From an optimization exercise on the open Yosys and OpenROAD flow, aimed at small area, a short achievable clock period and few clock cycles; shortcuts taken in it are not production practice. Where RTL was checked, it was by simulation tests only, not by an equivalence proof against the original. Some runs may be left out. An edit can pass the tests and still lose a function that they never use. No functional check of the RTL was part of run 9.

==> design/flow/design.v <==
module mux2 #(
    parameter N = 32
)(
    input [N-1:0] x,  
    input [N-1:0] y,  
    input sel,  
    output [N-1:0] z  
);
    assign z = (sel == 0) ? x : y;
endmodule
module mux4 #(
    parameter N = 32
)(
    input [N-1:0] v,  
    input [N-1:0] w,  
    input [N-1:0] x,  
    input [N-1:0] y,  
    input [1:0] sel,  
    output reg [N-1:0] z  
);
    always @(v or w or x or y or sel) begin
        case (sel)
            2'b00: z = v;
            2'b01: z = w;
            2'b10: z = x;
            2'b11: z = y;
        endcase
    end
endmodule
module alu #(
    parameter N = 32  
)(
    input clk,
    input rst,  
    input en,   
    input [N-1:0] x,
    input [N-1:0] y,
    input [3:0] mode,
    output reg [N-1:0] z
);
    reg [N-1:0] hi;  
    always @(posedge clk or negedge rst) begin
        if (rst == 1'b0) begin
            z <= 0;
            hi <= 0;
        end
        else if (en) begin
            case (mode)
                4'b0001: begin z <= x + y; end
                4'b0010: begin z <= x - y; end
                4'b0011: begin {hi, z} <= x * y; end
                4'b0100: begin
                    if (y == 0) begin
                        z <= {N{1'b1}}; hi <= x;
                    end
                    else begin
                        z <= x / y; hi <= x % y;
                    end
                end
                4'b0101: begin z <= x & y; end
                4'b0110: begin z <= x | y; end
                4'b0111: begin z <= x ^ y; end
                4'b1000: begin z <= ~(x | y); end    
                4'b1001: begin z <= x << y; end
                4'b1010: begin z <= x >> y; end
                4'b1011: begin z <= x < y; end
                4'b1101: begin z <= hi; end       
                4'b1110: begin z <= x == y; end
                4'b1111: begin z <= x != y; end
            endcase
        end
    end
endmodule
module registers #(
    parameter N = 32,  
    parameter M = 2   
)(
    input clk,  
    input rst,  
    input [M-1:0] r1,   
    input [M-1:0] r2,   
    input [M-1:0] w1,   
    input [N-1:0] mask,  
    input wf,   
    input [N-1:0] w,   
    output [N-1:0] v1,  
    output [N-1:0] v2  
);
    reg [N-1:0] regs[2**M-1:0];  
    integer i;
    assign v1 = (r1 == 0) ? 0 : regs[r1];
    assign v2 = (r2 == 0) ? 0 : regs[r2];
    always @(posedge clk or negedge rst) begin
        if (rst == 1'b0) begin
            for (i = 0; i < 2**M; i = i + 1) begin
                regs[i] <= 0;
            end
        end
        else if (wf == 1'b1) begin
            regs[w1] <= (regs[w1]&(~mask))|(w&mask);
        end
    end
endmodule
module controller (
    input clk,
    input rst,  
    input en,   
    input [N-1:0] instr,
    output reg [3:0] r1,  
    output reg [3:0] r2,
    output reg [3:0] w1,  
    output reg [N-1:0] imm,
    output reg [3:0] alu_mode,
    output reg imm_flag,   
    output reg [N-1:0] mask,  
    output reg reg_write,  
    output reg mem_write,  
    output reg mem_read,  
    output reg pc_read,  
    output reg is_jump,  
    output reg is_branch,  
    output reg is_halted  
);
    localparam N = 32;  
    localparam M = 16;  
    reg halted_flag;
    reg [3:0] n_alu_mode;
    reg [3:0] n_r1;
    reg [3:0] n_r2;
    reg [3:0] n_w1;
    reg n_imm_flag;
    reg [N-1:0] n_imm;
    reg [N-1:0] n_mask;
    reg n_reg_write;
    reg n_mem_write;
    reg n_mem_read;
    reg n_pc_read;
    reg n_is_jump;
    reg n_is_branch;
    reg n_is_halted;
    reg n_halted_flag;
    always @(*) begin
        n_alu_mode = alu_mode;
        n_r1 = r1;
        n_r2 = r2;
        n_w1 = w1;
        n_imm_flag = imm_flag;
        n_imm = imm;
        n_mask = mask;
        n_reg_write = reg_write;
        n_mem_write = mem_write;
        n_mem_read = mem_read;
        n_pc_read = pc_read;
        n_is_jump = is_jump;
        n_is_branch = is_branch;
        n_is_halted = is_halted;
        n_halted_flag = halted_flag;
        if (n_halted_flag == 0) begin
            casex (instr[31:29])
                3'b010, 3'b00x: begin
                    n_alu_mode = instr[30:27];
                    if (instr[26] == 0) begin
                        n_w1 = instr[25:22];   
                        n_r1 = instr[21:18];   
                        n_r2 = instr[17:14];   
                        n_imm = 0;
                        n_imm_flag = 0;
                    end
                    else begin
                        n_w1 = instr[25:22];   
                        n_r1 = instr[21:18];   
                        n_r2 = 4'b0;
                        n_imm = instr[17:0];   
                        n_imm_flag = 1;
                    end
                    n_mask = 32'hffffffff;
                    n_reg_write = 1;
                    n_mem_write = 0;
                    n_mem_read = 0;
                    n_pc_read = 0;
                    n_is_jump = 0;
                    n_is_branch = 0;
                    n_halted_flag = 0;
                end
                3'b011: begin
                    n_alu_mode = 4'b0001;  
                    n_w1 = instr[25:22];   
                    n_r1 = instr[21:18];   
                    n_r2 = instr[25:22];   
                    n_imm = instr[17:0];   
                    n_imm_flag = 1;
                    n_mask = {{16{instr[28]&instr[27]}}, {8{instr[28]}}, 8'b11111111};
                    n_pc_read = 0;
                    n_is_jump = 0;
                    n_is_branch = 0;
                    n_halted_flag = 0;
                    if (instr[26] == 0) begin
                        n_reg_write = 1;
                        n_mem_write = 0;
                        n_mem_read = 1;
                    end
                    else begin
                        n_reg_write = 0;
                        n_mem_write = 1;
                        n_mem_read = 0;
                    end
                end
                3'b100: begin
                    case (instr[31:26])
                        6'b100000: begin
                            n_alu_mode = 4'b1110;  
                            n_r1 = instr[25:22];  
                            n_r2 = instr[21:18];  
                            n_w1 = 0;
                            n_imm = instr[17:0];   
                            n_imm_flag = 0;
                            n_mask = 0;
                            n_reg_write = 0;
                            n_mem_write = 0;
                            n_mem_read = 0;
                            n_pc_read = 0;
                            n_is_jump = 0;
                            n_is_branch = 1;
                            end
                        6'b100001: begin
                            n_alu_mode = 4'b1111;  
                            n_r1 = instr[25:22];  
                            n_r2 = instr[21:18];  
                            n_w1 = 0;
                            n_imm = instr[17:0];   
                            n_imm_flag = 0;
                            n_mask = 0;
                            n_reg_write = 0;
                            n_mem_write = 0;
                            n_mem_read = 0;
                            n_pc_read = 0;
                            n_is_jump = 0;
                            n_is_branch = 1;
                        end
                        6'b100010: begin
                            n_alu_mode = 4'b0001;  
                            n_r1 = 0;  
                            n_r2 = 0;
                            n_w1 = 0;
                            n_imm = instr[25:14];
                            n_imm_flag = 1;
                            n_mask = 0;
                            n_reg_write = 0;
                            n_mem_write = 0;
                            n_mem_read = 0;
                            n_pc_read = 0;
                            n_is_jump = 1;
                            n_is_branch = 0;
                        end
                        6'b100011: begin
                            n_alu_mode = 4'b0001;  
                            n_r1 = 0;  
                            n_r2 = instr[25:22];   
                            n_w1 = 0;
                            n_imm = instr[25:14];
                            n_imm_flag = 1;
                            n_mask = 0;
                            n_reg_write = 0;
                            n_mem_write = 0;
                            n_mem_read = 0;
                            n_pc_read = 0;
                            n_is_jump = 1;
                            n_is_branch = 0;
                        end
                        6'b100100: begin
                            n_alu_mode = 4'b0001;  
                            n_r1 = 0;  
                            n_r2 = 0;
                            n_w1 = 4'b1111;  
                            n_imm = instr[25:14];
                            n_imm_flag = 1;
                            n_mask = 32'hffffffff;
                            n_reg_write = 1;
                            n_mem_write = 0;
                            n_mem_read = 0;
                            n_pc_read = 1;
                            n_is_jump = 1;
                            n_is_branch = 0;
                        end
                        6'b100101: begin
                            n_alu_mode = 4'b1101;  
                            n_w1 = instr[25:22];   
                            n_r1 = 0;
                            n_r2 = 0;
                            n_imm = 0;
                            n_imm_flag = 0;
                            n_mask = 32'hffffffff;
                            n_reg_write = 1;
                            n_mem_write = 0;
                            n_mem_read = 0;
                            n_pc_read = 0;
                            n_is_jump = 0;
                            n_is_branch = 0;
                        end
                        default: begin
                            n_halted_flag = 1;
                        end
                    endcase
                end
                default: begin
                    n_halted_flag = 1;
                end
            endcase
        end
        if (n_halted_flag) begin
            n_alu_mode = 1'b0;
            n_r1 = 0;
            n_r2 = 0;
            n_w1 = 2'b00;
            n_imm = 0;
            n_imm_flag = 0;
            n_mask = 0;
            n_reg_write = 0;
            n_mem_write = 0;
            n_mem_read = 0;
            n_pc_read = 0;
            n_is_jump = 0;
            n_is_branch = 0;
            n_is_halted = 1;
        end
    end
    always @(posedge clk or negedge rst) begin
        if (rst == 1'b0) begin
            alu_mode <= 0;
            r1 <= 0;
            r2 <= 0;
            w1 <= 0;
            imm_flag <= 0;
            imm <= 0;
            mask <= 0;
            reg_write <= 0;
            mem_write <= 0;
            mem_read <= 0;
            pc_read <= 0;
            is_jump <= 0;
            is_branch <= 0;
            is_halted <= 0;
            halted_flag <= 0;
        end
        else if (en) begin
            alu_mode <= n_alu_mode;
            r1 <= n_r1;
            r2 <= n_r2;
            w1 <= n_w1;
            imm_flag <= n_imm_flag;
            imm <= n_imm;
            mask <= n_mask;
            reg_write <= n_reg_write;
            mem_write <= n_mem_write;
            mem_read <= n_mem_read;
            pc_read <= n_pc_read;
            is_jump <= n_is_jump;
            is_branch <= n_is_branch;
            is_halted <= n_is_halted;
            halted_flag <= n_halted_flag;
        end
    end
endmodule
module cpu(
    input clk,
    input rst,  
    output [9:0] imem_addr,    
    input [31:0] imem_rdata,   
    output [11:0] dmem_addr,   
    output [31:0] dmem_wdata,  
    output [3:0] dmem_wmask,   
    output dmem_we,            
    input [31:0] dmem_rdata,   
    output reg is_halted
);
    localparam N = 32;
    localparam M = 10;
    reg [M-1:0] pc;  
    reg [3:0] state;
    wire [3:0] r1;
    wire [3:0] r2;
    wire [3:0] w1;
    wire [N-1:0] imm;
    wire imm_flag;
    wire [N-1:0] mask;
    wire reg_write;
    wire mem_write;
    wire mem_read;
    wire [3:0] alu_mode;
    wire pc_read;
    wire is_branch;
    wire is_jump;
    wire halted_flag;
    wire [N-1:0] v1;
    wire [N-1:0] v2;
    wire [N-1:0] m1;   
    wire [N-1:0] memv;   
    wire [N-1:0] z;
    wire [N-1:0] w;
    wire running = (halted_flag == 0);
    controller controller(
        .clk(clk),
        .rst(rst),
        .en(running && state == 4'b0000),
        .instr(imem_rdata),
        .alu_mode(alu_mode),
        .r1(r1),
        .r2(r2),
        .w1(w1),
        .imm(imm),
        .imm_flag(imm_flag),
        .mask(mask),
        .reg_write(reg_write),
        .mem_write(mem_write),
        .mem_read(mem_read),
        .pc_read(pc_read),
        .is_branch(is_branch),
        .is_jump(is_jump),
        .is_halted(halted_flag));
    registers #(.M(4)) registers(
        .clk(clk),
        .rst(rst),
        .r1(r1),
        .r2(r2),
        .w1(w1),
        .mask(mask),
        .wf(running && state == 4'b0100 && reg_write),
        .w(w),
        .v1(v1),
        .v2(v2));
    mux2 aluinputmux(
        .x(v2),
        .y(imm),
        .sel(imm_flag),
        .z(m1));
    alu alu(
        .clk(clk),
        .rst(rst),
        .en(running && state == 4'b0010),
        .x(v1),
        .y(m1),
        .mode(alu_mode),
        .z(z));
    mux4 regwritemux(
        .v(z),
        .w({22'b0, pc + 10'd4}),
        .x(memv),
        .y(32'h0),
        .sel({mem_read, pc_read}),
        .z(w));
    assign imem_addr = pc;
    assign dmem_addr = z[M+2-1:0];
    assign dmem_wdata = v2;
    assign dmem_wmask = {mask[24], mask[16], mask[8], mask[0]};
    assign dmem_we = running && state == 4'b0011 && mem_write;
    assign memv = dmem_rdata;
    always @(posedge clk or negedge rst) begin
        if (rst == 1'b0) begin
            pc <= 0;
            state <= 4'b0000;
            is_halted <= 0;
        end
        else if (halted_flag == 0) begin
            case (state)
                4'b0000: begin
                    state <= 4'b0001;
                end
                4'b0001: begin
                    state <= 4'b0010;
                end
                4'b0010: begin
                    state <= 4'b0011;
                end
                4'b0011: begin
                    state <= 4'b0100;
                end
                4'b0100: begin
                    state <= 4'b0101;
                end
                4'b0101: begin
                    if (is_jump) begin
                        pc <= z[M-1:0];
                    end
                    else if (is_branch & z[0] == 1) begin
                        pc <= imm;
                    end
                    else begin
                        pc <= pc + 4;
                    end
                    state <= 4'b0000;
                end
            endcase
        end
        else begin
            is_halted <= 1;
        end
    end
endmodule
==> design/flow/run.sh <==
#!/bin/bash
# synth_recipe.tcl (not shown) runs the flow's synth.tcl, then flattens the netlist and writes it again
# the make line also repeats each setting of config.mk as NAME=value (left out here)
make -C /OpenROAD-flow-scripts/flow DESIGN_CONFIG=/design/flow/config.mk WORK_HOME=/design/flow/orfs CLKGATE_MAP_FILE= SYNTH_SCRIPT=/design/flow/synth_recipe.tcl finish
==> design/flow/config.mk <==
export PLATFORM = sky130hd
export DESIGN_NAME = cpu
export DESIGN_NICKNAME = cpu
export VERILOG_FILES = /design/flow/design.v
export SDC_FILE = /design/flow/constraint.sdc
export NUM_CORES = 4
export LEC_CHECK = 0
export CAP_MARGIN = 40
export CORE_MARGIN = 2
export CORE_UTILIZATION = 30
export SLEW_MARGIN = 40
==> design/flow/constraint.sdc <==
create_clock -name core_clock -period 110.0 [get_ports {clk}]
set_input_delay 22.0000 -clock core_clock [delete_from_list [all_inputs] [get_ports {clk}]]
set_output_delay 22.0000 -clock core_clock [all_outputs]
set_load 0.01 [all_outputs]
run_1/met1.png
Supply wires on this layer in gray.
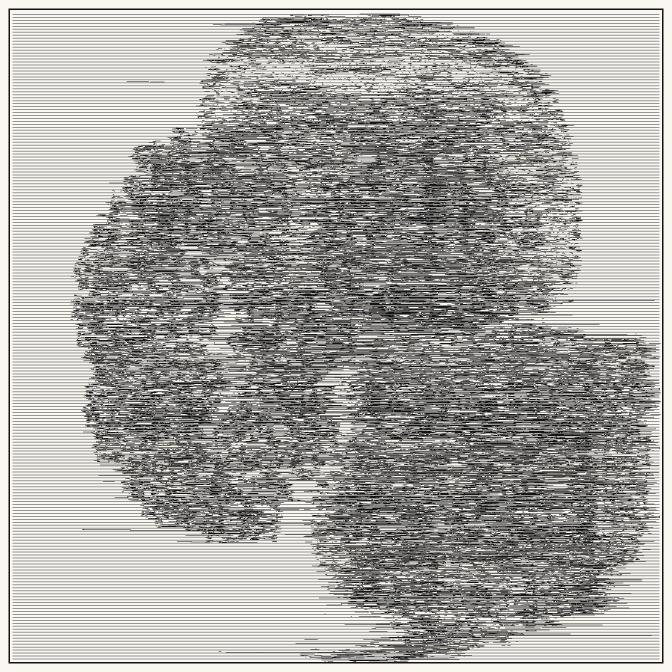
nets with wire on the layer = 14271
main direction = horizontal
longest straight run = 133 um
WL final: 577000 um
Vias: 112000
met1 usage: 40.0%

run_1/met2.png
Scale bar: 200 um. Cells faint in the background.
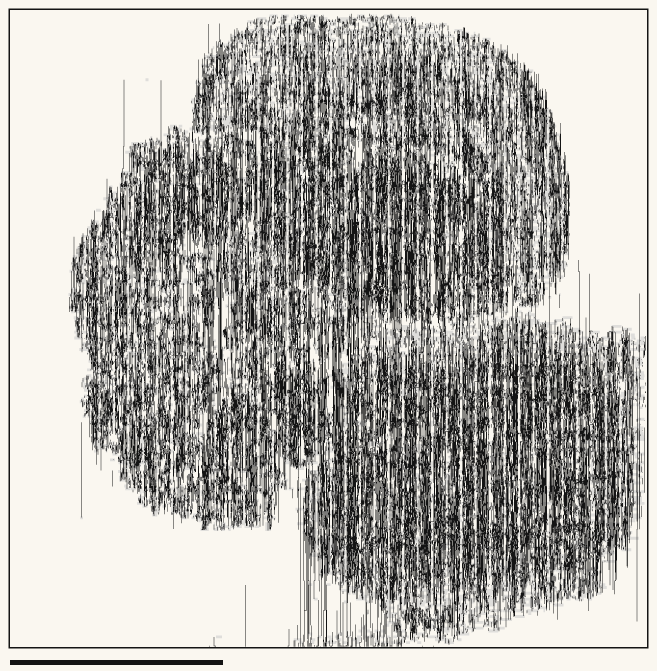
wire length on this layer = 234 mm
main direction = vertical
share of all routed wire = 41%
longest straight run = 211 um
met2 usage: 45.4%

run_1/met3.png
Cells faint in the background.
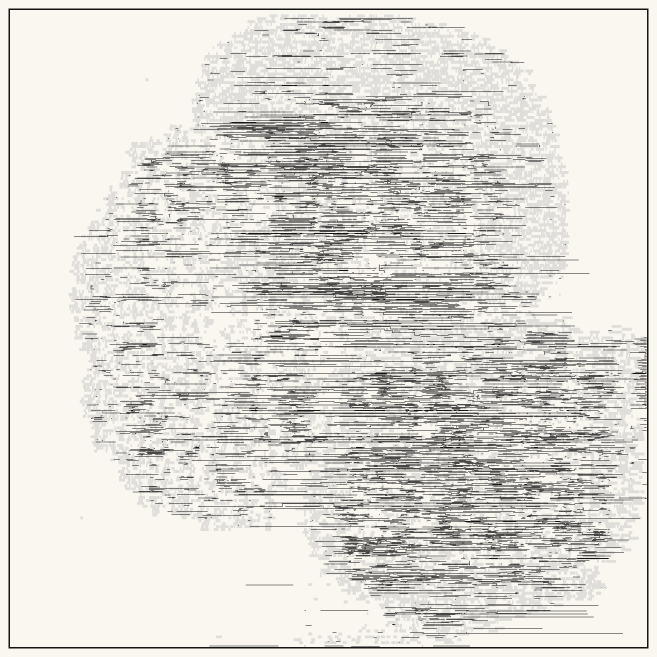
nets with wire on the layer = 1875
main direction = horizontal
met3 global-route usage: 9.92%

-- run 1: tightest hold or removal path, delay by kind of cell, from the launching register on --
family             cells  cell delay, ps
and+or+nand+nor        1              50
DFF                    1             360
AOI/OAI and AO/OA      1              60
-- run 1: path summary, 6_finish.rpt --
| check | from | end | slack [ps] | depth (start not counted) |
|---|---|---|---|---|
| max in group asynchronous | rst | pc[4] | 86070 | 5 |
| hold / removal | controller.is_branch | controller.is_branch | 500 | 2 |
| setup / recovery | controller.r2[3] | alu.hi[28] | 12420 | 348 |
| hold reg to reg | controller.is_branch | controller.is_branch | 500 | 2 |
| min in group asynchronous | rst | registers.regs[11][21] | 21220 | 1 |
| setup reg to reg | controller.r2[3] | alu.hi[28] | 12420 | 348 |
-- run 1: flip-flops by register name, summed over array words and instances (netlist names), 4 cells and up --
register             flops
controller.r2            4
controller.imm          18
registers.regs         512
alu.z                   32
alu.hi                  32
controller.w1            4
pc                      10
controller.r1            4
controller.alu_mode      4
-- run 1: final cells by class --
cell class              instances  area share [%]
diodes                         28          0.0601
well taps                    4599            4.94
repair buffers                542            3.96
inverters                    1274            4.10
clock inverters                35           0.417
multi-input cells           10900            70.9
flip-flops and latches        636            13.7
clock buffers                 112            1.97
-- run 1: cells by family (layout without fill, tap and decap cells) --
group,count (synthesis),in the layout,synth area share [%]
multiplexers,243,243,2.50
adder cells (fa/ha/maj),1790,1790,27.6
AND/OR/NAND/NOR,4494,4494,18.9
buffers and inverters,2144,1963,7.88
XOR/XNOR,410,410,3.40
flip-flops,636,636,15.1
AO/OA/AOI/OAI,3968,3968,24.6
other,0,28,0
-- run 1: synth_stat cells (all sizes together) (95+ instances only) --
master  instances  area share [%]
fa            899              17
nand2b        100            0.59
xnor2         256             2.1
nor3          275             1.3
buf           243             1.1
nand4         102            0.60
mux2          102             1.1
mux2i         135             1.3
nor2b         106            0.64
a221oi        110            0.92
o22ai          95            0.56
a22oi         331             2.4
a211oi        110            0.79
ha            891              11
a31oi         136            0.82
dfrtp         636              15
inv          1253             4.5
a22o           95            0.79
nand3         268             1.3
nand2        1534             5.5
a21oi        1351             6.4
a21o          218             1.6
o21a          177             1.3
nor2         1591             5.7
o21ai         587             2.8
xor2          154             1.3
clkbuf        627             2.2
-- run 1: metal layers --
metal  GRT usage, %  wire [um]  up-vias
met5          0.541        640        -
met4           20.9      47200       50
met3           9.92      72400     1851
met2           45.4     234000     7632
met1           40.0     223000    55500
li1               -          -    47300
-- run 1: stage by stage --
| step | worst slack (ps) | hold WS [ps] | util, % | instance area, sq um |
|---|---|---|---|---|
| floorplan | 27880 | 442 | - | 106000 |
| global placement | 14240 | 483 | 32.3 | 113000 |
| detailed placement | 15000 | 490 | 32.5 | 114000 |
| CTS | 14560 | 505 | 33.3 | 116000 |
| global route | 5940 | 522 | 33.3 | 116000 |
| finish | 12420 | 503 | 33.3 | 117000 |
==> impl_results.md, run 1 <==
- Ys async rst share: 100%
- Syn Inst Count: 13700
- Clk_skew: 49.4 ps
- Final hold violations: 0
- Die ar.: 0.357 sq mm
- Peak Freq: 10.2 MHz
- DRT iter0 DRCs: 16000
- Clk slew on worst S/H paths: 60 ps
- Row Count: 217
- Global route overflow: 0
- TritonCTS clock tree: yes
- Clk Latency, worst-skew pair: 740 ps
- Area occupied by multi-input gates: 0.0826 sq mm
- Status: finished clean
- Clk buf depth: 3
- Total GRT Usage: 31.4%
- Die H: 597 um
- # fillers: 37100
- Core footprint: 0.350 sq mm
- PortBufs: 125
- RSZ-0062 raised after global routing: no
- GPL Wtd Cong: 1.07
- Worst hold path type: flip-flop to flip-flop
- Crit-path max cell delay: 850 ps
- Final setup vio count: 0
- Commonest non-fill, non-tap cell in the layout: nor2_1
Testbench counts for the RTL of run 1, summed over its fixed seeds: cycles 264,018.
## Run 2: files that changed since run 1, shown whole
==> design/flow/design.v <==
module mux2 #(
    parameter N = 32
)(
    input [N-1:0] x,  
    input [N-1:0] y,  
    input sel,  
    output [N-1:0] z  
);
    assign z = (sel == 0) ? x : y;
endmodule
module mux4 #(
    parameter N = 32
)(
    input [N-1:0] v,  
    input [N-1:0] w,  
    input [N-1:0] x,  
    input [N-1:0] y,  
    input [1:0] sel,  
    output reg [N-1:0] z  
);
    always @(v or w or x or y or sel) begin
        case (sel)
            2'b00: z = v;
            2'b01: z = w;
            2'b10: z = x;
            2'b11: z = y;
        endcase
    end
endmodule
module registers (
    input clk,
    input rst,  
    input [3:0] ra,
    input [3:0] rb,
    input we,
    input [3:0] wa,
    input be_mid,  
    input be_hi,   
    input [31:0] wd,
    output [31:0] va,
    output [31:0] vb
);
    reg [31:0] regs [1:15];
    reg [15:1] valid;
    wire [15:0] vld = {valid, 1'b0};
    assign va = vld[ra] ? regs[ra] : 32'b0;
    assign vb = vld[rb] ? regs[rb] : 32'b0;
    always @(posedge clk or negedge rst) begin
        if (rst == 1'b0)
            valid <= 0;
        else if (we && wa != 0)
            valid[wa] <= 1'b1;
    end
    integer i;
    always @(posedge clk) begin
        for (i = 1; i < 16; i = i + 1) begin
            if (we && wa == i) begin
                regs[i][7:0] <= wd[7:0];
                if (be_mid || !valid[i]) regs[i][15:8] <= wd[15:8];
                if (be_hi || !valid[i]) regs[i][31:16] <= wd[31:16];
            end
        end
    end
endmodule
module cpu(
    input clk,
    input rst,  
    output [9:0] imem_addr,    
    input [31:0] imem_rdata,   
    output [11:0] dmem_addr,   
    output [31:0] dmem_wdata,  
    output [3:0] dmem_wmask,   
    output dmem_we,            
    input [31:0] dmem_rdata,   
    output reg is_halted
);
    reg [9:0] pc;      
    reg [31:0] ir;     
    reg ir_v;          
    reg [31:0] z;      
    reg [31:0] hi;
    reg busy;          
    reg [4:0] cnt;     
    reg w_we;          
    reg w_ld;          
    reg w_jal;         
    reg w_st;          
    reg w_half;        
    reg w_word;        
    reg [3:0] w_d;
    reg [31:0] sd;     
    wire [5:0] op = ir[31:26];
    wire [3:0] mode = op[4:1];
    wire is_mov = (op[5:1] == 5'b00000);
    wire is_mem = (op[5:3] == 3'b011);
    wire is_alu = !op[5] && !is_mov && !is_mem;
    wire is_ld = is_mem && !op[0];
    wire is_st = is_mem && op[0];
    wire is_beq = (op == 6'h20);
    wire is_bne = (op == 6'h21);
    wire is_br = is_beq || is_bne;
    wire is_j = (op == 6'h22) || (op == 6'h23);
    wire is_jal = (op == 6'h24);
    wire is_mfhi = (op == 6'h25);
    wire is_halt = op[5] && (op[4] || op[3] || (op[2] && op[1]));
    wire is_mul = is_alu && (mode == 4'd3);
    wire is_div = is_alu && (mode == 4'd4);
    wire use_imm = (is_alu && op[0]) || is_mem;
    wire r_fmt = is_alu && !op[0];
    wire [3:0] ra = ir[21:18];
    wire [3:0] rb = r_fmt ? ir[17:14] : ir[25:22];
    wire [3:0] rd = ir[25:22];
    wire use_a = is_alu || is_mem || is_br;
    wire use_b = r_fmt || is_st || is_br;
    wire wr_d = is_alu || is_mov || is_ld || is_mfhi;
    wire [31:0] ldm = dmem_rdata & {{16{w_word}}, {8{w_half}}, 8'hff};
    wire [31:0] wd = w_ld ? ldm : (w_jal ? sd : z);
    wire [31:0] rfa, rfb;
    registers registers(
        .clk(clk), .rst(rst),
        .ra(ra), .rb(rb),
        .we(w_we), .wa(w_d),
        .be_mid(!w_ld || w_half), .be_hi(!w_ld || w_word),
        .wd(wd),
        .va(rfa), .vb(rfb));
    wire fwd_ok = w_we && !w_ld && !w_jal;
    wire [31:0] a = (fwd_ok && w_d == ra) ? z : rfa;
    wire [31:0] b = (fwd_ok && w_d == rb) ? z : rfb;
    wire lu = w_we && (w_ld || w_jal) &&
              ((use_a && w_d == ra) || (use_b && w_d == rb));
    wire [31:0] y = use_imm ? {14'b0, ir[17:0]} : b;
    wire sub = !(is_mem || mode == 4'd1);
    wire [32:0] as = {1'b0, a} + {1'b0, sub ? ~y : y} + {32'b0, sub};
    wire lt = !as[32];                  
    wire y_big = (y[31:5] != 0);
    wire y_zero = (y == 0);
    reg [5:0] by;
    integer k;
    always @(*) begin
        by = 0;
        for (k = 0; k < 32; k = k + 1)
            if (y[k]) by = k + 1;
    end
    wire [4:0] shl_n = is_div ? (by[4:0] - 5'd1) : y[4:0];
    wire [5:0] shr_n = is_div ? (6'd33 - by) : {y_big, y[4:0]};
    wire [31:0] shl = (y_big && !is_div) ? 32'b0 : (a << shl_n);
    wire [31:0] shr = shr_n[5] ? 32'b0 : (a >> shr_n[4:0]);
    wire eq = (a == b);
    wire taken = is_beq ? eq : !eq;
    reg [31:0] res;
    always @(*) begin
        case (mode)
            4'd5: res = a & y;
            4'd6: res = a | y;
            4'd7: res = a ^ y;
            4'd8: res = ~(a | y);
            4'd9: res = shl;
            4'd10: res = shr;
            4'd11: res = {31'b0, lt};
            default: res = as[31:0];
        endcase
    end
    wire [31:0] mz = busy ? z : y;
    wire [31:0] mh = busy ? hi : 32'b0;
    wire [35:0] mt = {4'b0, mh}
                   + (mz[0] ? {4'b0, a} : 36'b0)
                   + (mz[1] ? {3'b0, a, 1'b0} : 36'b0)
                   + (mz[2] ? {2'b0, a, 2'b0} : 36'b0)
                   + (mz[3] ? {1'b0, a, 3'b0} : 36'b0);
    wire [32:0] dt = {hi, z[31]} - {1'b0, y};
    wire qb = !dt[32];
    wire md = is_mul || is_div;
    wire md_triv = is_mul ? (a == 0 || y_zero) : (y_zero || lt);
    wire md_fin = busy ? (cnt == 0) : md_triv;
    wire e_v = ir_v && !is_halted;
    wire e_go = e_v && !lu;               
    wire e_done = e_go && (!md || md_fin);
    wire redirect = e_done && (is_j || is_jal || (is_br && taken));
    wire [9:0] target = is_br ? ir[9:0] : ir[23:14];
    wire fetch = !is_halted && (e_done || !ir_v);
    assign imem_addr = pc;
    assign dmem_addr = z[11:0];
    assign dmem_wdata = sd;
    assign dmem_wmask = {w_word, w_word, w_half, 1'b1};
    assign dmem_we = w_st;
    always @(posedge clk or negedge rst) begin
        if (rst == 1'b0) begin
            pc <= 0;
            ir_v <= 0;
            is_halted <= 0;
        end
        else begin
            if (e_v && is_halt)
                is_halted <= 1;
            if (redirect) begin
                pc <= target;
                ir_v <= 0;
            end
            else if (fetch) begin
                pc <= pc + 10'd4;
                ir_v <= 1;
            end
        end
    end
    always @(posedge clk) begin
        if (fetch && !redirect)
            ir <= imem_rdata;
        sd <= is_jal ? {22'b0, pc} : b;
        w_d <= is_jal ? 4'd15 : rd;
        w_half <= op[2];
        w_word <= op[2] && op[1];
    end
    always @(posedge clk or negedge rst) begin
        if (rst == 1'b0) begin
            w_we <= 0;
            w_ld <= 0;
            w_jal <= 0;
            w_st <= 0;
        end
        else begin
            w_we <= e_done && ((wr_d && rd != 0) || is_jal);
            w_ld <= e_done && is_ld;
            w_jal <= e_done && is_jal;
            w_st <= e_done && is_st;
        end
    end
    always @(posedge clk or negedge rst) begin
        if (rst == 1'b0) begin
            z <= 0;
            hi <= 0;
            busy <= 0;
            cnt <= 0;
        end
        else if (e_go) begin
            if (is_mul) begin
                if (!busy && md_triv) begin
                    z <= 0;
                    hi <= 0;
                end
                else begin
                    z <= {mt[3:0], mz[31:4]};
                    hi <= mt[35:4];
                    busy <= !md_fin;
                    cnt <= busy ? cnt - 5'd1 : 5'd6;
                end
            end
            else if (is_div) begin
                if (!busy) begin
                    if (y_zero) begin
                        z <= 32'hffffffff;
                        hi <= a;
                    end
                    else if (lt) begin
                        z <= 0;
                        hi <= a;
                    end
                    else begin
                        z <= shl;
                        hi <= shr;
                        busy <= 1;
                        cnt <= 5'd31 - by[4:0] + 5'd1;
                    end
                end
                else begin
                    z <= {z[30:0], qb};
                    hi <= qb ? dt[31:0] : {hi[30:0], z[31]};
                    busy <= !md_fin;
                    cnt <= cnt - 5'd1;
                end
            end
            else if (is_alu || is_mem)
                z <= res;
            else if (is_br)
                z <= {31'b0, taken};
            else if (is_j || is_jal)
                z <= {20'b0, ir[25:14]};
            else if (is_mfhi)
                z <= hi;
        end
    end
endmodule
==> run 2 against run 1 <==
  * Still clean on timing, DRC and antenna
  * Routed wire length decreased by 55%
  * Register-to-register slack improved by 86000 ps
  * Global-route usage decreased by 1.5 points
  * Die area decreased by 53%
  * Area after synthesis decreased by 54%
  * Utilization increased by 1.5 points
  * Clock skew increased by 1.7 ps
  * First-iteration DRC count decreased by 40%
  * Sequential cell count increased by 15
  * Via count decreased by 56%
  * Worst setup slack improved by 73000 ps
  * Largest cell class unchanged
==> impl_results.md, run 2 <==
- Largest register FFs: 480 (-6.3%)
- Final setup vio count: 0 (unchanged)
- Synth top area share: 31.4% (+14 points)
- Worst path bufs/invs: 1
- Clk_skew: 51.1 ps (+1.74 ps)
- Worst hold path type: flip-flop to flip-flop
- RSZ-0062 raised after global routing: no
- Clk slew on worst S/H paths: 60 ps (about the same)
- Top FF cell, synth: edfxtp_1
- Synth Cell Area: 0.0490 sq mm
- Commonest non-fill, non-tap cell in the layout: edfxtp_1
- Crit path depth: 1 (-99.7%)
- DRT iter0 DRCs: 9620 (-40%)
- Placed inst area: 0.0538 sq mm (-53%)
- Ys async rst share: 15.5% (-84 points)
- Area grow syn2layout: 15.6%
- TritonCTS clock tree: yes
- Most common cell in the netlist: edfxtp_1
- Row Count: 148 (-32%)
- Dpl hpwl: 186000 um
- Grt peak-use layer: met2
- GPL Wtd Cong: 1.08 (+0.52%)
- PortBufs: 124 (-0.80%)
- Largest cells by area after synthesis: edfxtp_1, dfrtp_1, ha_1, a22oi_1, a21oi_1
- Fin area: 0.0566 sq mm (-51%)
- Family with the most delay on the worst path: buffers and inverters
- Depth of the most critical reg-to-reg path: 36 (-90%)
- Vias per cell: 6.54
- Met3 global-route usage: 11.2% (+1.3 points)
- Io pins: 126
- # fillers: 16600 (-55%)
- Post-CTS setup buffer count: 0
- Min Clock Period, post-route: 24120 ps
- Total GRT Usage: 29.9% (-1.5 points)
- Core footprint: 0.163 sq mm (-54%)
- Clk Latency, worst-skew pair: 720 ps (-20 ps)
- Crit-path max cell delay: 850 ps (about the same)
- Synth area leader: edfxtp_1
- Met1 usage: 37.6% (-2.4 points)
- Global route overflow: 0 (unchanged)
- Register bit count reported by yosys: 651
- Critical Path RT: 88000 ps
- Status: finished clean
- Peak Freq: 41.5 MHz (+300%)
- Top reg by flops: registers.regs
- Hold depth: 2 (unchanged)
- Die ar.: 0.167 sq mm (-53%)
- Met2 usage: 43.3% (-2.1 points)
- Die H: 408 um (-32%)
- Most instantiated cells after synthesis: edfxtp_1, nand2_1, a21oi_1
- Final hold violations: 0 (unchanged)
- Syn Inst Count: 5237 (-62%)
- Clk buf depth: 3 (unchanged)
Testbench counts for the RTL of run 2, summed over its fixed seeds: cycles 68,477.
## run 2: changes by cell type in the layout (fill, tap and decap cells not counted), moves of 528 or more
cell	delta
nor2_1	-1231
a21oi_1	-968
ha_1	-708
inv_1	-1054
dfrtp_1	-528
fa_1	-805
nand2_1	-1023
## run 2: cell type report
cell class,instances,area (sq um),share of cell area (%)
multi-input combinational,3990,28600,50.5
sequential,651,18700,33.0
timing repair buffer,361,3220,5.69
tap,2175,2720,4.80
clock buffer,91,2040,3.60
inverter,197,739,1.31
clock inverter,49,617,1.09
antenna,8,20.0,0.0353
## run 2: layer usage
| layer | wire, um | vias up | part of all wire, % |
|---|---|---|---|
| met5 | 207 | - | 0.080 |
| met4 | 19500 | 30 | 7.5 |
| met3 | 38100 | 1096 | 15 |
| met2 | 106000 | 4182 | 41 |
| met1 | 95900 | 23800 | 37 |
| li1 | - | 20100 | - |
## run 2: kinds of logic after synthesis
group | after synthesis | synth area share (%)
xor gates and xnor gates | 152 | 2.72
muxes | 244 | 5.31
adders and majority gates | 277 | 8.51
AOI/OAI and AO/OA | 1808 | 25.5
and+or+nand+nor | 1508 | 14.7
other | 1 | 0.00765
DFF | 651 | 38.1
buffers and inverters | 596 | 5.18
## run 2: final timing paths
check,from,end,slack (ps)
setup / recovery,z[9],dmem_addr[9],85880
max in group asynchronous,rst,z[26],87610
setup reg to reg,ir[29],hi[30],98330
hold reg to reg,pc[0],pc[0],540
hold / removal,pc[0],pc[0],540
min in group asynchronous,rst,hi[5],21320
## run 2: through the flow
step | setup WS [ps] | hold WS [ps] | util (%) | std cells
2_1_floorplan | 87300 | 491 | - | 5237
3_3_place_gp | 86390 | 499 | 32.8 | 7355
3_5_place_dp | 86350 | 513 | 33.1 | 7372
4_1_cts | 85910 | 537 | 34.7 | 7512
5_1_grt | 85850 | 593 | 34.8 | 7515
6_report | 85880 | 539 | 34.8 | 7522
run_2/final_clocks.png
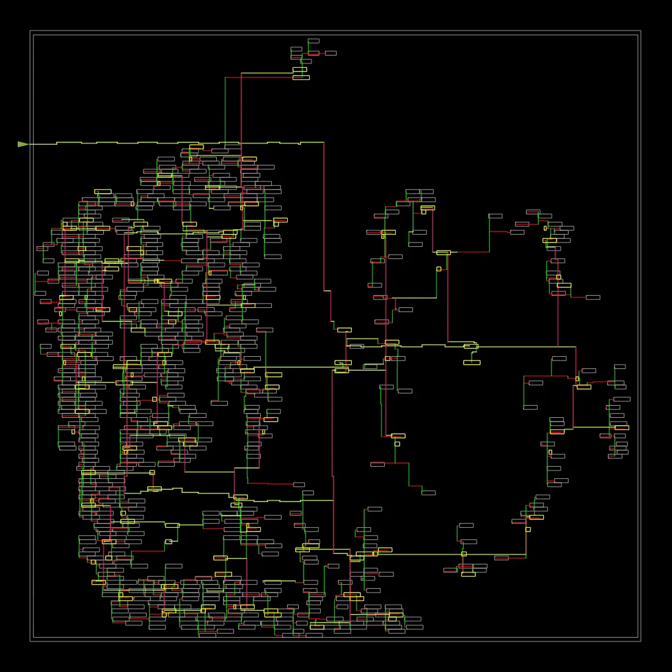
number of sequential cells: 651
clk sinks: 651

run_2/met4.png
Scale bar: 100 um. Supply wires on this layer in gray.
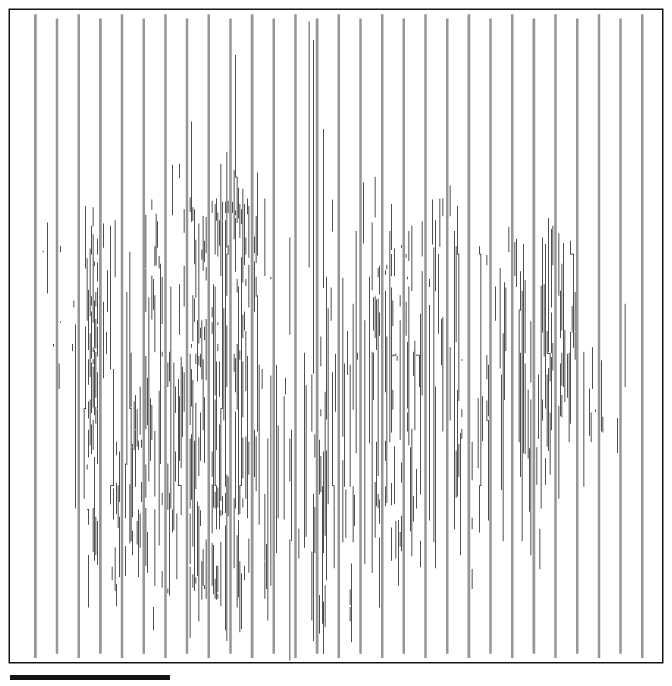
longest straight run = 209 um
wire length on this layer = 19500 um
WL final: 260000 um
Vias: 49200

--- run 3 (changed files replaced; the others as in run 2) ---
==> design/flow/design.v <==
module mux2 #(
    parameter N = 32
)(
    input [N-1:0] x,  
    input [N-1:0] y,  
    input sel,  
    output [N-1:0] z  
);
    assign z = (sel == 0) ? x : y;
endmodule
module mux4 #(
    parameter N = 32
)(
    input [N-1:0] v,  
    input [N-1:0] w,  
    input [N-1:0] x,  
    input [N-1:0] y,  
    input [1:0] sel,  
    output reg [N-1:0] z  
);
    always @(v or w or x or y or sel) begin
        case (sel)
            2'b00: z = v;
            2'b01: z = w;
            2'b10: z = x;
            2'b11: z = y;
        endcase
    end
endmodule
module rca #(
    parameter W = 32
)(
    input [W-1:0] x,
    input [W-1:0] y,
    input ci,
    output [W-1:0] s,
    output co
);
    wire [W:0] c;
    assign c[0] = ci;
    genvar i;
    generate
        for (i = 0; i < W; i = i + 1) begin : bit_
            assign s[i] = x[i] ^ y[i] ^ c[i];
            assign c[i+1] = (x[i] & y[i]) | (x[i] & c[i]) | (y[i] & c[i]);
        end
    endgenerate
    assign co = c[W];
endmodule
module csa #(
    parameter W = 32
)(
    input [W-1:0] x,
    input [W-1:0] y,
    input [W-1:0] z,
    output [W-1:0] s,
    output [W-1:0] c
);
    assign s = x ^ y ^ z;
    assign c = {(x[W-2:0] & y[W-2:0]) | (x[W-2:0] & z[W-2:0]) | (y[W-2:0] & z[W-2:0]), 1'b0};
endmodule
module registers (
    input clk,
    input rst,  
    input [3:0] ra,
    input [3:0] rb,
    input we,
    input [3:0] wa,
    input be_mid,  
    input be_hi,   
    input [31:0] wd,
    output [31:0] va,
    output [31:0] vb
);
    reg [31:0] regs [1:15];
    reg [15:1] valid;
    wire [15:0] vld = {valid, 1'b0};
    assign va = vld[ra] ? regs[ra] : 32'b0;
    assign vb = vld[rb] ? regs[rb] : 32'b0;
    always @(posedge clk or negedge rst) begin
        if (rst == 1'b0)
            valid <= 0;
        else if (we && wa != 0)
            valid[wa] <= 1'b1;
    end
    integer i;
    always @(posedge clk) begin
        for (i = 1; i < 16; i = i + 1) begin
            if (we && wa == i) begin
                regs[i][7:0] <= wd[7:0];
                if (be_mid || !valid[i]) regs[i][15:8] <= wd[15:8];
                if (be_hi || !valid[i]) regs[i][31:16] <= wd[31:16];
            end
        end
    end
endmodule
module cpu(
    input clk,
    input rst,  
    output [9:0] imem_addr,    
    input [31:0] imem_rdata,   
    output [11:0] dmem_addr,   
    output [31:0] dmem_wdata,  
    output [3:0] dmem_wmask,   
    output dmem_we,            
    input [31:0] dmem_rdata,   
    output reg is_halted
);
    reg [9:0] pc;      
    reg [31:0] ir;     
    reg ir_v;          
    reg [31:0] z;      
    reg [31:0] hi;
    reg busy;          
    reg [4:0] cnt;     
    reg w_we;          
    reg w_ld;          
    reg w_jal;         
    reg w_st;          
    reg w_half;        
    reg w_word;        
    reg [3:0] w_d;
    reg [31:0] sd;     
    wire [5:0] op = ir[31:26];
    wire [3:0] mode = op[4:1];
    wire is_mov = (op[5:1] == 5'b00000);
    wire is_mem = (op[5:3] == 3'b011);
    wire is_alu = !op[5] && !is_mov && !is_mem;
    wire is_ld = is_mem && !op[0];
    wire is_st = is_mem && op[0];
    wire is_beq = (op == 6'h20);
    wire is_bne = (op == 6'h21);
    wire is_br = is_beq || is_bne;
    wire is_j = (op == 6'h22) || (op == 6'h23);
    wire is_jal = (op == 6'h24);
    wire is_mfhi = (op == 6'h25);
    wire is_halt = op[5] && (op[4] || op[3] || (op[2] && op[1]));
    wire is_mul = is_alu && (mode == 4'd3);
    wire is_div = is_alu && (mode == 4'd4);
    wire is_sll = is_alu && (mode == 4'd9);
    wire use_imm = (is_alu && op[0]) || is_mem;
    wire r_fmt = is_alu && !op[0];
    wire [3:0] ra = ir[21:18];
    wire [3:0] rb = r_fmt ? ir[17:14] : ir[25:22];
    wire [3:0] rd = ir[25:22];
    wire use_a = is_alu || is_mem || is_br;
    wire use_b = r_fmt || is_st || is_br;
    wire wr_d = is_alu || is_mov || is_ld || is_mfhi;
    wire [31:0] ldm = dmem_rdata & {{16{w_word}}, {8{w_half}}, 8'hff};
    wire [31:0] wd = w_ld ? ldm : (w_jal ? sd : z);
    wire [31:0] rfa, rfb;
    registers registers(
        .clk(clk), .rst(rst),
        .ra(ra), .rb(rb),
        .we(w_we), .wa(w_d),
        .be_mid(!w_ld || w_half), .be_hi(!w_ld || w_word),
        .wd(wd),
        .va(rfa), .vb(rfb));
    wire fwd_ok = w_we && !w_ld && !w_jal;
    wire [31:0] a = (fwd_ok && w_d == ra) ? z : rfa;
    wire [31:0] b = (fwd_ok && w_d == rb) ? z : rfb;
    wire lu = w_we && (w_ld || w_jal) &&
              ((use_a && w_d == ra) || (use_b && w_d == rb));
    wire [31:0] y = use_imm ? {14'b0, ir[17:0]} : b;
    wire y_big = (y[31:5] != 0);
    wire y_zero = (y == 0);
    wire busy_div = busy && is_div;
    wire sub = !(is_mem || mode == 4'd1);
    wire [32:0] opa = busy_div ? {hi, a[cnt]} : {1'b0, a};
    wire [32:0] opb = {1'b0, y} ^ {33{sub}};
    wire [32:0] as;
    wire as_co;
    rca #(33) addsub(.x(opa), .y(opb), .ci(sub), .s(as), .co(as_co));
    wire lt = !as_co;                   
    reg [5:0] by, bx;
    reg [2:0] ny;
    integer k;
    always @(*) begin
        by = 0;
        bx = 0;
        ny = 0;
        for (k = 0; k < 32; k = k + 1) begin
            if (y[k]) by = k + 1;
            if (a[k]) bx = k + 1;
        end
        for (k = 0; k < 8; k = k + 1)
            if (y[4*k +: 4] != 0) ny = k;
    end
    wire [5:0] dn = bx - by + 6'd1;    
    reg [31:0] ar;
    integer m;
    always @(*)
        for (m = 0; m < 32; m = m + 1)
            ar[m] = a[31-m];
    wire [31:0] sh_in = is_sll ? ar : a;
    wire [5:0] sh_n = is_div ? dn : {y_big, y[4:0]};
    wire [31:0] sh = sh_n[5] ? 32'b0 : (sh_in >> sh_n[4:0]);
    reg [31:0] shr;
    always @(*)
        for (m = 0; m < 32; m = m + 1)
            shr[m] = sh[31-m];
    wire [31:0] xr = a ^ y;
    wire eq = (xr == 0);
    wire taken = is_beq ? eq : !eq;
    reg [31:0] res;
    always @(*) begin
        case (mode)
            4'd5: res = a & y;
            4'd6: res = a | y;
            4'd7: res = xr;
            4'd8: res = ~(a | y);
            4'd9: res = shr;
            4'd10: res = sh;
            4'd11: res = {31'b0, lt};
            default: res = as[31:0];
        endcase
    end
    wire [2:0] di = busy ? cnt[2:0] : ny;
    wire [3:0] dg = y[{di, 2'b00} +: 4];
    wire [36:0] pp0 = {5'b0, a & {32{dg[0]}}};
    wire [36:0] pp1 = {4'b0, a & {32{dg[1]}}, 1'b0};
    wire [36:0] pp2 = {3'b0, a & {32{dg[2]}}, 2'b0};
    wire [36:0] pp3 = {2'b0, a & {32{dg[3]}}, 3'b0};
    wire [36:0] ppz = {1'b0, busy ? z : 32'b0, 4'b0};
    wire [36:0] s1, c1, s2, c2, s3, c3, ml;
    csa #(37) csa1(.x(pp0), .y(pp1), .z(pp2), .s(s1), .c(c1));
    csa #(37) csa2(.x(s1), .y(c1), .z(pp3), .s(s2), .c(c2));
    csa #(37) csa3(.x(s2), .y(c2), .z(ppz), .s(s3), .c(c3));
    rca #(37) mcpa(.x(s3), .y(c3), .ci(1'b0), .s(ml), .co());
    wire [27:0] mh = busy ? hi[27:0] : 28'b0;
    wire [27:0] mhi;
    rca #(28) minc(.x(mh), .y(28'b0), .ci(1'b1), .s(mhi), .co());
    wire [31:0] mhn = {ml[36] ? mhi : mh, ml[35:32]};
    wire qb = as_co;
    wire [31:0] dr = qb ? as[31:0] : {hi[30:0], a[cnt]};
    wire md = is_mul || is_div;
    wire md_triv = is_mul ? (a == 0 || y_zero) : (y_zero || lt);
    wire md_fin = busy ? (cnt == 0) : (md_triv || (is_mul && ny == 0));
    wire e_v = ir_v && !is_halted;
    wire e_go = e_v && !lu;               
    wire e_done = e_go && (!md || md_fin);
    wire redirect = e_done && (is_j || is_jal || (is_br && taken));
    wire [9:0] target = is_br ? ir[9:0] : ir[23:14];
    wire fetch = !is_halted && (e_done || !ir_v);
    assign imem_addr = pc;
    assign dmem_addr = z[11:0];
    assign dmem_wdata = sd;
    assign dmem_wmask = {w_word, w_word, w_half, 1'b1};
    assign dmem_we = w_st;
    always @(posedge clk or negedge rst) begin
        if (rst == 1'b0) begin
            pc <= 0;
            ir_v <= 0;
            is_halted <= 0;
        end
        else begin
            if (e_v && is_halt)
                is_halted <= 1;
            if (redirect) begin
                pc <= target;
                ir_v <= 0;
            end
            else if (fetch) begin
                pc <= pc + 10'd4;
                ir_v <= 1;
            end
        end
    end
    always @(posedge clk) begin
        if (fetch && !redirect)
            ir <= imem_rdata;
        sd <= is_jal ? {22'b0, pc} : b;
        w_d <= is_jal ? 4'd15 : rd;
        w_half <= op[2];
        w_word <= op[2] && op[1];
    end
    always @(posedge clk or negedge rst) begin
        if (rst == 1'b0) begin
            w_we <= 0;
            w_ld <= 0;
            w_jal <= 0;
            w_st <= 0;
        end
        else begin
            w_we <= e_done && ((wr_d && rd != 0) || is_jal);
            w_ld <= e_done && is_ld;
            w_jal <= e_done && is_jal;
            w_st <= e_done && is_st;
        end
    end
    always @(posedge clk or negedge rst) begin
        if (rst == 1'b0) begin
            z <= 0;
            hi <= 0;
            busy <= 0;
            cnt <= 0;
        end
        else if (e_go) begin
            if (is_mul) begin
                if (!busy && md_triv) begin
                    z <= 0;
                    hi <= 0;
                end
                else begin
                    z <= ml[31:0];
                    hi <= mhn;
                    busy <= !md_fin;
                    cnt <= {2'b0, di} - 5'd1;
                end
            end
            else if (is_div) begin
                if (!busy) begin
                    if (y_zero) begin
                        z <= 32'hffffffff;
                        hi <= a;
                    end
                    else if (lt) begin
                        z <= 0;
                        hi <= a;
                    end
                    else begin
                        z <= 0;
                        hi <= sh;
                        busy <= 1;
                        cnt <= dn[4:0] - 5'd1;
                    end
                end
                else begin
                    z <= {z[30:0], qb};
                    hi <= dr;
                    busy <= !md_fin;
                    cnt <= cnt - 5'd1;
                end
            end
            else if (is_alu || is_mem)
                z <= res;
            else if (is_br)
                z <= {31'b0, taken};
            else if (is_j || is_jal)
                z <= {20'b0, ir[25:14]};
            else if (is_mfhi)
                z <= hi;
        end
    end
endmodule
==> design/flow/config.mk <==
export PLATFORM = sky130hd
export DESIGN_NAME = cpu
export DESIGN_NICKNAME = cpu
export VERILOG_FILES = /design/flow/design.v
export SDC_FILE = /design/flow/constraint.sdc
export NUM_CORES = 4
export LEC_CHECK = 0
export ABC_AREA = 1
export CAP_MARGIN = 20
export CORE_MARGIN = 2
export CORE_UTILIZATION = 45
export SLEW_MARGIN = 20
==> run 3 against run 2 <==
  * Critical path type unchanged
  * Largest cell class unchanged
  * First-iteration DRC count is 20% lower
  * Sequential cell count stayed put
  * Clock skew is 3.6 ps higher
  * Routed wire length is 19% lower
  * Still clean on timing, DRC and antenna
==> impl_results.md, run 3 <==
- Area grow syn2layout: 12.1%
- Synth Cell Area: 0.0454 sq mm (-7.4%)
- Critical Path RT: 88000 ps (about the same)
- Ys async rst share: 15.5% (unchanged)
- Top FF cell, synth: edfxtp_1
- DRT iter0 DRCs: 7723 (-20%)
- Core footprint: 0.100 sq mm (-38%)
- Syn Inst Count: 5531 (+5.6%)
- Status: finished clean
- Largest cells by area after synthesis: edfxtp_1, nand2_1, fa_1, inv_1, dfrtp_1
- Synth area leader: edfxtp_1
- Clk sinks: 651 (unchanged)
- Row Count: 116 (-22%)
- Crit-path max cell delay: 760 ps (-90 ps)
- Commonest non-fill, non-tap cell in the layout: nand2_1
- Dpl hpwl: 146000 um (-22%)
- Die ar.: 0.103 sq mm (-38%)
- Final hold violations: 0 (unchanged)
- Clk_skew: 54.8 ps (+3.61 ps)
- Peak Freq: 41.5 MHz (about the same)
- Top reg by flops: registers.regs
- Die H: 322 um (-21%)
- Final worst slack: 85900 ps (+19.9 ps)
- Worst hold path type: flip-flop to flip-flop
- Clk Latency, worst-skew pair: 690 ps (-30 ps)
- Final setup vio count: 0 (unchanged)
- Min Clock Period, post-route: 24100 ps (-19.9 ps)
Testbench counts for the RTL of run 3, summed over its fixed seeds: cycles 59,218.
-- run 3: changes by cell type after synthesis, moves of 64 or more --
cell / change
clkbuf_1: -117
nand2_1: +873
mux2i_1: -176
a22oi_1: -274
a222oi_1: -67
o21ai_0: +171
a21oi_1: -142
and2_1: -64
ha_1: -64
xnor2_1: -89
inv_1: +509
-- run 3: routing by layer --
layer,global-route usage (%),up-vias,wire length (um)
li1,-,18900,-
met1,56.5,21200,83300
met2,54.6,3520,82600
met3,11.8,641,30800
met4,21.6,6,13100
met5,0.662,-,122
-- run 3: area by class of cell --
class,instances,area (sq um),area share [%]
inverter,735,2760,5.43
antenna,3,7.51,0.0148
sequential,651,18700,36.7
clock inverter,41,623,1.23
clock buffer,97,2010,3.95
multi-input combinational,3851,22700,44.7
tap,1298,1620,3.19
timing repair buffer,281,2420,4.77
-- run 3: metrics by stage --
stage               cells  hold WS, ps  instance area (sq um)  utilization, %
floorplan            5531          435                  45400               -
global placement     6815          478                  48200            48.2
detailed placement   6815          490                  48200            48.2
CTS                  6953          502                  50800            50.8
global route         6954          521                  50900            50.9
finish               6957          502                  50900            50.9
-- run 3: kinds of logic (layout without fill, tap and decap cells) --
family	count (synthesis)	after routing	synth area share [%]
and+or+nand+nor	2195	2195	20.4
AOI/OAI and AO/OA	1325	1325	18.0
buffers and inverters	1029	1154	9.20
DFF	651	651	41.1
adders and majority gates	274	274	10.1
xor gates and xnor gates	50	50	0.965
muxes	6	6	0.132
other	1	4	0.00827
-- run 3: final timing paths --
check | depth (start not counted) | slack, ps | start | to
setup / recovery | 1 | 85900 | w_half | dmem_wmask[1]
hold / removal | 0 | 500 | ir[28] | w_half
setup reg to reg | 73 | 86500 | ir[19] | ir[19]
hold reg to reg | 0 | 500 | ir[28] | w_half
max in group asynchronous | 2 | 87200 | rst | busy
min in group asynchronous | 1 | 21410 | rst | hi[22]
run_3/met3.png
Cells faint in the background.
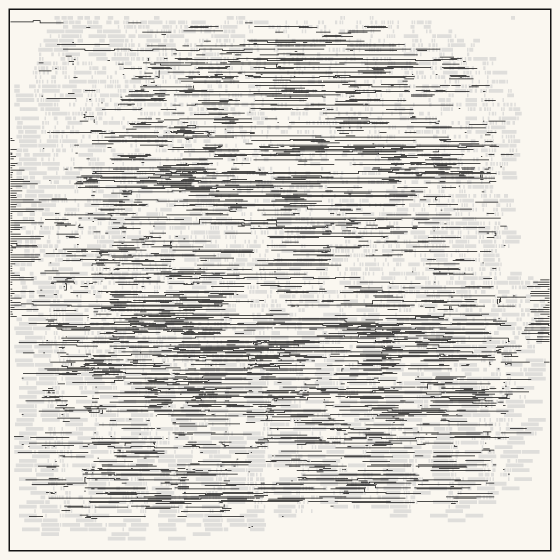
wire length on this layer = 30.8 mm
share of all routed wire = 15%
main direction = horizontal
met3 global-route usage: 11.8%
WL final: 210000 um
Vias: 44300

run_3/met1.png
Supply wires on this layer in gray.
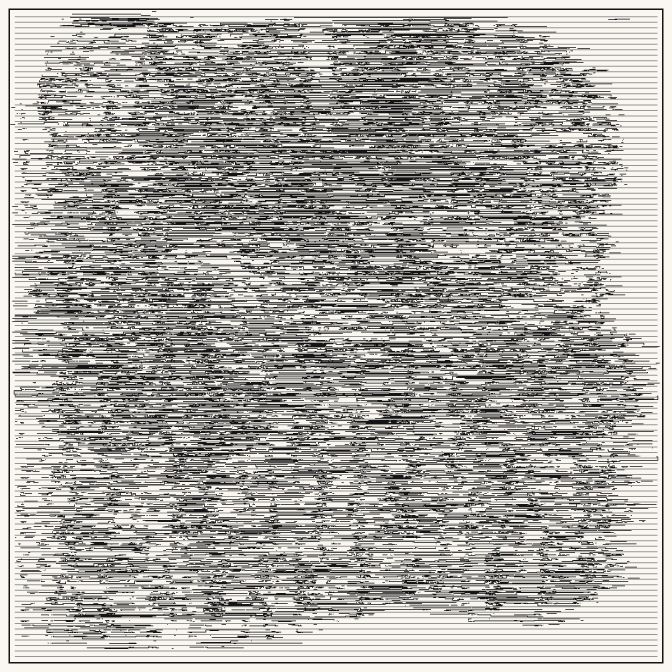
met1 usage: 56.5%

## Run 4: what changed since run 3
--- a/design/flow/config.mk
+++ b/design/flow/config.mk
@@ -9,4 +9,5 @@
 export CAP_MARGIN = 20
 export CORE_MARGIN = 2
 export CORE_UTILIZATION = 45
+export CTS_BUF_LIST = sky130_fd_sc_hd__clkbuf_4 sky130_fd_sc_hd__clkbuf_8
 export SLEW_MARGIN = 20
==> run 4 against run 3 <==
  * Still clean on timing, DRC and antenna
  * Global-route usage is essentially flat
  * Die area is the same
  * Hold slack gained 5.8 ps
  * First-iteration DRC count shrank 4.3%
  * Area after synthesis is the same
  * Fmax shrank 0.57%
  * Count of clock-buffer cells in the layout grew 54
  * Clock skew grew 3.3 ps
  * Non-clock buffer count shrank 1
  * Worst setup slack lost 140 ps
==> impl_results.md, run 4 <==
- Clk sinks: 651 (unchanged)
- Top reg by flops: registers.regs
- R2r setup slk: 86640 ps (+140 ps)
- Vias: 44500 (+0.30%)
- Largest family of logic cells by synthesized area: simple AND/OR/NAND/NOR gates
- Worst r2r src: ir[19]
- Post-synthesis mux area share: 0.132% (unchanged)
- Fin area: 0.0505 sq mm (-0.63%)
- Placed inst area: 0.0482 sq mm (unchanged)
- Synth area leader: edfxtp_1
- Hold wc startpoint: ir[28]
- Final setup vio count: 0 (unchanged)
- Core footprint: 0.100 sq mm (unchanged)
- Storage cell area: 0.0187 sq mm (unchanged)
- Die H: 322 um (unchanged)
- Die ar.: 0.103 sq mm (unchanged)
- Clk Latency, worst-skew pair: 840 ps (+150 ps)
- Synth Cell Area: 0.0454 sq mm (unchanged)
- Peak Freq: 41.3 MHz (-0.57%)
- DRT iter0 DRCs: 7392 (-4.3%)
- Final hold violations: 0 (unchanged)
- Row Count: 116 (unchanged)
- Syn Inst Count: 5531 (unchanged)
- Post-Synth XOR/XNOR Area: 0.965% (unchanged)
- Adder-Cell Fraction of Synth Area: 10.1% (unchanged)
- Simple-Gate Fraction of Synth Area: 20.4% (unchanged)
- Global route overflow: 0
- Ys async rst share: 15.5% (unchanged)
- Clk_skew: 58.0 ps (+3.27 ps)
- Commonest non-fill, non-tap cell in the layout: nand2_1
- Worst Hold Endpoint: w_half
- Crit-path max cell delay: 760 ps (about the same)
- Min Hold Slack: 508 ps (+5.83 ps)
- Depth of the most critical reg-to-reg path: 72 (-1.4%)
- Area occupied by multi-input gates: 0.0227 sq mm (unchanged)
- Worst hold path type: flip-flop to flip-flop
- Critical Path RT: 88000 ps (about the same)
- Dpl hpwl: 146000 um (unchanged)
- Reg-to-Reg End: ir[19]
- Status: finished clean
- Top FF cell, synth: edfxtp_1
==> run 4: cell counts after synthesis <==
No cell type changed its count.
==> run 4: how the worst max path moves through the flow <==
stage | from | endpoint | slack [ps] | depth (start not counted)
detailed placement | dmem_rdata[20] | registers.regs[2][20] | 86280 | 3
floorplan | dmem_rdata[25] | registers.regs[10][25] | 87280 | 2
finish | w_half | dmem_wmask[1] | 85760 | 1
CTS | w_half | dmem_wmask[1] | 85750 | 1
global route | w_half | dmem_wmask[1] | 85740 | 1
global placement | dmem_rdata[9] | registers.regs[14][9] | 86300 | 3
==> run 4: metrics by stage <==
stage,instances,setup WS (ps)
6_report,7026,85760
5_1_grt,7025,85740
4_1_cts,7023,85750
3_5_place_dp,6815,86280
3_3_place_gp,6815,86300
2_1_floorplan,5531,87280
==> run 4: cell type report <==
cell class	count	share of cell area (%)
sequential	651	36.9
tap	1298	3.21
clock inverter	57	0.938
inverter	735	5.46
timing repair buffer	280	4.77
multi-input combinational	3851	45.0
clock buffer	151	3.67
antenna	3	0.0149
==> run 4: logic make-up (layout without fill, tap and decap cells) <==
logic type | after synthesis | in the layout
mux | 6 | 6
xor+xnor | 50 | 50
other cells | 1 | 4
compound gates | 1325 | 1325
fa+ha+maj | 274 | 274
buf+inv | 1029 | 1223
flops | 651 | 651
simple gates | 2195 | 2195
==> run 4: layer usage <==
metal | global-route usage [%] | share of wire [%] | vias to the layer above
li1 | - | - | 19000
met1 | 56.4 | 40 | 21300
met2 | 55.0 | 40 | 3496
met3 | 12.6 | 15 | 642
met4 | 20.3 | 5.8 | 8
met5 | 0.662 | 0.065 | -
run_4/met1.png
Supply wires on this layer in gray.
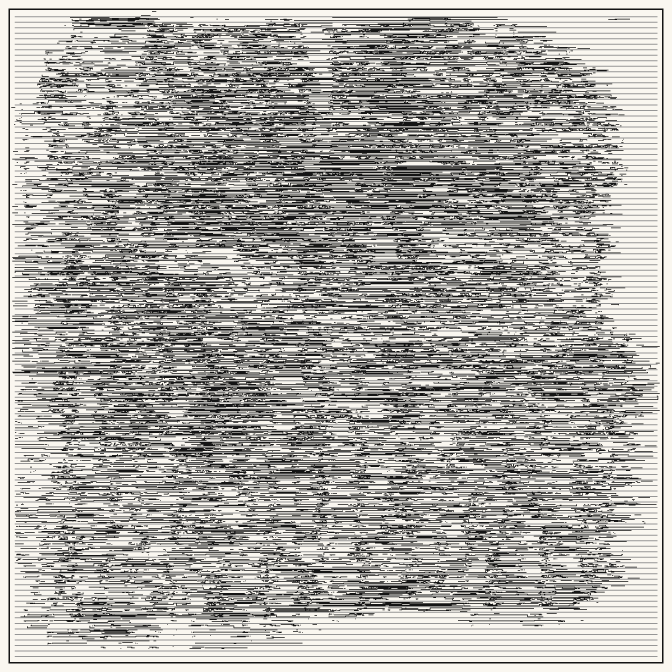
WL final: 210000 um
met1 usage: 56.4%

run_4/final_congestion.png
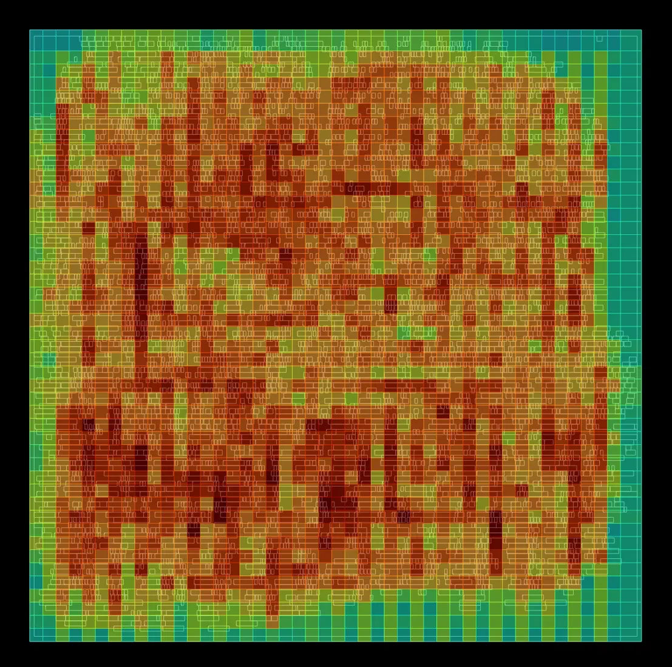
Total GRT Usage: 40.0%
met2 usage: 55.0%
grt peak-use layer: met1
drt wl/cell: 29.9 um
fin util: 50.5%

## Run 5: what changed since run 4
--- a/design/flow/design.v
+++ b/design/flow/design.v
@@ -107,6 +107,7 @@
     output reg is_halted
 );
     reg [9:0] pc;      
+    reg [9:0] pcn;     
     reg [31:0] ir;     
     reg ir_v;          
     reg [31:0] z;      
@@ -239,9 +240,13 @@
     wire e_v = ir_v && !is_halted;
     wire e_go = e_v && !lu;               
     wire e_done = e_go && (!md || md_fin);
-    wire redirect = e_done && (is_j || is_jal || (is_br && taken));
-    wire [9:0] target = is_br ? ir[9:0] : ir[23:14];
+    wire redirect = e_done && ((is_beq && taken) || (is_bne && !taken));
+    wire [9:0] target = is_beq ? ir[9:0] : pcn;
     wire fetch = !is_halted && (e_done || !ir_v);
+    wire [5:0] fop = imem_rdata[31:26];
+    wire f_jmp = (fop == 6'h22) || (fop == 6'h23) || (fop == 6'h24);
+    wire f_bne = (fop == 6'h21);
+    wire [9:0] pc4 = pc + 10'd4;
     assign imem_addr = pc;
     assign dmem_addr = z[11:0];
     assign dmem_wdata = sd;
@@ -261,15 +266,17 @@
                 ir_v <= 0;
             end
             else if (fetch) begin
-                pc <= pc + 10'd4;
+                pc <= f_bne ? imem_rdata[9:0] : (f_jmp ? imem_rdata[23:14] : pc4);
                 ir_v <= 1;
             end
         end
     end
     always @(posedge clk) begin
-        if (fetch && !redirect)
+        if (fetch && !redirect) begin
             ir <= imem_rdata;
-        sd <= is_jal ? {22'b0, pc} : b;
+            pcn <= pc4;
+        end
+        sd <= is_jal ? {22'b0, pcn} : b;
         w_d <= is_jal ? 4'd15 : rd;
         w_half <= op[2];
         w_word <= op[2] && op[1];
--- a/design/flow/config.mk
+++ b/design/flow/config.mk
@@ -9,5 +9,4 @@
 export CAP_MARGIN = 20
 export CORE_MARGIN = 2
 export CORE_UTILIZATION = 45
-export CTS_BUF_LIST = sky130_fd_sc_hd__clkbuf_4 sky130_fd_sc_hd__clkbuf_8
 export SLEW_MARGIN = 20
==> run 5 against run 4 <==
  * Critical endpoint unchanged
  * Global-route usage rose by 0.43 points
  * Critical path depth did not move
  * Cell count rose by 1.0%
  * Hold slack got worse by 14 ps
  * Area after synthesis rose by 1.0%
  * Count of clock-buffer cells in the layout fell by 50
  * Fmax rose by 0.72%
==> impl_results.md, run 5 <==
- Peak Freq: 41.6 MHz (+0.72%)
- Fin area: 0.0515 sq mm (+1.9%)
- Critical Path RT: 88000 ps (about the same)
- Row Count: 117 (+0.86%)
- Die ar.: 0.104 sq mm (+1.0%)
- Clk sinks: 661 (+1.5%)
- Worst r2r src: ir[27]
- Placed inst area: 0.0488 sq mm (+1.3%)
- Die H: 323 um (+0.52%)
- Pre-CTS WS: 85780 ps (-504 ps)
- Total GRT Usage: 40.5% (+0.43 points)
- Core footprint: 0.101 sq mm (+1.4%)
- Final worst slack: 85930 ps (+173 ps)
- Placed cell count: 6955 (+2.1%)
- Worst setup path startpoint: w_half
- Ys async rst share: 15.3% (-0.23 points)
- Post-Layout Cell Count: 7099 (+1.0%)
- Dpl hpwl: 149000 um (+2.4%)
- Final setup vio count: 0 (unchanged)
- Syn nets: 5941
- Die X: 323 um
- PortBufs: 124
- Clk_skew: 38.1 ps (-19.9 ps)
- Global route overflow: 0 (unchanged)
- Crit-path max cell delay: 740 ps (-20 ps)
- Number of max-cap violations: 0
- Synth area leader: edfxtp_1
- Drt wl/cell: 30.1 um (+0.62%)
- Syn Inst Count: 5602 (+1.3%)
- Slowest cell on crit path: dfxtp_1
- Status: finished clean
- Top FF cell, synth: edfxtp_1
- Final hold violations: 0 (unchanged)
- Worst hold path type: flip-flop to flip-flop
- Fin util: 50.7% (+0.21 points)
- Clk Latency, worst-skew pair: 680 ps (-160 ps)
Testbench counts for the RTL of run 5, summed over its fixed seeds: cycles 56,898.
[run 5: through the flow]
step / hold slack, ps
floorplan: 446
global placement: 480
detailed placement: 471
CTS: 489
global route: 515
finish: 493
[run 5: cells by family (layout without fill, tap and decap cells)]
group                    after synthesis  after routing  share of synthesized area, %
flip-flops                           661            661                          41.4
XOR/XNOR                              51             51                         0.974
buffers and inverters               1039           1167                          9.23
adder cells (fa/ha/maj)              273            273                          9.99
other                                  1              2                       0.00818
AND/OR/NAND/NOR                     2260           2260                          20.8
multiplexers                          10             10                         0.218
AO/OA/AOI/OAI                       1307           1307                          17.4
[run 5: area by class of cell]
| type | count | area (sq um) |
|---|---|---|
| Fill cell | 9733 | 50000 |
| Multi-Input combinational cell | 3902 | 22900 |
| Sequential cell | 661 | 19000 |
| Inverter | 741 | 2780 |
| Timing Repair Buffer | 285 | 2490 |
| Clock buffer | 101 | 2140 |
| Tap cell | 1368 | 1710 |
| Clock inverter | 40 | 472 |
| Antenna cell | 1 | 2.50 |
[run 5: worst paths after layout]
kind,endpoint,slack (ps),cells past startpoint
setup / recovery,dmem_wmask[1],85930,1
hold / removal,pcn[0],490,0
setup reg to reg,hi[16],86160,77
hold reg to reg,pcn[0],490,0
max in group asynchronous,registers.valid[1],87210,2
min in group asynchronous,hi[18],21370,1
[run 5: per-layer routing]
metal	global-route usage (%)	part of all wire [%]
met1	56.0	39
met2	56.9	40
met3	12.0	14
met4	21.5	6.4
met5	0	0
run_5/met2.png
Scale bar: 100 um. Cells faint in the background.
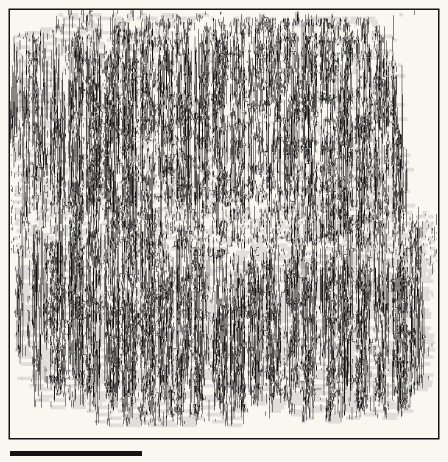
nets with wire on the layer = 4674
share of all routed wire = 40%
Vias: 44600
met2 usage: 56.9%
WL final: 214000 um

run_5/met4.png
Scale bar: 100 um. Supply wires on this layer in gray.
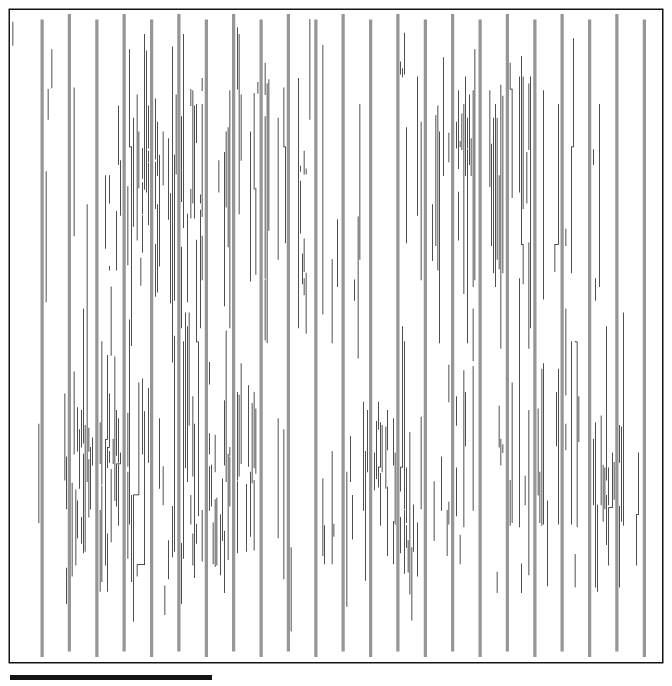
wire length on this layer = 13600 um
main direction = vertical
share of all routed wire = 6.4%
nets with wire on the layer = 220

## Run 6: what changed since run 5
--- a/design/flow/design.v
+++ b/design/flow/design.v
@@ -122,6 +122,7 @@
     reg w_word;        
     reg [3:0] w_d;
     reg [31:0] sd;     
+    reg half_on, word_on;  
     wire [5:0] op = ir[31:26];
     wire [3:0] mode = op[4:1];
     wire is_mov = (op[5:1] == 5'b00000);
@@ -227,7 +228,12 @@
     csa #(37) csa1(.x(pp0), .y(pp1), .z(pp2), .s(s1), .c(c1));
     csa #(37) csa2(.x(s1), .y(c1), .z(pp3), .s(s2), .c(c2));
     csa #(37) csa3(.x(s2), .y(c2), .z(ppz), .s(s3), .c(c3));
-    rca #(37) mcpa(.x(s3), .y(c3), .ci(1'b0), .s(ml), .co());
+    wire mco;
+    wire [17:0] mh0, mh1;
+    rca #(19) mcpl(.x(s3[18:0]), .y(c3[18:0]), .ci(1'b0), .s(ml[18:0]), .co(mco));
+    rca #(18) mcph0(.x(s3[36:19]), .y(c3[36:19]), .ci(1'b0), .s(mh0), .co());
+    rca #(18) mcph1(.x(s3[36:19]), .y(c3[36:19]), .ci(1'b1), .s(mh1), .co());
+    assign ml[36:19] = mco ? mh1 : mh0;
     wire [27:0] mh = busy ? hi[27:0] : 28'b0;
     wire [27:0] mhi;
     rca #(28) minc(.x(mh), .y(28'b0), .ci(1'b1), .s(mhi), .co());
@@ -235,7 +241,7 @@
     wire qb = as_co;
     wire [31:0] dr = qb ? as[31:0] : {hi[30:0], a[cnt]};
     wire md = is_mul || is_div;
-    wire md_triv = is_mul ? (a == 0 || y_zero) : (y_zero || lt);
+    wire md_triv = is_mul ? (a == 0 || y_zero) : (y_zero || bx < by);
     wire md_fin = busy ? (cnt == 0) : (md_triv || (is_mul && ny == 0));
     wire e_v = ir_v && !is_halted;
     wire e_go = e_v && !lu;               
@@ -250,7 +256,7 @@
     assign imem_addr = pc;
     assign dmem_addr = z[11:0];
     assign dmem_wdata = sd;
-    assign dmem_wmask = {w_word, w_word, w_half, 1'b1};
+    assign dmem_wmask = {~word_on, ~word_on, ~half_on, 1'b1};
     assign dmem_we = w_st;
     always @(posedge clk or negedge rst) begin
         if (rst == 1'b0) begin
@@ -280,6 +286,8 @@
         w_d <= is_jal ? 4'd15 : rd;
         w_half <= op[2];
         w_word <= op[2] && op[1];
+        half_on <= !op[2];
+        word_on <= !(op[2] && op[1]);
     end
     always @(posedge clk or negedge rst) begin
         if (rst == 1'b0) begin
@@ -321,7 +329,7 @@
                         z <= 32'hffffffff;
                         hi <= a;
                     end
-                    else if (lt) begin
+                    else if (bx < by) begin
                         z <= 0;
                         hi <= a;
                     end
==> design/flow/flow/run.sh (new file) <==
#!/bin/bash
# The standard layout with two changes:
#  - synthesis maps the logic with an area-oriented ABC script (flow/abc.script)
#    in place of ORFS's; everything else in synthesis is the standard flow's own script
#    (synth_recipe.tcl), so the registers are the standard synthesis's;
#  - the input and output ports get buf_4 buffers.
set -euo pipefail
W=$PWD
F=$W/flow
# synth_recipe.tcl, with yosys's abc command wrapped to use flow/abc.script
# and no delay target
{
  cat <<TCL
proc abc {args} {
  set i [lsearch -exact \$args -script]
  if {\$i >= 0} { set args [lreplace \$args \$i [expr {\$i + 1}] -script $F/abc.script] }
  set i [lsearch -exact \$args -D]
  if {\$i >= 0} { set args [lreplace \$args \$i [expr {\$i + 1}]] }
  yosys abc {*}\$args
}
TCL
  cat "$W/synth_recipe.tcl"
} > "$W/flow_synth.tcl"
export BUFFER_PORTS_ARGS="-buffer_cell sky130_fd_sc_hd__buf_4"
bash "$W/standard.sh" SYNTH_SCRIPT="$W/flow_synth.tcl" finish > "$W/standard.log" 2>&1
==> design/flow/flow/abc.script (new file) <==
strash
&get -n
&dch
&nf -p -R 1000
&put
topo
stime -c
upsize -c
dnsize -c
==> design/flow/standard.sh (new file) <==
#!/bin/bash
# synth_recipe.tcl (not shown) runs the flow's synth.tcl, then flattens the netlist and writes it again
# the make line also repeats each setting of config.mk as NAME=value (left out here)
make -C /OpenROAD-flow-scripts/flow DESIGN_CONFIG=/design/flow/config.mk WORK_HOME=/design/flow/orfs CLKGATE_MAP_FILE= SYNTH_SCRIPT=/design/flow/synth_recipe.tcl "${@:-finish}"
removed: design/flow/run.sh
==> run 6 against run 5 <==
  * Synthesized cell count is 24% lower
  * Area after synthesis is 8.8% lower
  * Still clean on timing, DRC and antenna
  * Routed wire length is 13% lower
  * Count of clock-buffer cells in the layout is 3 lower
  * Critical endpoint is now pc[0]
  * Via count is 9.6% lower
  * Hold slack worse by 23 ps
  * Cell count is 16% lower
  * Die area is 8.7% lower
  * Critical path type is now input pin to flip-flop
  * Non-clock buffer count is 16 higher
==> impl_results.md, run 6 <==
- Clk_skew: 50.7 ps (+12.5 ps)
- Final hold violations: 0 (unchanged)
- Total GRT Usage: 38.7% (-1.8 points)
- Slowest cell on crit path: nand3_1
- Final setup vio count: 0 (unchanged)
- Clk Latency, worst-skew pair: 680 ps (about the same)
- Die ar.: 0.0954 sq mm (-8.7%)
- Global route overflow: 0 (unchanged)
- PortBufs: 124 (unchanged)
- Worst r2r src: ir[27]
- Worst hold path type: flip-flop to flip-flop
- Top FF cell, synth: edfxtp_1
- Die X: 309 um (-4.4%)
- Critical Path RT: 110520 ps (+22520 ps)
- Die H: 309 um (-4.4%)
- Fin util: 52.6% (+1.9 points)
- Drt wl/cell: 31.5 um (+4.7%)
- Peak Freq: 42.4 MHz (+2.1%)
- Syn nets: 4610 (-22%)
- Synth area leader: edfxtp_1
- Ys async rst share: 15.2% (-0.046 points)
- Worst setup path startpoint: imem_rdata[29]
- Status: finished clean
- Core footprint: 0.0919 sq mm (-9.4%)
- Syn Inst Count: 4264 (-24%)
Testbench counts for the RTL of run 6, summed over its fixed seeds: cycles 56,928.
## run 6: metal layers
metal / GRT usage [%] / part of all wire (%)
met3: 12.6 / 15
met2: 55.4 / 41
met4: 20.6 / 6.5
met5: 0 / 0.021
met1: 52.0 / 38
## run 6: critical path, delay by kind of cell
family	cells	cell delay [ps]
AND/OR/NAND/NOR	2	1140
AO/OA/AOI/OAI	1	470
multiplexers	1	360
buffers and inverters	1	120
## run 6: cell type report
class	instances	area, sq um
multi-input cells	3312	22000
fillers	8526	43600
well taps	1243	1560
clock inverters	36	428
inverters	273	1020
repair buffers	301	2250
clock buffers	98	2060
flip-flops and latches	663	19000
diodes	4	10.0
## run 6: per-stage QoR
stage	hold WS [ps]	setup WS (ps)	cells	instance area, sq um
after global routing	506	86270	5926	48400
after global placement	468	85750	5790	45900
after CTS	478	86400	5925	48400
after floorplan	441	86530	4264	41800
after detailed placement	463	85770	5791	45900
final	470	86430	5930	48400
## run 6: cells by family (layout without fill, tap and decap cells)
kind of cell / after synthesis / after routing / synth area share (%)
AO/OA/AOI/OAI: 1494 / 1494 / 22.7
XOR/XNOR: 74 / 74 / 1.55
flip-flops: 663 / 663 / 45.4
other: 1 / 5 / 0.00897
adder cells (fa/ha/maj): 280 / 280 / 10.9
AND/OR/NAND/NOR: 1376 / 1376 / 14.5
buffers and inverters: 289 / 708 / 2.74
multiplexers: 87 / 87 / 2.16
## run 6: worst paths after layout
check                           cells past startpoint  endpoint  slack, ps
worst min register to register                      0    pcn[0]        470
max in group asynchronous                           2      busy      87730
min in group asynchronous                           1    hi[18]      21210
worst min-delay path                                0    pcn[0]        470
worst max-delay path                                5     pc[0]      86430
worst max register to register                     56      z[0]      88430
run_6/met4.png
Scale bar: 100 um. Supply wires on this layer in gray.
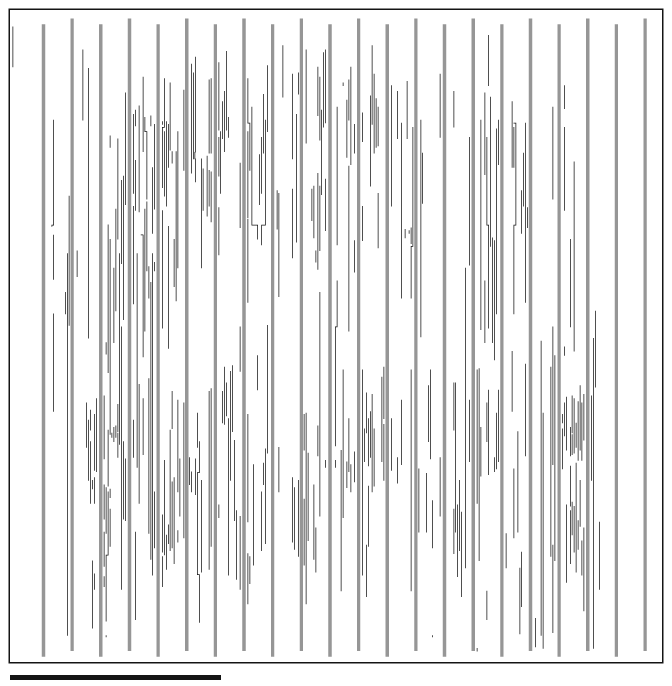
longest straight run = 181 um
main direction = vertical
share of all routed wire = 6.5%
nets with wire on the layer = 221
wire length on this layer = 12100 um
WL final: 187000 um
Vias: 40300

run_6/met2.png
Scale bar: 100 um. Cells faint in the background.
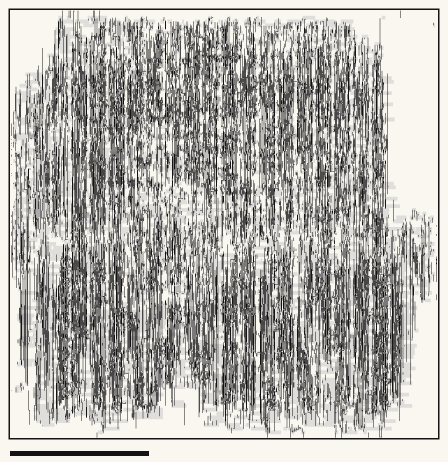
main direction = vertical
nets with wire on the layer = 4043
wire length on this layer = 76.4 mm
met2 usage: 55.4%

## Run 7: what changed since run 6
==> design/flow/flow/abc.script (replaced) <==
strash
&get -n
&dch
&nf -p -R 1000
&put
topo
stime -c
buffer -c
upsize -c
dnsize -c
==> run 7 against run 6 <==
  * Utilization shrank 1.4 points
  * Non-clock buffer count grew 14
  * Via count grew 2.4%
  * Critical path type is now flip-flop to output pin
  * Largest cell class unchanged
  * Highest routed layer unchanged
==> impl_results.md, run 7 <==
- Status: finished clean
- Fin area: 0.0487 sq mm (+0.76%)
- Storage cell area: 0.0190 sq mm (unchanged)
- Critical path type: flip-flop to output pin
- Critical Path RT: 88000 ps (-22520 ps)
- CTS Root Cell: clkbuf_16
- Placed inst area: 0.0461 sq mm (+0.46%)
- Total GRT Usage: 41.3% (+2.7 points)
- Global route overflow: 0 (unchanged)
- Vias per cell: 6.91
- Io pins: 126
- Syn Inst Count: 4597 (+7.8%)
- TritonCTS clock tree: yes
- Remaining antenna violation count: 0
- Core footprint: 0.0952 sq mm (+3.5%)
- Fin util: 51.2% (-1.4 points)
- Die X: 314 um (+1.7%)
- CTS Buf Count: 76
- Worst path bufs/invs: 1 (unchanged)
- Syn nets: 4943 (+7.2%)
- Drt wl/cell: 34.7 um (+10%)
- Worst hold path type: flip-flop to flip-flop
- Final worst slack: 86400 ps (-35.1 ps)
- Placed cell count: 5827 (+0.62%)
- Clk_skew: 52.6 ps (+1.94 ps)
- Family with the most delay on the worst path: flip-flops
- Slowest cell on crit path: dfxtp_1
- PortBufs: 124 (unchanged)
- Peak Freq: 42.4 MHz (-0.15%)
- Die ar.: 0.0986 sq mm (+3.4%)
- Ys async rst share: 15.2% (unchanged)
- Post-CTS setup buffer count: 0
- Die H: 314 um (+1.7%)
- Min Hold Slack: 474 ps (+3.39 ps)
- Final hold violations: 0 (unchanged)
- Worst slew pin tran: 1220 ps
- # fillers: 8797 (+3.2%)
- Area occupied by multi-input gates: 0.0221 sq mm (+0.27%)
- Number of max-cap violations: 0
- Clk Latency, worst-skew pair: 700 ps (+20 ps)
- Synth area leader: edfxtp_1
- Final setup vio count: 0 (unchanged)
- Top FF cell, synth: edfxtp_1
- CP startpoint kind: flip-flop
- Pre-CTS WS: 86000 ps (+230 ps)
- H-tree levels: 3
- First-pass GRT wire length: 290000 um
- Post-Layout Cell Count: 5970 (+0.67%)
- Post-synthesis sequential area ratio: 43.9%
[run 7: cell types whose count changed after synthesis, moves of 19 or more]
cell / previous run / this run
and2_0: 26 / 0
and2_1: 0 / 27
buf_1: 0 / 28
buf_2: 0 / 61
buf_4: 16 / 35
clkbuf_1: 0 / 219
clkinv_1: 264 / 6
inv_1: 2 / 260
[run 7: final cells by class]
| cell class | instances | area share (%) |
|---|---|---|
| antenna | 2 | 0.0103 |
| clock buffer | 93 | 4.07 |
| clock inverter | 47 | 1.35 |
| inverter | 273 | 2.10 |
| multi-input combinational | 3312 | 45.3 |
| sequential | 663 | 39.0 |
| tap | 1265 | 3.25 |
| timing repair buffer | 315 | 4.89 |
[run 7: per-layer routing]
layer  wire, um  track usage [%]  vias to the layer above
li1           -                -                    16900
met1      80100             58.2                    20000
met2      82100             56.4                     3581
met3      32100             13.6                      663
met4      12400             21.2                       10
met5         73                0                        -
[run 7: logic make-up after synthesis]
kind of cell               count (synthesis)  synth area share, %
AOI/OAI and AO/OA                       1494                 22.1
and+or+nand+nor                         1376                 13.9
DFF                                      663                 43.9
buffers and inverters                    622                 5.98
adders and majority gates                280                 10.5
muxes                                     87                 2.07
xor gates and xnor gates                  74                 1.50
other                                      1              0.00867
[run 7: path summary, 6_finish.rpt]
check | start | end | slack, ps | cells after the start
worst min-delay path | pc[0] | pcn[0] | 470 | 0
worst max register to register | ir[28] | z[0] | 88500 | 58
max in group asynchronous | rst | w_ld | 87760 | 2
worst min register to register | pc[0] | pcn[0] | 470 | 0
worst max-delay path | sd[3] | dmem_wdata[3] | 86400 | 1
min in group asynchronous | rst | z[1] | 21170 | 1
run_7/met4.png
Scale bar: 100 um. Supply wires on this layer in gray.
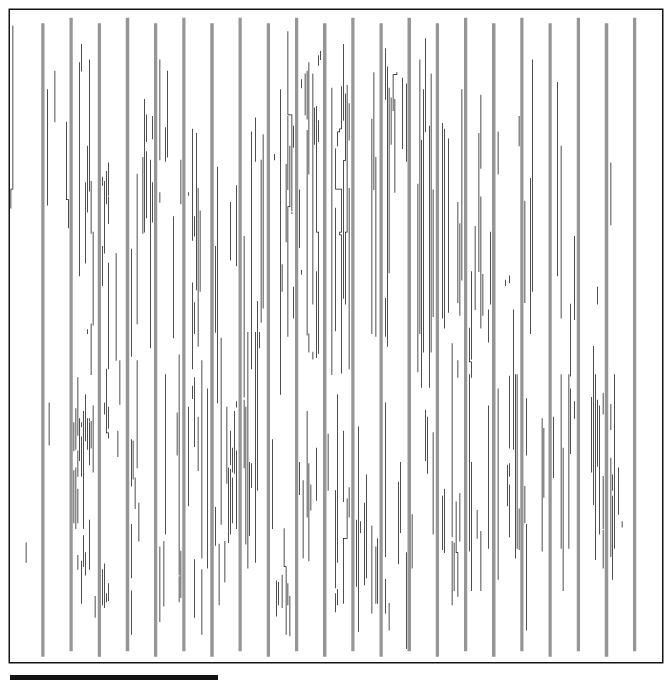
main direction = vertical
share of all routed wire = 6.0%
wire length on this layer = 12400 um
nets with wire on the layer = 199
longest straight run = 147 um
Vias: 41200
WL final: 207000 um

run_7/met1.png
Supply wires on this layer in gray.
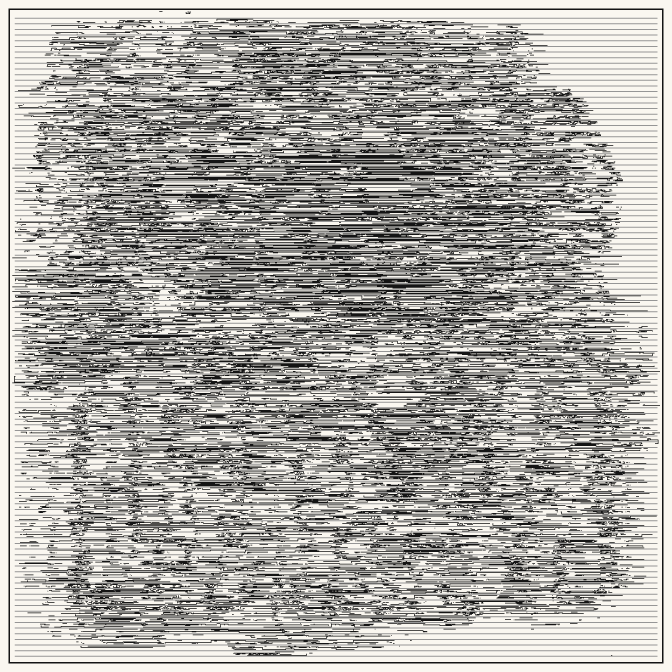
share of all routed wire = 39%
main direction = horizontal
wire length on this layer = 80.1 mm
nets with wire on the layer = 4598
met1 usage: 58.2%

## Run 8: what changed since run 7
--- a/design/flow/design.v
+++ b/design/flow/design.v
@@ -75,8 +75,18 @@
     reg [31:0] regs [1:15];
     reg [15:1] valid;
     wire [15:0] vld = {valid, 1'b0};
-    assign va = vld[ra] ? regs[ra] : 32'b0;
-    assign vb = vld[rb] ? regs[rb] : 32'b0;
+    reg [31:0] va_r, vb_r;
+    integer j;
+    always @(*) begin
+        va_r = 0;
+        vb_r = 0;
+        for (j = 1; j < 16; j = j + 1) begin
+            va_r = va_r | (regs[j] & {32{vld[j] && ra == j}});
+            vb_r = vb_r | (regs[j] & {32{vld[j] && rb == j}});
+        end
+    end
+    assign va = va_r;
+    assign vb = vb_r;
     always @(posedge clk or negedge rst) begin
         if (rst == 1'b0)
             valid <= 0;
==> run 8 against run 7 <==
  * Sequential share of layout area grew 0.74 points
  * Routed wire length shrank 11%
  * Still clean on timing, DRC and antenna
  * Die area shrank 0.98%
  * Register-to-register slack lost 430 ps
==> impl_results.md, run 8 <==
- Post-Layout Cell Count: 5671 (-5.0%)
- Worst slew pin tran: 1200 ps (-14.7 ps)
- Final setup vio count: 0 (unchanged)
- Setup TNS: 0 ps
- Io pins: 126 (unchanged)
- Global route overflow: 0 (unchanged)
- Crit path capture: dmem_addr[10]
- Worst hold path type: flip-flop to flip-flop
- Largest family of logic cells by synthesized area: compound AO/OA/AOI/OAI gates
- Reg-to-Reg End: hi[3]
- First-pass GRT wire length: 258000 um (-11%)
- TritonCTS clock tree: yes
- Family with the most delay on the worst path: flip-flops
- Die ar.: 0.0976 sq mm (-0.98%)
- Clk Latency, worst-skew pair: 690 ps (about the same)
- Core footprint: 0.0946 sq mm (-0.59%)
- Placed cell count: 5528 (-5.1%)
- R2r setup slk: 88070 ps (-430 ps)
- Post-CTS setup buffer count: 0 (unchanged)
- Clk_skew: 50.4 ps (-2.22 ps)
- Compound-Gate Fraction of Synth Area: 20.9% (-1.2 points)
- Worst r2r src: ir[27]
- Adder-Cell Fraction of Synth Area: 10.6% (+0.077 points)
- Vias per cell: 6.82 (-1.2%)
- H-tree levels: 3 (unchanged)
- Crit path depth: 1 (unchanged)
- Die H: 312 um (-0.49%)
- Status: finished clean
- Depth of the most critical reg-to-reg path: 54 (-6.9%)
- Synth area leader: edfxtp_1
- Register bit count reported by yosys: 663
- Final hold violations: 0 (unchanged)
- Top FF cell, synth: edfxtp_1
- Hold depth: 0 (unchanged)
- Clk slew on worst S/H paths: 60 ps
- Simple-Gate Fraction of Synth Area: 13.2% (-0.70 points)
- Syn nets: 4666 (-5.6%)
- PortBufs: 124 (unchanged)
- Ys async rst share: 15.2% (unchanged)
- Drt wl/cell: 32.4 um (-6.5%)
- Post-Synth XOR/XNOR Area: 1.47% (-0.026 points)
- Number of max-cap violations: 0 (unchanged)
- Post-synthesis sequential area ratio: 44.4% (+0.44 points)
- Slowest cell on crit path: dfrtp_1
- Post-synthesis mux area share: 3.00% (+0.93 points)
- CTS Buf Count: 76 (unchanged)
- CP startpoint kind: flip-flop
- Worst setup path startpoint: z[10]
- Critical Path RT: 88000 ps (about the same)
- Die X: 312 um (-0.49%)
- Worst path bufs/invs: 1 (unchanged)
- Peak Freq: 42.7 MHz (+0.87%)
- Critical path type: flip-flop to output pin
- Post_cts resized: 0
- CTS Root Cell: clkbuf_16
- Syn Inst Count: 4321 (-6.0%)
- Remaining antenna violation count: 0 (unchanged)
- DRT iter0 DRCs: 7867
Testbench counts for the RTL of run 8, summed over its fixed seeds: cycles 56,928.
[run 8: cell count changes in the layout (fill, tap and decap cells not counted), sizes merged, moves of 29 or more]
cell	before	now
a22oi	330	128
o21ai	394	287
a222oi	86	218
mux2i	77	108
a31oi	66	37
o22ai	80	42
and3	3	52
nor2	560	456
a21oi	391	331
nand3	112	78
[run 8: routing by layer]
layer | share of wire, % | GRT usage (%) | up-vias
li1 | - | - | 16200
met1 | 39 | 51.3 | 18800
met2 | 41 | 51.8 | 3141
met3 | 15 | 10.5 | 537
met4 | 5.6 | 18.0 | 6
met5 | 0.022 | 0 | -
[run 8: logic make-up (layout without fill, tap and decap cells)]
family	count (synthesis)	after routing
mux	123	123
flops	663	663
fa+ha+maj	279	279
other cells	1	4
compound gates	1292	1292
simple gates	1268	1268
xor+xnor	72	72
buf+inv	623	705
[run 8: final cells by class]
cell class / instances / area (sq um)
diodes: 3 / 7.51
clock buffers: 93 / 2060
clock inverters: 47 / 594
fillers: 8715 / 46800
inverters: 266 / 998
multi-input cells: 3035 / 21300
flip-flops and latches: 663 / 19000
well taps: 1265 / 1580
repair buffers: 299 / 2240
[run 8: worst min path at each step]
stage	slack (ps)	from	to
global route	500	pc[0]	pcn[0]
CTS	490	pc[0]	pcn[0]
floorplan	340	ir[28]	w_half
finish	490	pc[0]	pcn[0]
detailed placement	480	pc[0]	pcn[0]
global placement	480	pc[0]	pcn[0]
[run 8: per-stage QoR]
stage | hold slack, ps | utilization, % | worst slack (ps) | area, sq um
2_1_floorplan | 343 | - | 86670 | 42800
3_3_place_gp | 485 | 47.7 | 86050 | 45200
3_5_place_dp | 478 | 47.7 | 86050 | 45200
4_1_cts | 495 | 50.6 | 86580 | 47800
5_1_grt | 503 | 50.6 | 86570 | 47800
6_report | 490 | 50.6 | 86600 | 47800
[run 8: worst register-to-register path: cells and delay by family (launching register included)]
| family | cells | cell delay (ps) |
|---|---|---|
| adder cells (fa/ha/maj) | 31 | 14490 |
| multiplexers | 1 | 710 |
| buffers and inverters | 5 | 1550 |
| flip-flops | 1 | 610 |
| XOR/XNOR | 1 | 200 |
| AND/OR/NAND/NOR | 9 | 2230 |
| AO/OA/AOI/OAI | 7 | 1990 |
run_8/final_congestion.png
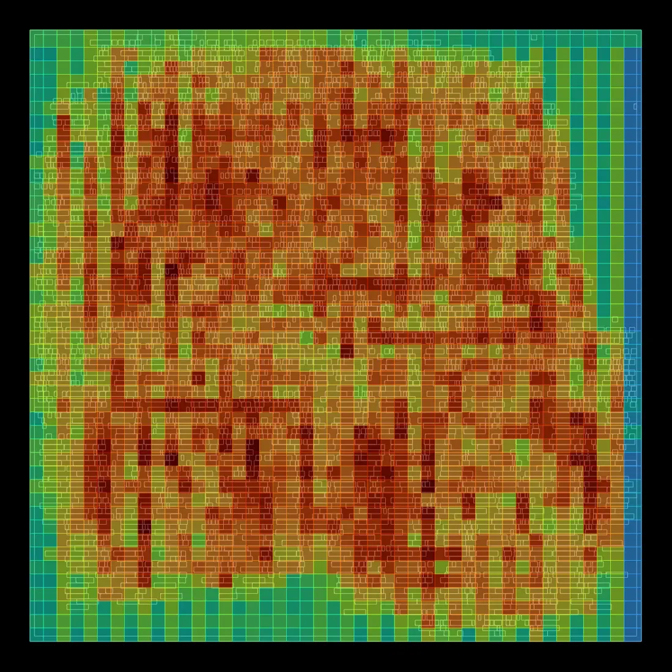
met1 usage: 51.3%
fin util: 50.6%
grt peak-use layer: met2
Total GRT Usage: 36.6%

run_8/met1.png
Supply wires on this layer in gray.
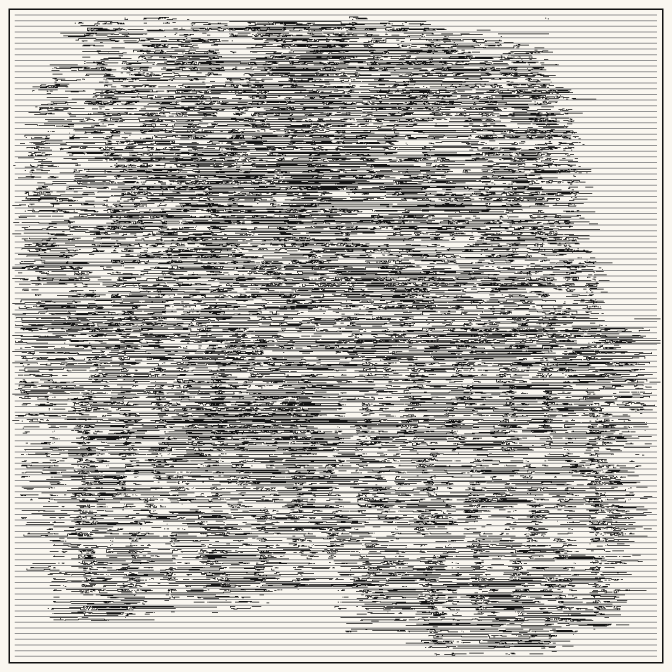
longest straight run = 75.0 um
wire length on this layer = 70.8 mm
share of all routed wire = 39%
nets with wire on the layer = 4332
main direction = horizontal
WL final: 184000 um
Vias: 38700

## Run 9: what changed since run 8
--- a/design/flow/design.v
+++ b/design/flow/design.v
@@ -69,6 +69,9 @@
     input be_mid,  
     input be_hi,   
     input [31:0] wd,
+    input [31:0] fz,  
+    input fa,         
+    input fb,         
     output [31:0] va,
     output [31:0] vb
 );
@@ -78,11 +81,11 @@
     reg [31:0] va_r, vb_r;
     integer j;
     always @(*) begin
-        va_r = 0;
-        vb_r = 0;
+        va_r = fz & {32{fa}};
+        vb_r = fz & {32{fb}};
         for (j = 1; j < 16; j = j + 1) begin
-            va_r = va_r | (regs[j] & {32{vld[j] && ra == j}});
-            vb_r = vb_r | (regs[j] & {32{vld[j] && rb == j}});
+            va_r = va_r | (regs[j] & {32{vld[j] && ra == j && !fa}});
+            vb_r = vb_r | (regs[j] & {32{vld[j] && rb == j && !fb}});
         end
     end
     assign va = va_r;
@@ -161,16 +164,19 @@
     wire [31:0] ldm = dmem_rdata & {{16{w_word}}, {8{w_half}}, 8'hff};
     wire [31:0] wd = w_ld ? ldm : (w_jal ? sd : z);
     wire [31:0] rfa, rfb;
+    wire fwd_ok = w_we && !w_ld && !w_jal;
+    wire fwd_a = fwd_ok && w_d == ra;
+    wire fwd_b = fwd_ok && w_d == rb;
     registers registers(
         .clk(clk), .rst(rst),
         .ra(ra), .rb(rb),
         .we(w_we), .wa(w_d),
         .be_mid(!w_ld || w_half), .be_hi(!w_ld || w_word),
         .wd(wd),
+        .fz(z), .fa(fwd_a), .fb(fwd_b),
         .va(rfa), .vb(rfb));
-    wire fwd_ok = w_we && !w_ld && !w_jal;
-    wire [31:0] a = (fwd_ok && w_d == ra) ? z : rfa;
-    wire [31:0] b = (fwd_ok && w_d == rb) ? z : rfb;
+    wire [31:0] a = rfa;
+    wire [31:0] b = rfb;
     wire lu = w_we && (w_ld || w_jal) &&
               ((use_a && w_d == ra) || (use_b && w_d == rb));
     wire [31:0] y = use_imm ? {14'b0, ir[17:0]} : b;
==> design/flow/flow/abc.script (replaced) <==
strash
&get -n
&dch
&nf -p -R 1000
&put
topo
stime -c
upsize -c
dnsize -c
--- a/design/flow/config.mk
+++ b/design/flow/config.mk
@@ -9,4 +9,6 @@
 export CAP_MARGIN = 20
 export CORE_MARGIN = 2
 export CORE_UTILIZATION = 45
+export CTS_CLUSTER_DIAMETER = 180
+export CTS_CLUSTER_SIZE = 20
 export SLEW_MARGIN = 20
==> run 9 against run 8 <==
  * Synthesized cell count down 7.6%
  * First-iteration DRC count decreased by 12%
  * Via count down 1.7%
  * Register-to-register slack got worse by 1300 ps
  * Clock skew barely moved
  * Routed wire length decreased by 2.1%
  * Hold slack better by 11 ps
  * Die area decreased by 3.5%
  * Cell area is 3.2% lower
  * Critical endpoint is now dmem_addr[9]
==> impl_results.md, run 9 <==
- Fin util: 50.7% (+0.18 points)
- Final setup vio count: 0 (unchanged)
- Worst hold path type: flip-flop to flip-flop
- PortBufs: 124 (unchanged)
- Top FF cell, synth: edfxtp_1
- Hold depth: 1 (+1)
- Die H: 307 um (-1.8%)
- CTS Buf Count: 39 (-49%)
- CTS Root Cell: clkbuf_16
- Clk slew on worst S/H paths: 100 ps (+40 ps)
- Placed inst area: 0.0451 sq mm (about the same)
- Die X: 307 um (-1.8%)
- # fillers: 8358 (-4.1%)
- Fin area: 0.0463 sq mm (-3.2%)
- Post-CTS setup buffer count: 0 (unchanged)
- Critical Path RT: 88000 ps (about the same)
- Synth area leader: edfxtp_1
- Worst Hold Endpoint: sd[4]
- Final worst slack: 86550 ps (-45.6 ps)
- Ys async rst share: 15.2% (unchanged)
- Worst path bufs/invs: 1 (unchanged)
- Clk_skew: 50.9 ps (+0.485 ps)
- Status: finished clean
- Post_cts resized: 0 (unchanged)
- TritonCTS clock tree: yes
- Placed cell count: 5444 (-1.5%)
- Slowest cell on crit path: dfrtp_1
- DRT iter0 DRCs: 6891 (-12%)
- Post-Layout Cell Count: 5517 (-2.7%)
==> run 9: cell count changes in the layout (fill, tap and decap cells not counted), sizes merged, moves of 26 or more <==
cell	change
a21oi	-63
a221o	+45
a222oi	-41
and3	-32
clkbuf	-26
clkinv	+226
inv	-256
o221ai	-27
==> run 9: cells by family after synthesis <==
family                   after synthesis  synth area share (%)
XOR/XNOR                              75                  1.59
AO/OA/AOI/OAI                       1239                  21.0
multiplexers                         131                  3.32
buffers and inverters                283                  2.72
adder cells (fa/ha/maj)              279                  11.0
flip-flops                           663                  46.0
AND/OR/NAND/NOR                     1320                  14.4
other                                  1               0.00908
==> run 9: layout make-up <==
| type | instances | area, sq um | share of cell area [%] |
|---|---|---|---|
| diodes | 2 | 5.00 | 0.0108 |
| clock buffers | 67 | 1100 | 2.38 |
| clock inverters | 4 | 48.8 | 0.105 |
| inverters | 267 | 1000 | 2.16 |
| multi-input cells | 3045 | 21500 | 46.5 |
| flip-flops and latches | 663 | 19000 | 41.1 |
| well taps | 1186 | 1480 | 3.21 |
| repair buffers | 283 | 2120 | 4.59 |
==> run 9: metal layers <==
layer	vias up	wire, um	track usage (%)
met3	622	23400	9.68
met4	0	12000	21.4
met2	2871	77600	56.2
li1	16000	-	-
met1	18500	66900	48.9
met5	-	0	0
==> run 9: how the worst max path moves through the flow <==
| stage | cells past startpoint | end | start | slack [ps] |
|---|---|---|---|---|
| 2_1_floorplan | 4 | pc[0] | imem_rdata[30] | 86610 |
| 3_3_place_gp | 5 | pc[0] | imem_rdata[30] | 86060 |
| 3_5_place_dp | 5 | pc[1] | imem_rdata[30] | 86010 |
| 4_1_cts | 1 | dmem_addr[9] | z[9] | 86560 |
| 5_1_grt | 59 | z[0] | ir[27] | 86210 |
| 6_report | 1 | dmem_addr[9] | z[9] | 86550 |
run_9/met3.png
Cells faint in the background.
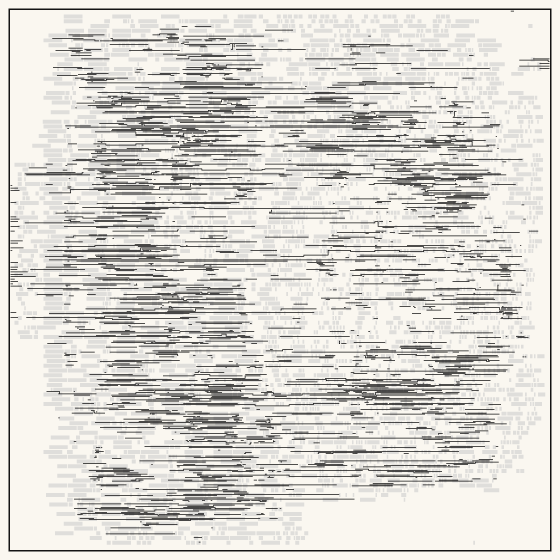
share of all routed wire = 13%
wire length on this layer = 23.4 mm
main direction = horizontal
nets with wire on the layer = 686
longest straight run = 186 um
met3 global-route usage: 9.68%
Vias: 38000
WL final: 180000 um

run_9/final_clocks.png
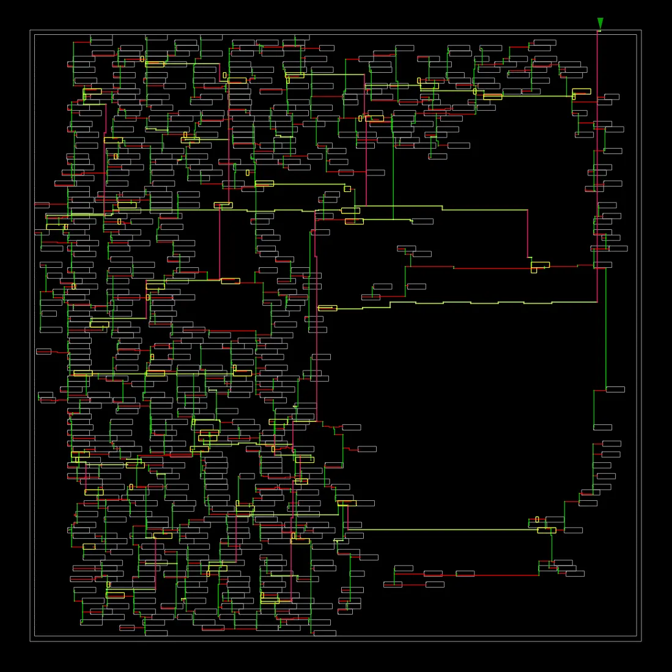
clk sinks: 663
number of sequential cells: 663

## Run 10: what changed since run 9
--- a/design/flow/design.v
+++ b/design/flow/design.v
@@ -220,19 +220,18 @@
     wire [31:0] xr = a ^ y;
     wire eq = (xr == 0);
     wire taken = is_beq ? eq : !eq;
-    reg [31:0] res;
-    always @(*) begin
-        case (mode)
-            4'd5: res = a & y;
-            4'd6: res = a | y;
-            4'd7: res = xr;
-            4'd8: res = ~(a | y);
-            4'd9: res = shr;
-            4'd10: res = sh;
-            4'd11: res = {31'b0, lt};
-            default: res = as[31:0];
-        endcase
-    end
+    wire s_and = (mode == 4'd5);
+    wire s_or = (mode == 4'd6);
+    wire s_xor = (mode == 4'd7);
+    wire s_nor = (mode == 4'd8);
+    wire s_sll = (mode == 4'd9);
+    wire s_slr = (mode == 4'd10);
+    wire s_slt = (mode == 4'd11);
+    wire s_as = !(s_and || s_or || s_xor || s_nor || s_sll || s_slr || s_slt);
+    wire [31:0] res = ({32{s_and}} & (a & y)) | ({32{s_or}} & (a | y)) |
+                      ({32{s_xor}} & xr) | ({32{s_nor}} & ~(a | y)) |
+                      ({32{s_sll}} & shr) | ({32{s_slr}} & sh) |
+                      {31'b0, s_slt & lt} | ({32{s_as}} & as[31:0]);
     wire [2:0] di = busy ? cnt[2:0] : ny;
     wire [3:0] dg = y[{di, 2'b00} +: 4];
     wire [36:0] pp0 = {5'b0, a & {32{dg[0]}}};
@@ -319,58 +318,57 @@
             w_st <= e_done && is_st;
         end
     end
+    wire d_triv = y_zero || bx < by;
+    wire m_step = is_mul && !(!busy && md_triv);
+    wire z_en = e_go && !is_mov && !is_halt;
+    wire [31:0] z_n = ({32{is_alu && !md || is_mem}} & res)
+                    | ({32{m_step}} & ml[31:0])
+                    | {32{is_div && !busy && y_zero}}
+                    | ({32{is_div && busy}} & {z[30:0], qb})
+                    | {31'b0, is_br && taken}
+                    | ({32{is_j || is_jal}} & {20'b0, ir[25:14]})
+                    | ({32{is_mfhi}} & hi);
+    wire hi_en = e_go && md;
+    wire [31:0] hi_n = ({32{m_step}} & mhn)
+                     | ({32{is_div && !busy && d_triv}} & a)
+                     | ({32{is_div && !busy && !d_triv}} & sh)
+                     | ({32{is_div && busy}} & dr);
     always @(posedge clk or negedge rst) begin
         if (rst == 1'b0) begin
             z <= 0;
             hi <= 0;
+        end
+        else begin
+            if (z_en)
+                z <= z_n;
+            if (hi_en)
+                hi <= hi_n;
+        end
+    end
+    always @(posedge clk or negedge rst) begin
+        if (rst == 1'b0) begin
             busy <= 0;
             cnt <= 0;
         end
-        else if (e_go) begin
+        else if (e_go && md) begin
             if (is_mul) begin
-                if (!busy && md_triv) begin
-                    z <= 0;
-                    hi <= 0;
-                end
-                else begin
-                    z <= ml[31:0];
-                    hi <= mhn;
+                if (!(!busy && md_triv)) begin
                     busy <= !md_fin;
                     cnt <= {2'b0, di} - 5'd1;
                 end
             end
-            else if (is_div) begin
+            else begin
                 if (!busy) begin
-                    if (y_zero) begin
-                        z <= 32'hffffffff;
-                        hi <= a;
-                    end
-                    else if (bx < by) begin
-                        z <= 0;
-                        hi <= a;
-                    end
-                    else begin
-                        z <= 0;
-                        hi <= sh;
+                    if (!d_triv) begin
                         busy <= 1;
                         cnt <= dn[4:0] - 5'd1;
                     end
                 end
                 else begin
-                    z <= {z[30:0], qb};
-                    hi <= dr;
                     busy <= !md_fin;
                     cnt <= cnt - 5'd1;
                 end
             end
-            else if (is_alu || is_mem)
-                z <= res;
-            else if (is_br)
-                z <= {31'b0, taken};
-            else if (is_j || is_jal)
-                z <= {20'b0, ir[25:14]};
-            else if (is_mfhi)
-                z <= hi;
         end
     end
 endmodule
--- a/design/flow/config.mk
+++ b/design/flow/config.mk
@@ -8,7 +8,7 @@
 export ABC_AREA = 1
 export CAP_MARGIN = 20
 export CORE_MARGIN = 2
-export CORE_UTILIZATION = 45
+export CORE_UTILIZATION = 60
 export CTS_CLUSTER_DIAMETER = 180
 export CTS_CLUSTER_SIZE = 20
 export SLEW_MARGIN = 20
==> run 10 against run 9 <==
  * Cell area decreased by 1.6%
  * Non-clock buffer count increased by 21
  * Critical path depth unchanged
  * Critical path type unchanged
  * Critical endpoint is now dmem_addr[1]
  * Still clean
  * Count of clock-buffer cells in the layout increased by 1
==> impl_results.md, run 10 <==
- Post_cts resized: 0 (unchanged)
- # fillers: 5332 (-36%)
- Worst hold path type: flip-flop to flip-flop
- Final worst slack: 86440 ps (-116 ps)
- PortBufs: 124 (unchanged)
- Core footprint: 0.0672 sq mm
- Synth area leader: edfxtp_1
- Clk slew on worst S/H paths: 80 ps (-20 ps)
- # diodes: 0 (-2)
- Top FF cell, synth: edfxtp_1
- DRT iter0 DRCs: 7887 (+14%)
- Setup TNS: 0 ps
- Status: finished clean
- First-pass DRT Iterations: 10
- CTS Root Cell: clkbuf_16
- Vias in the first global route: 36400
- Critical Path RT: 88000 ps (about the same)
- Crit-path max cell delay: 700 ps
- Final setup vio count: 0 (unchanged)
- CTS Buf Count: 40 (+2.6%)
- Worst slew pin tran: 1160 ps
- Ys async rst share: 15.2% (unchanged)
- Area occupied by multi-input gates: 0.0210 sq mm (-2.4%)
- Die H: 265 um (-14%)
- Worst path bufs/invs: 1 (unchanged)
- Syn Inst Count: 3918
- Clk sinks: 663 (unchanged)
- Die X: 265 um (-14%)
- Post-CTS setup buffer count: 0 (unchanged)
- Slowest cell on crit path: dfrtp_1
- Area grow syn2layout: 11.9%
- TritonCTS clock tree: yes
- Io pins: 126
- Top reg by flops: registers.regs
- Storage cell area: 0.0190 sq mm (about the same)
- H-tree levels: 2
- Global route overflow: 0
Testbench counts for the RTL of run 10, summed over its fixed seeds: cycles 56,928.
[run 10: final timing paths]
kind	endpoint	start	cells past startpoint
setup / recovery	dmem_addr[1]	z[1]	1
hold / removal	pcn[1]	pc[1]	0
setup reg to reg	hi[21]	ir[27]	89
hold reg to reg	pcn[1]	pc[1]	0
max in group asynchronous	hi[13]	rst	2
min in group asynchronous	z[30]	rst	1
[run 10: cell type report]
class / instances / share of cell area, %
multi-input cells: 2995 / 46.1
repair buffers: 304 / 5.01
inverters: 244 / 2.01
flip-flops and latches: 663 / 41.7
clock inverters: 6 / 0.321
clock buffers: 68 / 2.43
well taps: 873 / 2.40
[run 10: per-layer routing]
layer / share of wire, % / track usage (%)
met3: 16 / 17.0
met5: 0.015 / 0
met1: 34 / 60.8
met2: 42 / 70.6
met4: 8.3 / 32.7
[run 10: per-stage QoR]
step	instances	area, sq um	hold slack, ps
finish	5153	45500	491
CTS	5151	45500	494
global placement	5077	44300	477
detailed placement	5077	44300	473
floorplan	3918	40700	441
global route	5153	45500	506
[run 10: cell families after synthesis]
kind of cell             after synthesis  share of synthesized area, %
other                                  1                       0.00921
XOR/XNOR                              73                          1.57
flip-flops                           663                          46.7
buffers and inverters                260                          2.54
multiplexers                          96                          2.45
AND/OR/NAND/NOR                     1336                          14.5
adder cells (fa/ha/maj)              280                          11.2
AO/OA/AOI/OAI                       1209                          21.0
run_10/met4.png
Scale bar: 100 um. Supply wires on this layer in gray.
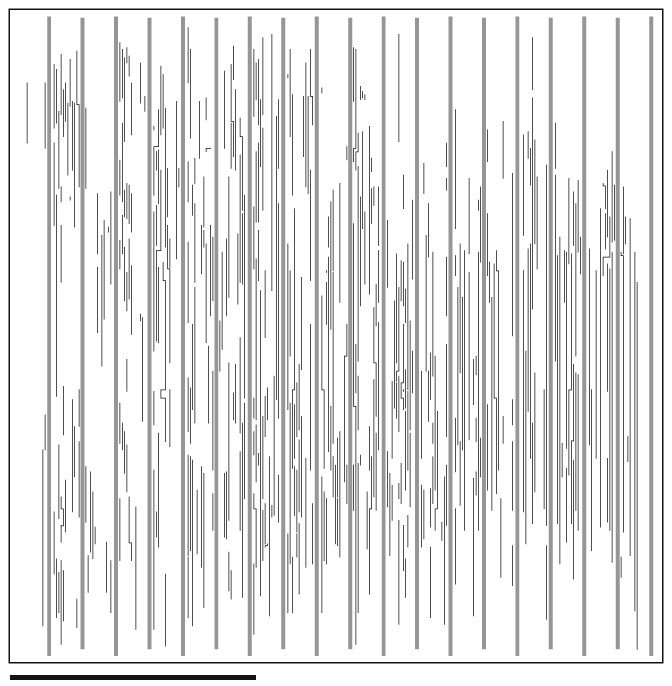
WL final: 172000 um
Vias: 38400

run_10/final_congestion.png
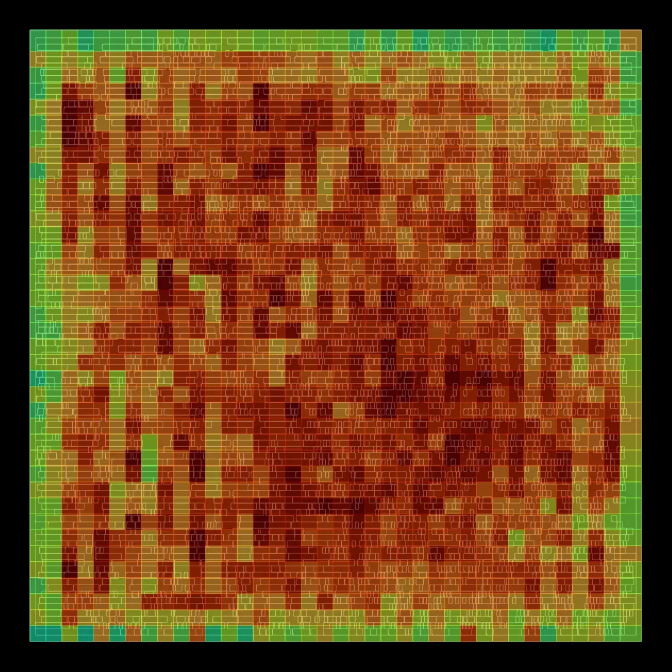
fin util: 67.8%
drt wl/cell: 33.5 um

## Run 11: what changed since run 10
--- a/design/flow/config.mk
+++ b/design/flow/config.mk
@@ -8,7 +8,7 @@
 export ABC_AREA = 1
 export CAP_MARGIN = 20
 export CORE_MARGIN = 2
-export CORE_UTILIZATION = 60
+export CORE_UTILIZATION = 45
 export CTS_CLUSTER_DIAMETER = 180
 export CTS_CLUSTER_SIZE = 20
 export SLEW_MARGIN = 20
==> run 11 against run 10 <==
  * Hold slack improved by 11 ps
  * Non-clock buffer count decreased by 11
  * Synthesized cell count unchanged
  * Area after synthesis unchanged
  * Via count decreased by 2.1%
  * Global-route usage decreased by 11 points
  * Die area increased by 33%
==> impl_results.md, run 11 <==
- Ys async rst share: 15.2% (unchanged)
- Syn Inst Count: 3918 (unchanged)
- PortBufs: 124 (unchanged)
- Global route overflow: 0 (unchanged)
- Crit-path max cell delay: 740 ps (+40 ps)
- Area grow syn2layout: 12.6%
- Worst slew pin tran: 1270 ps (+110 ps)
- # fillers: 8208 (+54%)
- Met2 usage: 56.1% (-14 points)
- DRT iter0 DRCs: 6692 (-15%)
- Vias in the first global route: 36100 (-0.96%)
- Met1 usage: 48.2% (-13 points)
- Top FF cell, synth: edfxtp_1
- Crit path depth: 1 (unchanged)
- Io pins: 126 (unchanged)
- Critical Path RT: 88000 ps (about the same)
- Reg-to-Reg End: hi[21]
- Worst hold path type: flip-flop to flip-flop
- Final worst slack: 86430 ps (-10.2 ps)
- Die H: 305 um (+15%)
- Depth of the most critical reg-to-reg path: 88 (-1.1%)
- Fin util: 51.0% (-17 points)
- Status: finished clean
- Worst path bufs/invs: 1 (unchanged)
- CTS Root Cell: clkbuf_16
- First-pass DRT Iterations: 10 (unchanged)
- Final setup vio count: 0 (unchanged)
- Post_cts resized: 0 (unchanged)
- Worst r2r src: ir[27]
- H-tree levels: 2 (unchanged)
- Worst setup path startpoint: z[3]
- TritonCTS clock tree: yes
- Crit path capture: dmem_addr[3]
- Drt wl/cell: 32.8 um (-2.0%)
- Core footprint: 0.0899 sq mm (+34%)
## run 11: cell counts after synthesis
Identical to the previous run, type by type.
## run 11: layer usage
layer / wire length, um / vias to the layer above
li1: - / 15800
met5: 314 / -
met2: 77000 / 2838
met3: 23500 / 695
met1: 65100 / 18300
met4: 12600 / 20
## run 11: cell type report
cell class	instances	area [sq um]	share of cell area (%)
inverters	244	916	2.00
diodes	5	12.5	0.0273
clock buffers	66	1080	2.35
well taps	1176	1470	3.21
flip-flops and latches	663	19000	41.5
clock inverters	4	80.1	0.175
multi-input cells	2995	21100	46.0
repair buffers	293	2200	4.80
## run 11: kinds of logic after synthesis
group / share of synthesized area, %
AO/OA/AOI/OAI: 21.0
XOR/XNOR: 1.57
adder cells (fa/ha/maj): 11.2
buffers and inverters: 2.54
flip-flops: 46.7
multiplexers: 2.45
other: 0.00921
AND/OR/NAND/NOR: 14.5
## run 11: worst min path at each step
stage                start      to  slack (ps)  depth (start not counted)
finish               pc[1]  pcn[1]         500                          0
global route         pc[1]  pcn[1]         520                          0
CTS                  pc[1]  pcn[1]         510                          0
detailed placement  pcn[3]   sd[3]         480                          2
global placement     pc[0]  pcn[0]         480                          0
floorplan            pc[0]  pcn[0]         440                          0
## run 11: through the flow
stage / hold slack, ps / std cells / cell area, sq um
6_report: 502 / 5446 / 45900
5_1_grt: 522 / 5442 / 45800
4_1_cts: 506 / 5441 / 45800
3_5_place_dp: 479 / 5371 / 44700
3_3_place_gp: 481 / 5371 / 44700
2_1_floorplan: 441 / 3918 / 40700
run_11/met4.png
Scale bar: 100 um. Supply wires on this layer in gray.
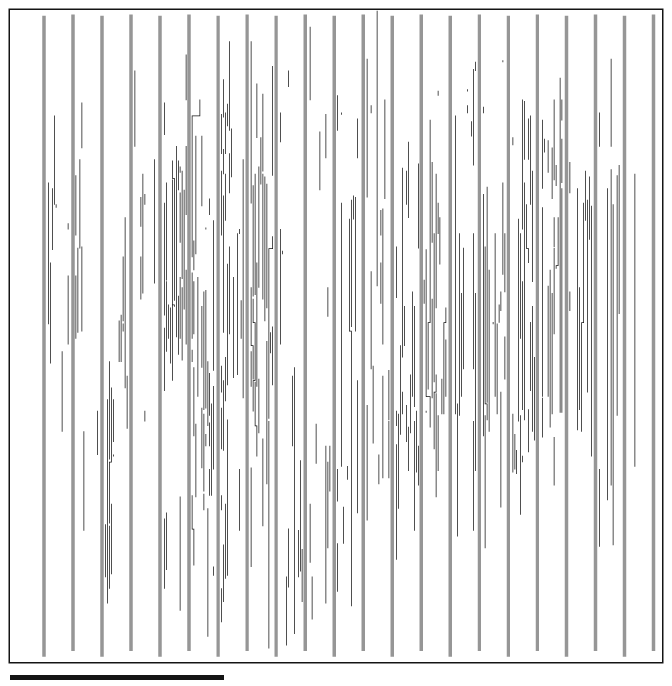
longest straight run = 159 um
nets with wire on the layer = 187
main direction = vertical
share of all routed wire = 7.1%
wire length on this layer = 12600 um
WL final: 179000 um
Vias: 37600

run_11/met3.png
Cells faint in the background.
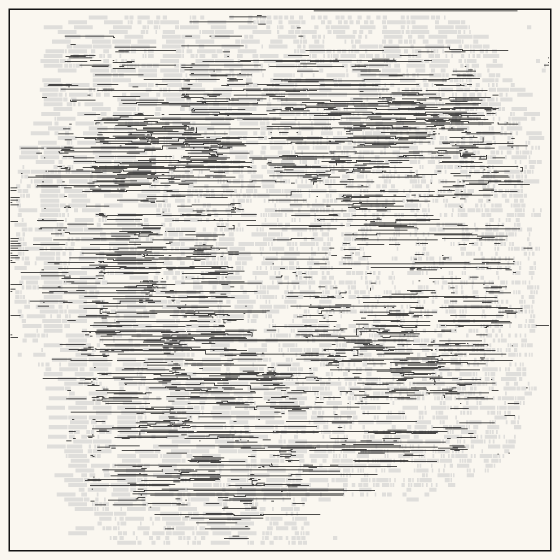
nets with wire on the layer = 658
share of all routed wire = 13%
longest straight run = 139 um
wire length on this layer = 23.5 mm
met3 global-route usage: 10.3%


==> screenshots <==
Signal wires on met3.
Cells faint in the background.
image #1
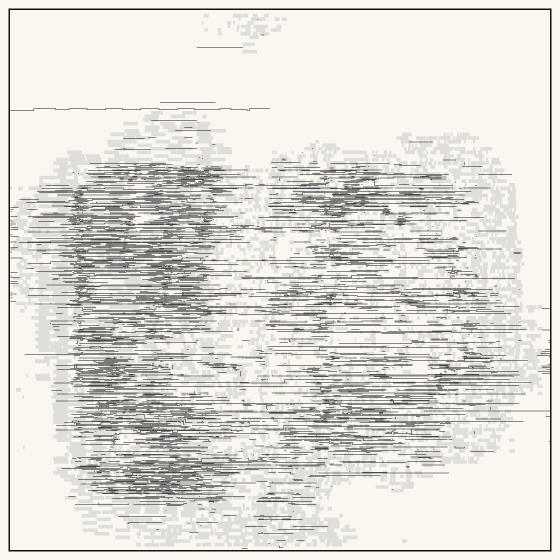
image #2
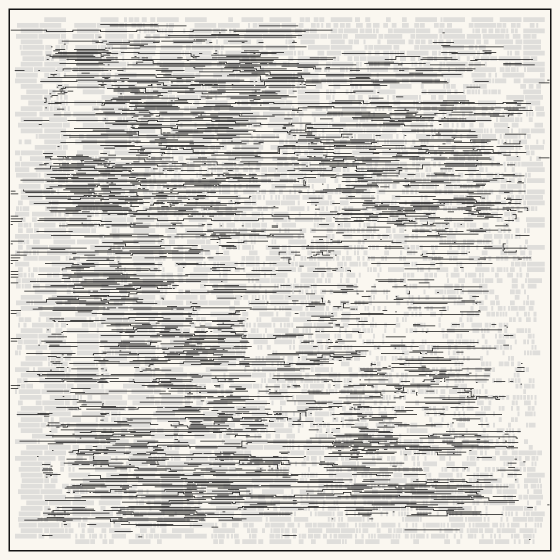
image #3
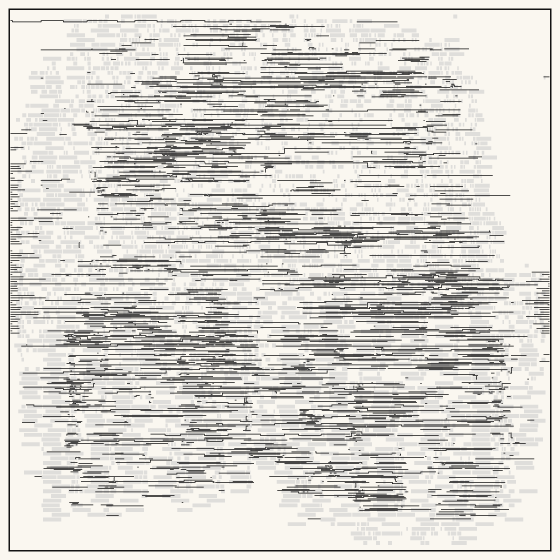
image #4
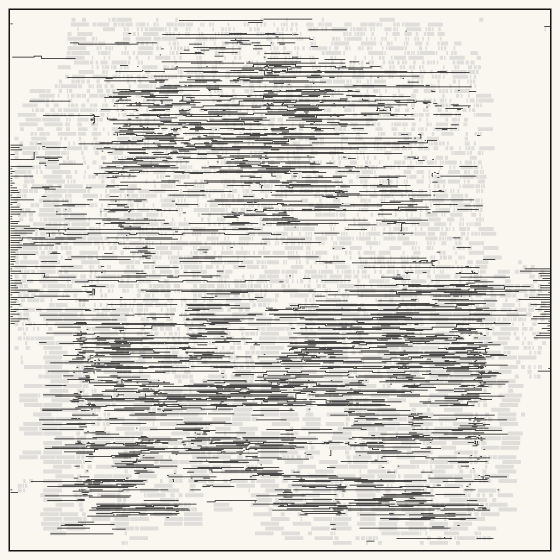
image #4 -> run 6
image #1 -> run 2
image #3 -> run 8
image #2 -> run 10

Key to image #3:
nets with wire on the layer = 772
longest straight run = 156 um
wire length on this layer = 27.1 mm
main direction = horizontal


==> notes/layouts.md <==
Pictures saved along the way, in no particular order.

M1 wires.
Supply wires on this layer in gray.
panel A
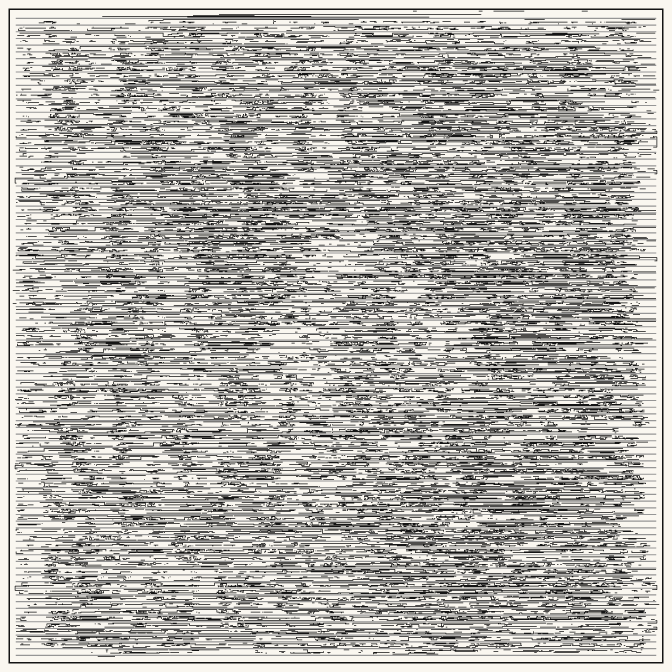
panel B
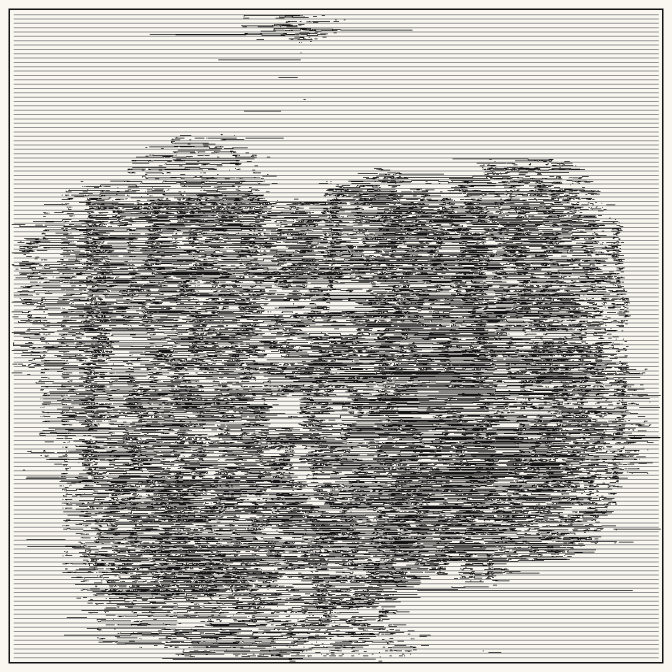
panel C
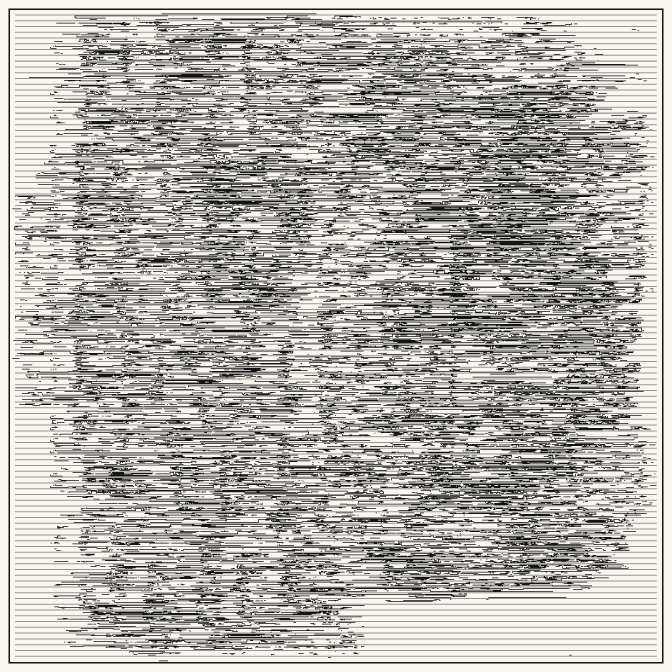
panel D
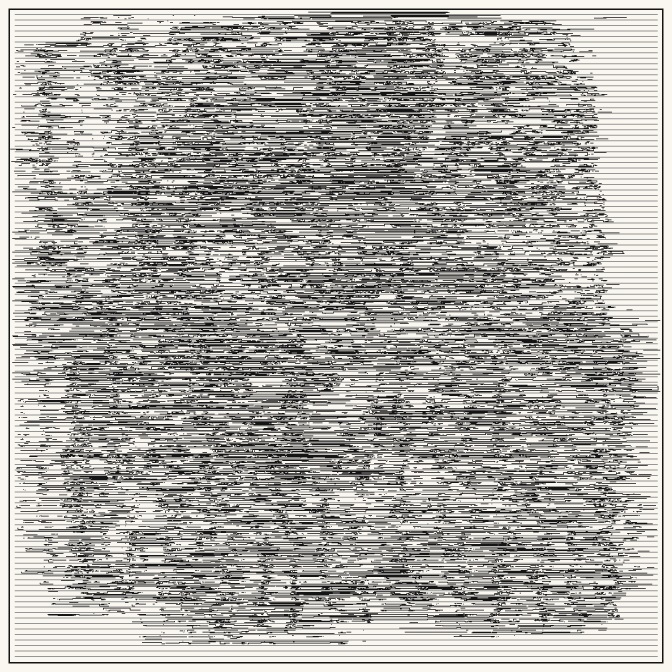
panel E
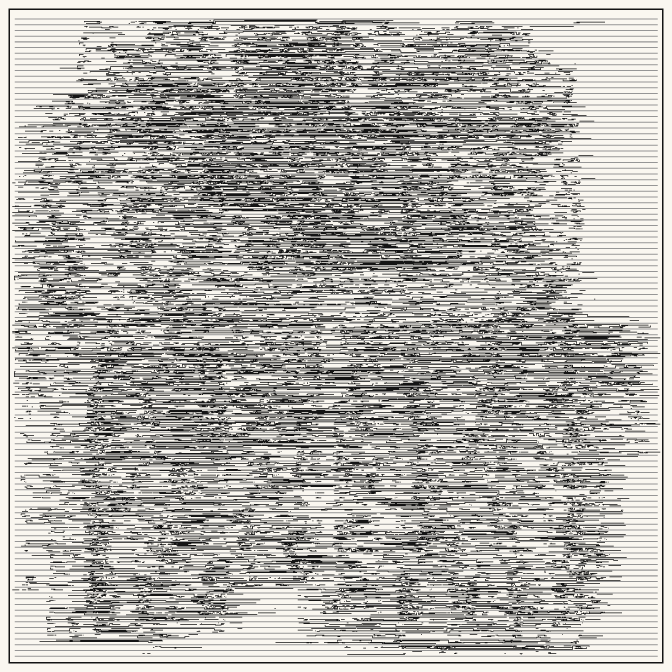
| picture | from |
|---|---|
| panel A | run 10 |
| panel E | run 6 |
| panel D | run 5 |
| panel B | run 2 |
| panel C | run 9 |

Key to panel C:
longest straight run = 131 um
main direction = horizontal
share of all routed wire = 37%
nets with wire on the layer = 4298

port drivers added, routing unchanged:
Ports are ideal in the flow. The routed layouts listed here were re-timed in OpenROAD. Step 1 (the two cells are an assumption about what drives the block):
set clk [get_ports {clk}]
set_driving_cell -lib_cell sky130_fd_sc_hd__clkbuf_16 $clk
set_driving_cell -lib_cell sky130_fd_sc_hd__buf_2 [delete_from_list [all_inputs] $clk]
Step 2 moves the port delays by t, midway between the first and last clock arrival at a register: inputs arrive t later, outputs are due t later. That takes back most of the time a late clock gives input paths. Three values: ideal, step 1, step 2; two values: the first two.
run	t, ns	setup slack, ns	hold WS [ns]	worst setup path after step 2	worst data-port slew with drivers (ns)
run 1	0.811	12.418 / 12.418 / 12.418	0.503 / 0.503 / 0.503	register to register	0.07
run 2	0.766	85.880 / 85.809 / 86.574	0.539 / 0.539 / 0.539	register to output	0.10
run 3	0.744	85.900 / 85.820 / 86.153	0.502 / 0.502 / 0.502	input to register	0.06
run 4	0.881	85.761 / 85.687 / 86.147	0.508 / 0.508 / 0.508	input to register	0.06
run 5	0.743	85.934 / 85.854 / 85.726	0.493 / 0.493 / 0.493	input to register	0.07
run 6	0.724	86.432 / 86.482 / 85.758	0.470 / 0.470 / 0.470	input to register	0.06
run 7	0.746	86.397 / 86.321 / 86.002	0.474 / 0.474 / 0.474	input to register	0.05
run 8	0.736	86.600 / 86.525 / 86.062	0.490 / 0.490 / 0.490	input to register	0.06
run 9	0.678	86.554 / 86.482 / 86.032	0.502 / 0.502 / 0.502	input to register	0.06
run 10	0.683	86.438 / 86.371 / 86.048	0.491 / 0.491 / 0.491	input to register	0.05
run 11	0.685	86.427 / 86.359 / 86.012	0.502 / 0.502 / 0.502	input to register	0.05
After both steps setup and hold are still met in every run listed. For run 6, which loses most, drivers alone change the setup slack by +0.050 ns; drivers and shift together by -0.674 ns.
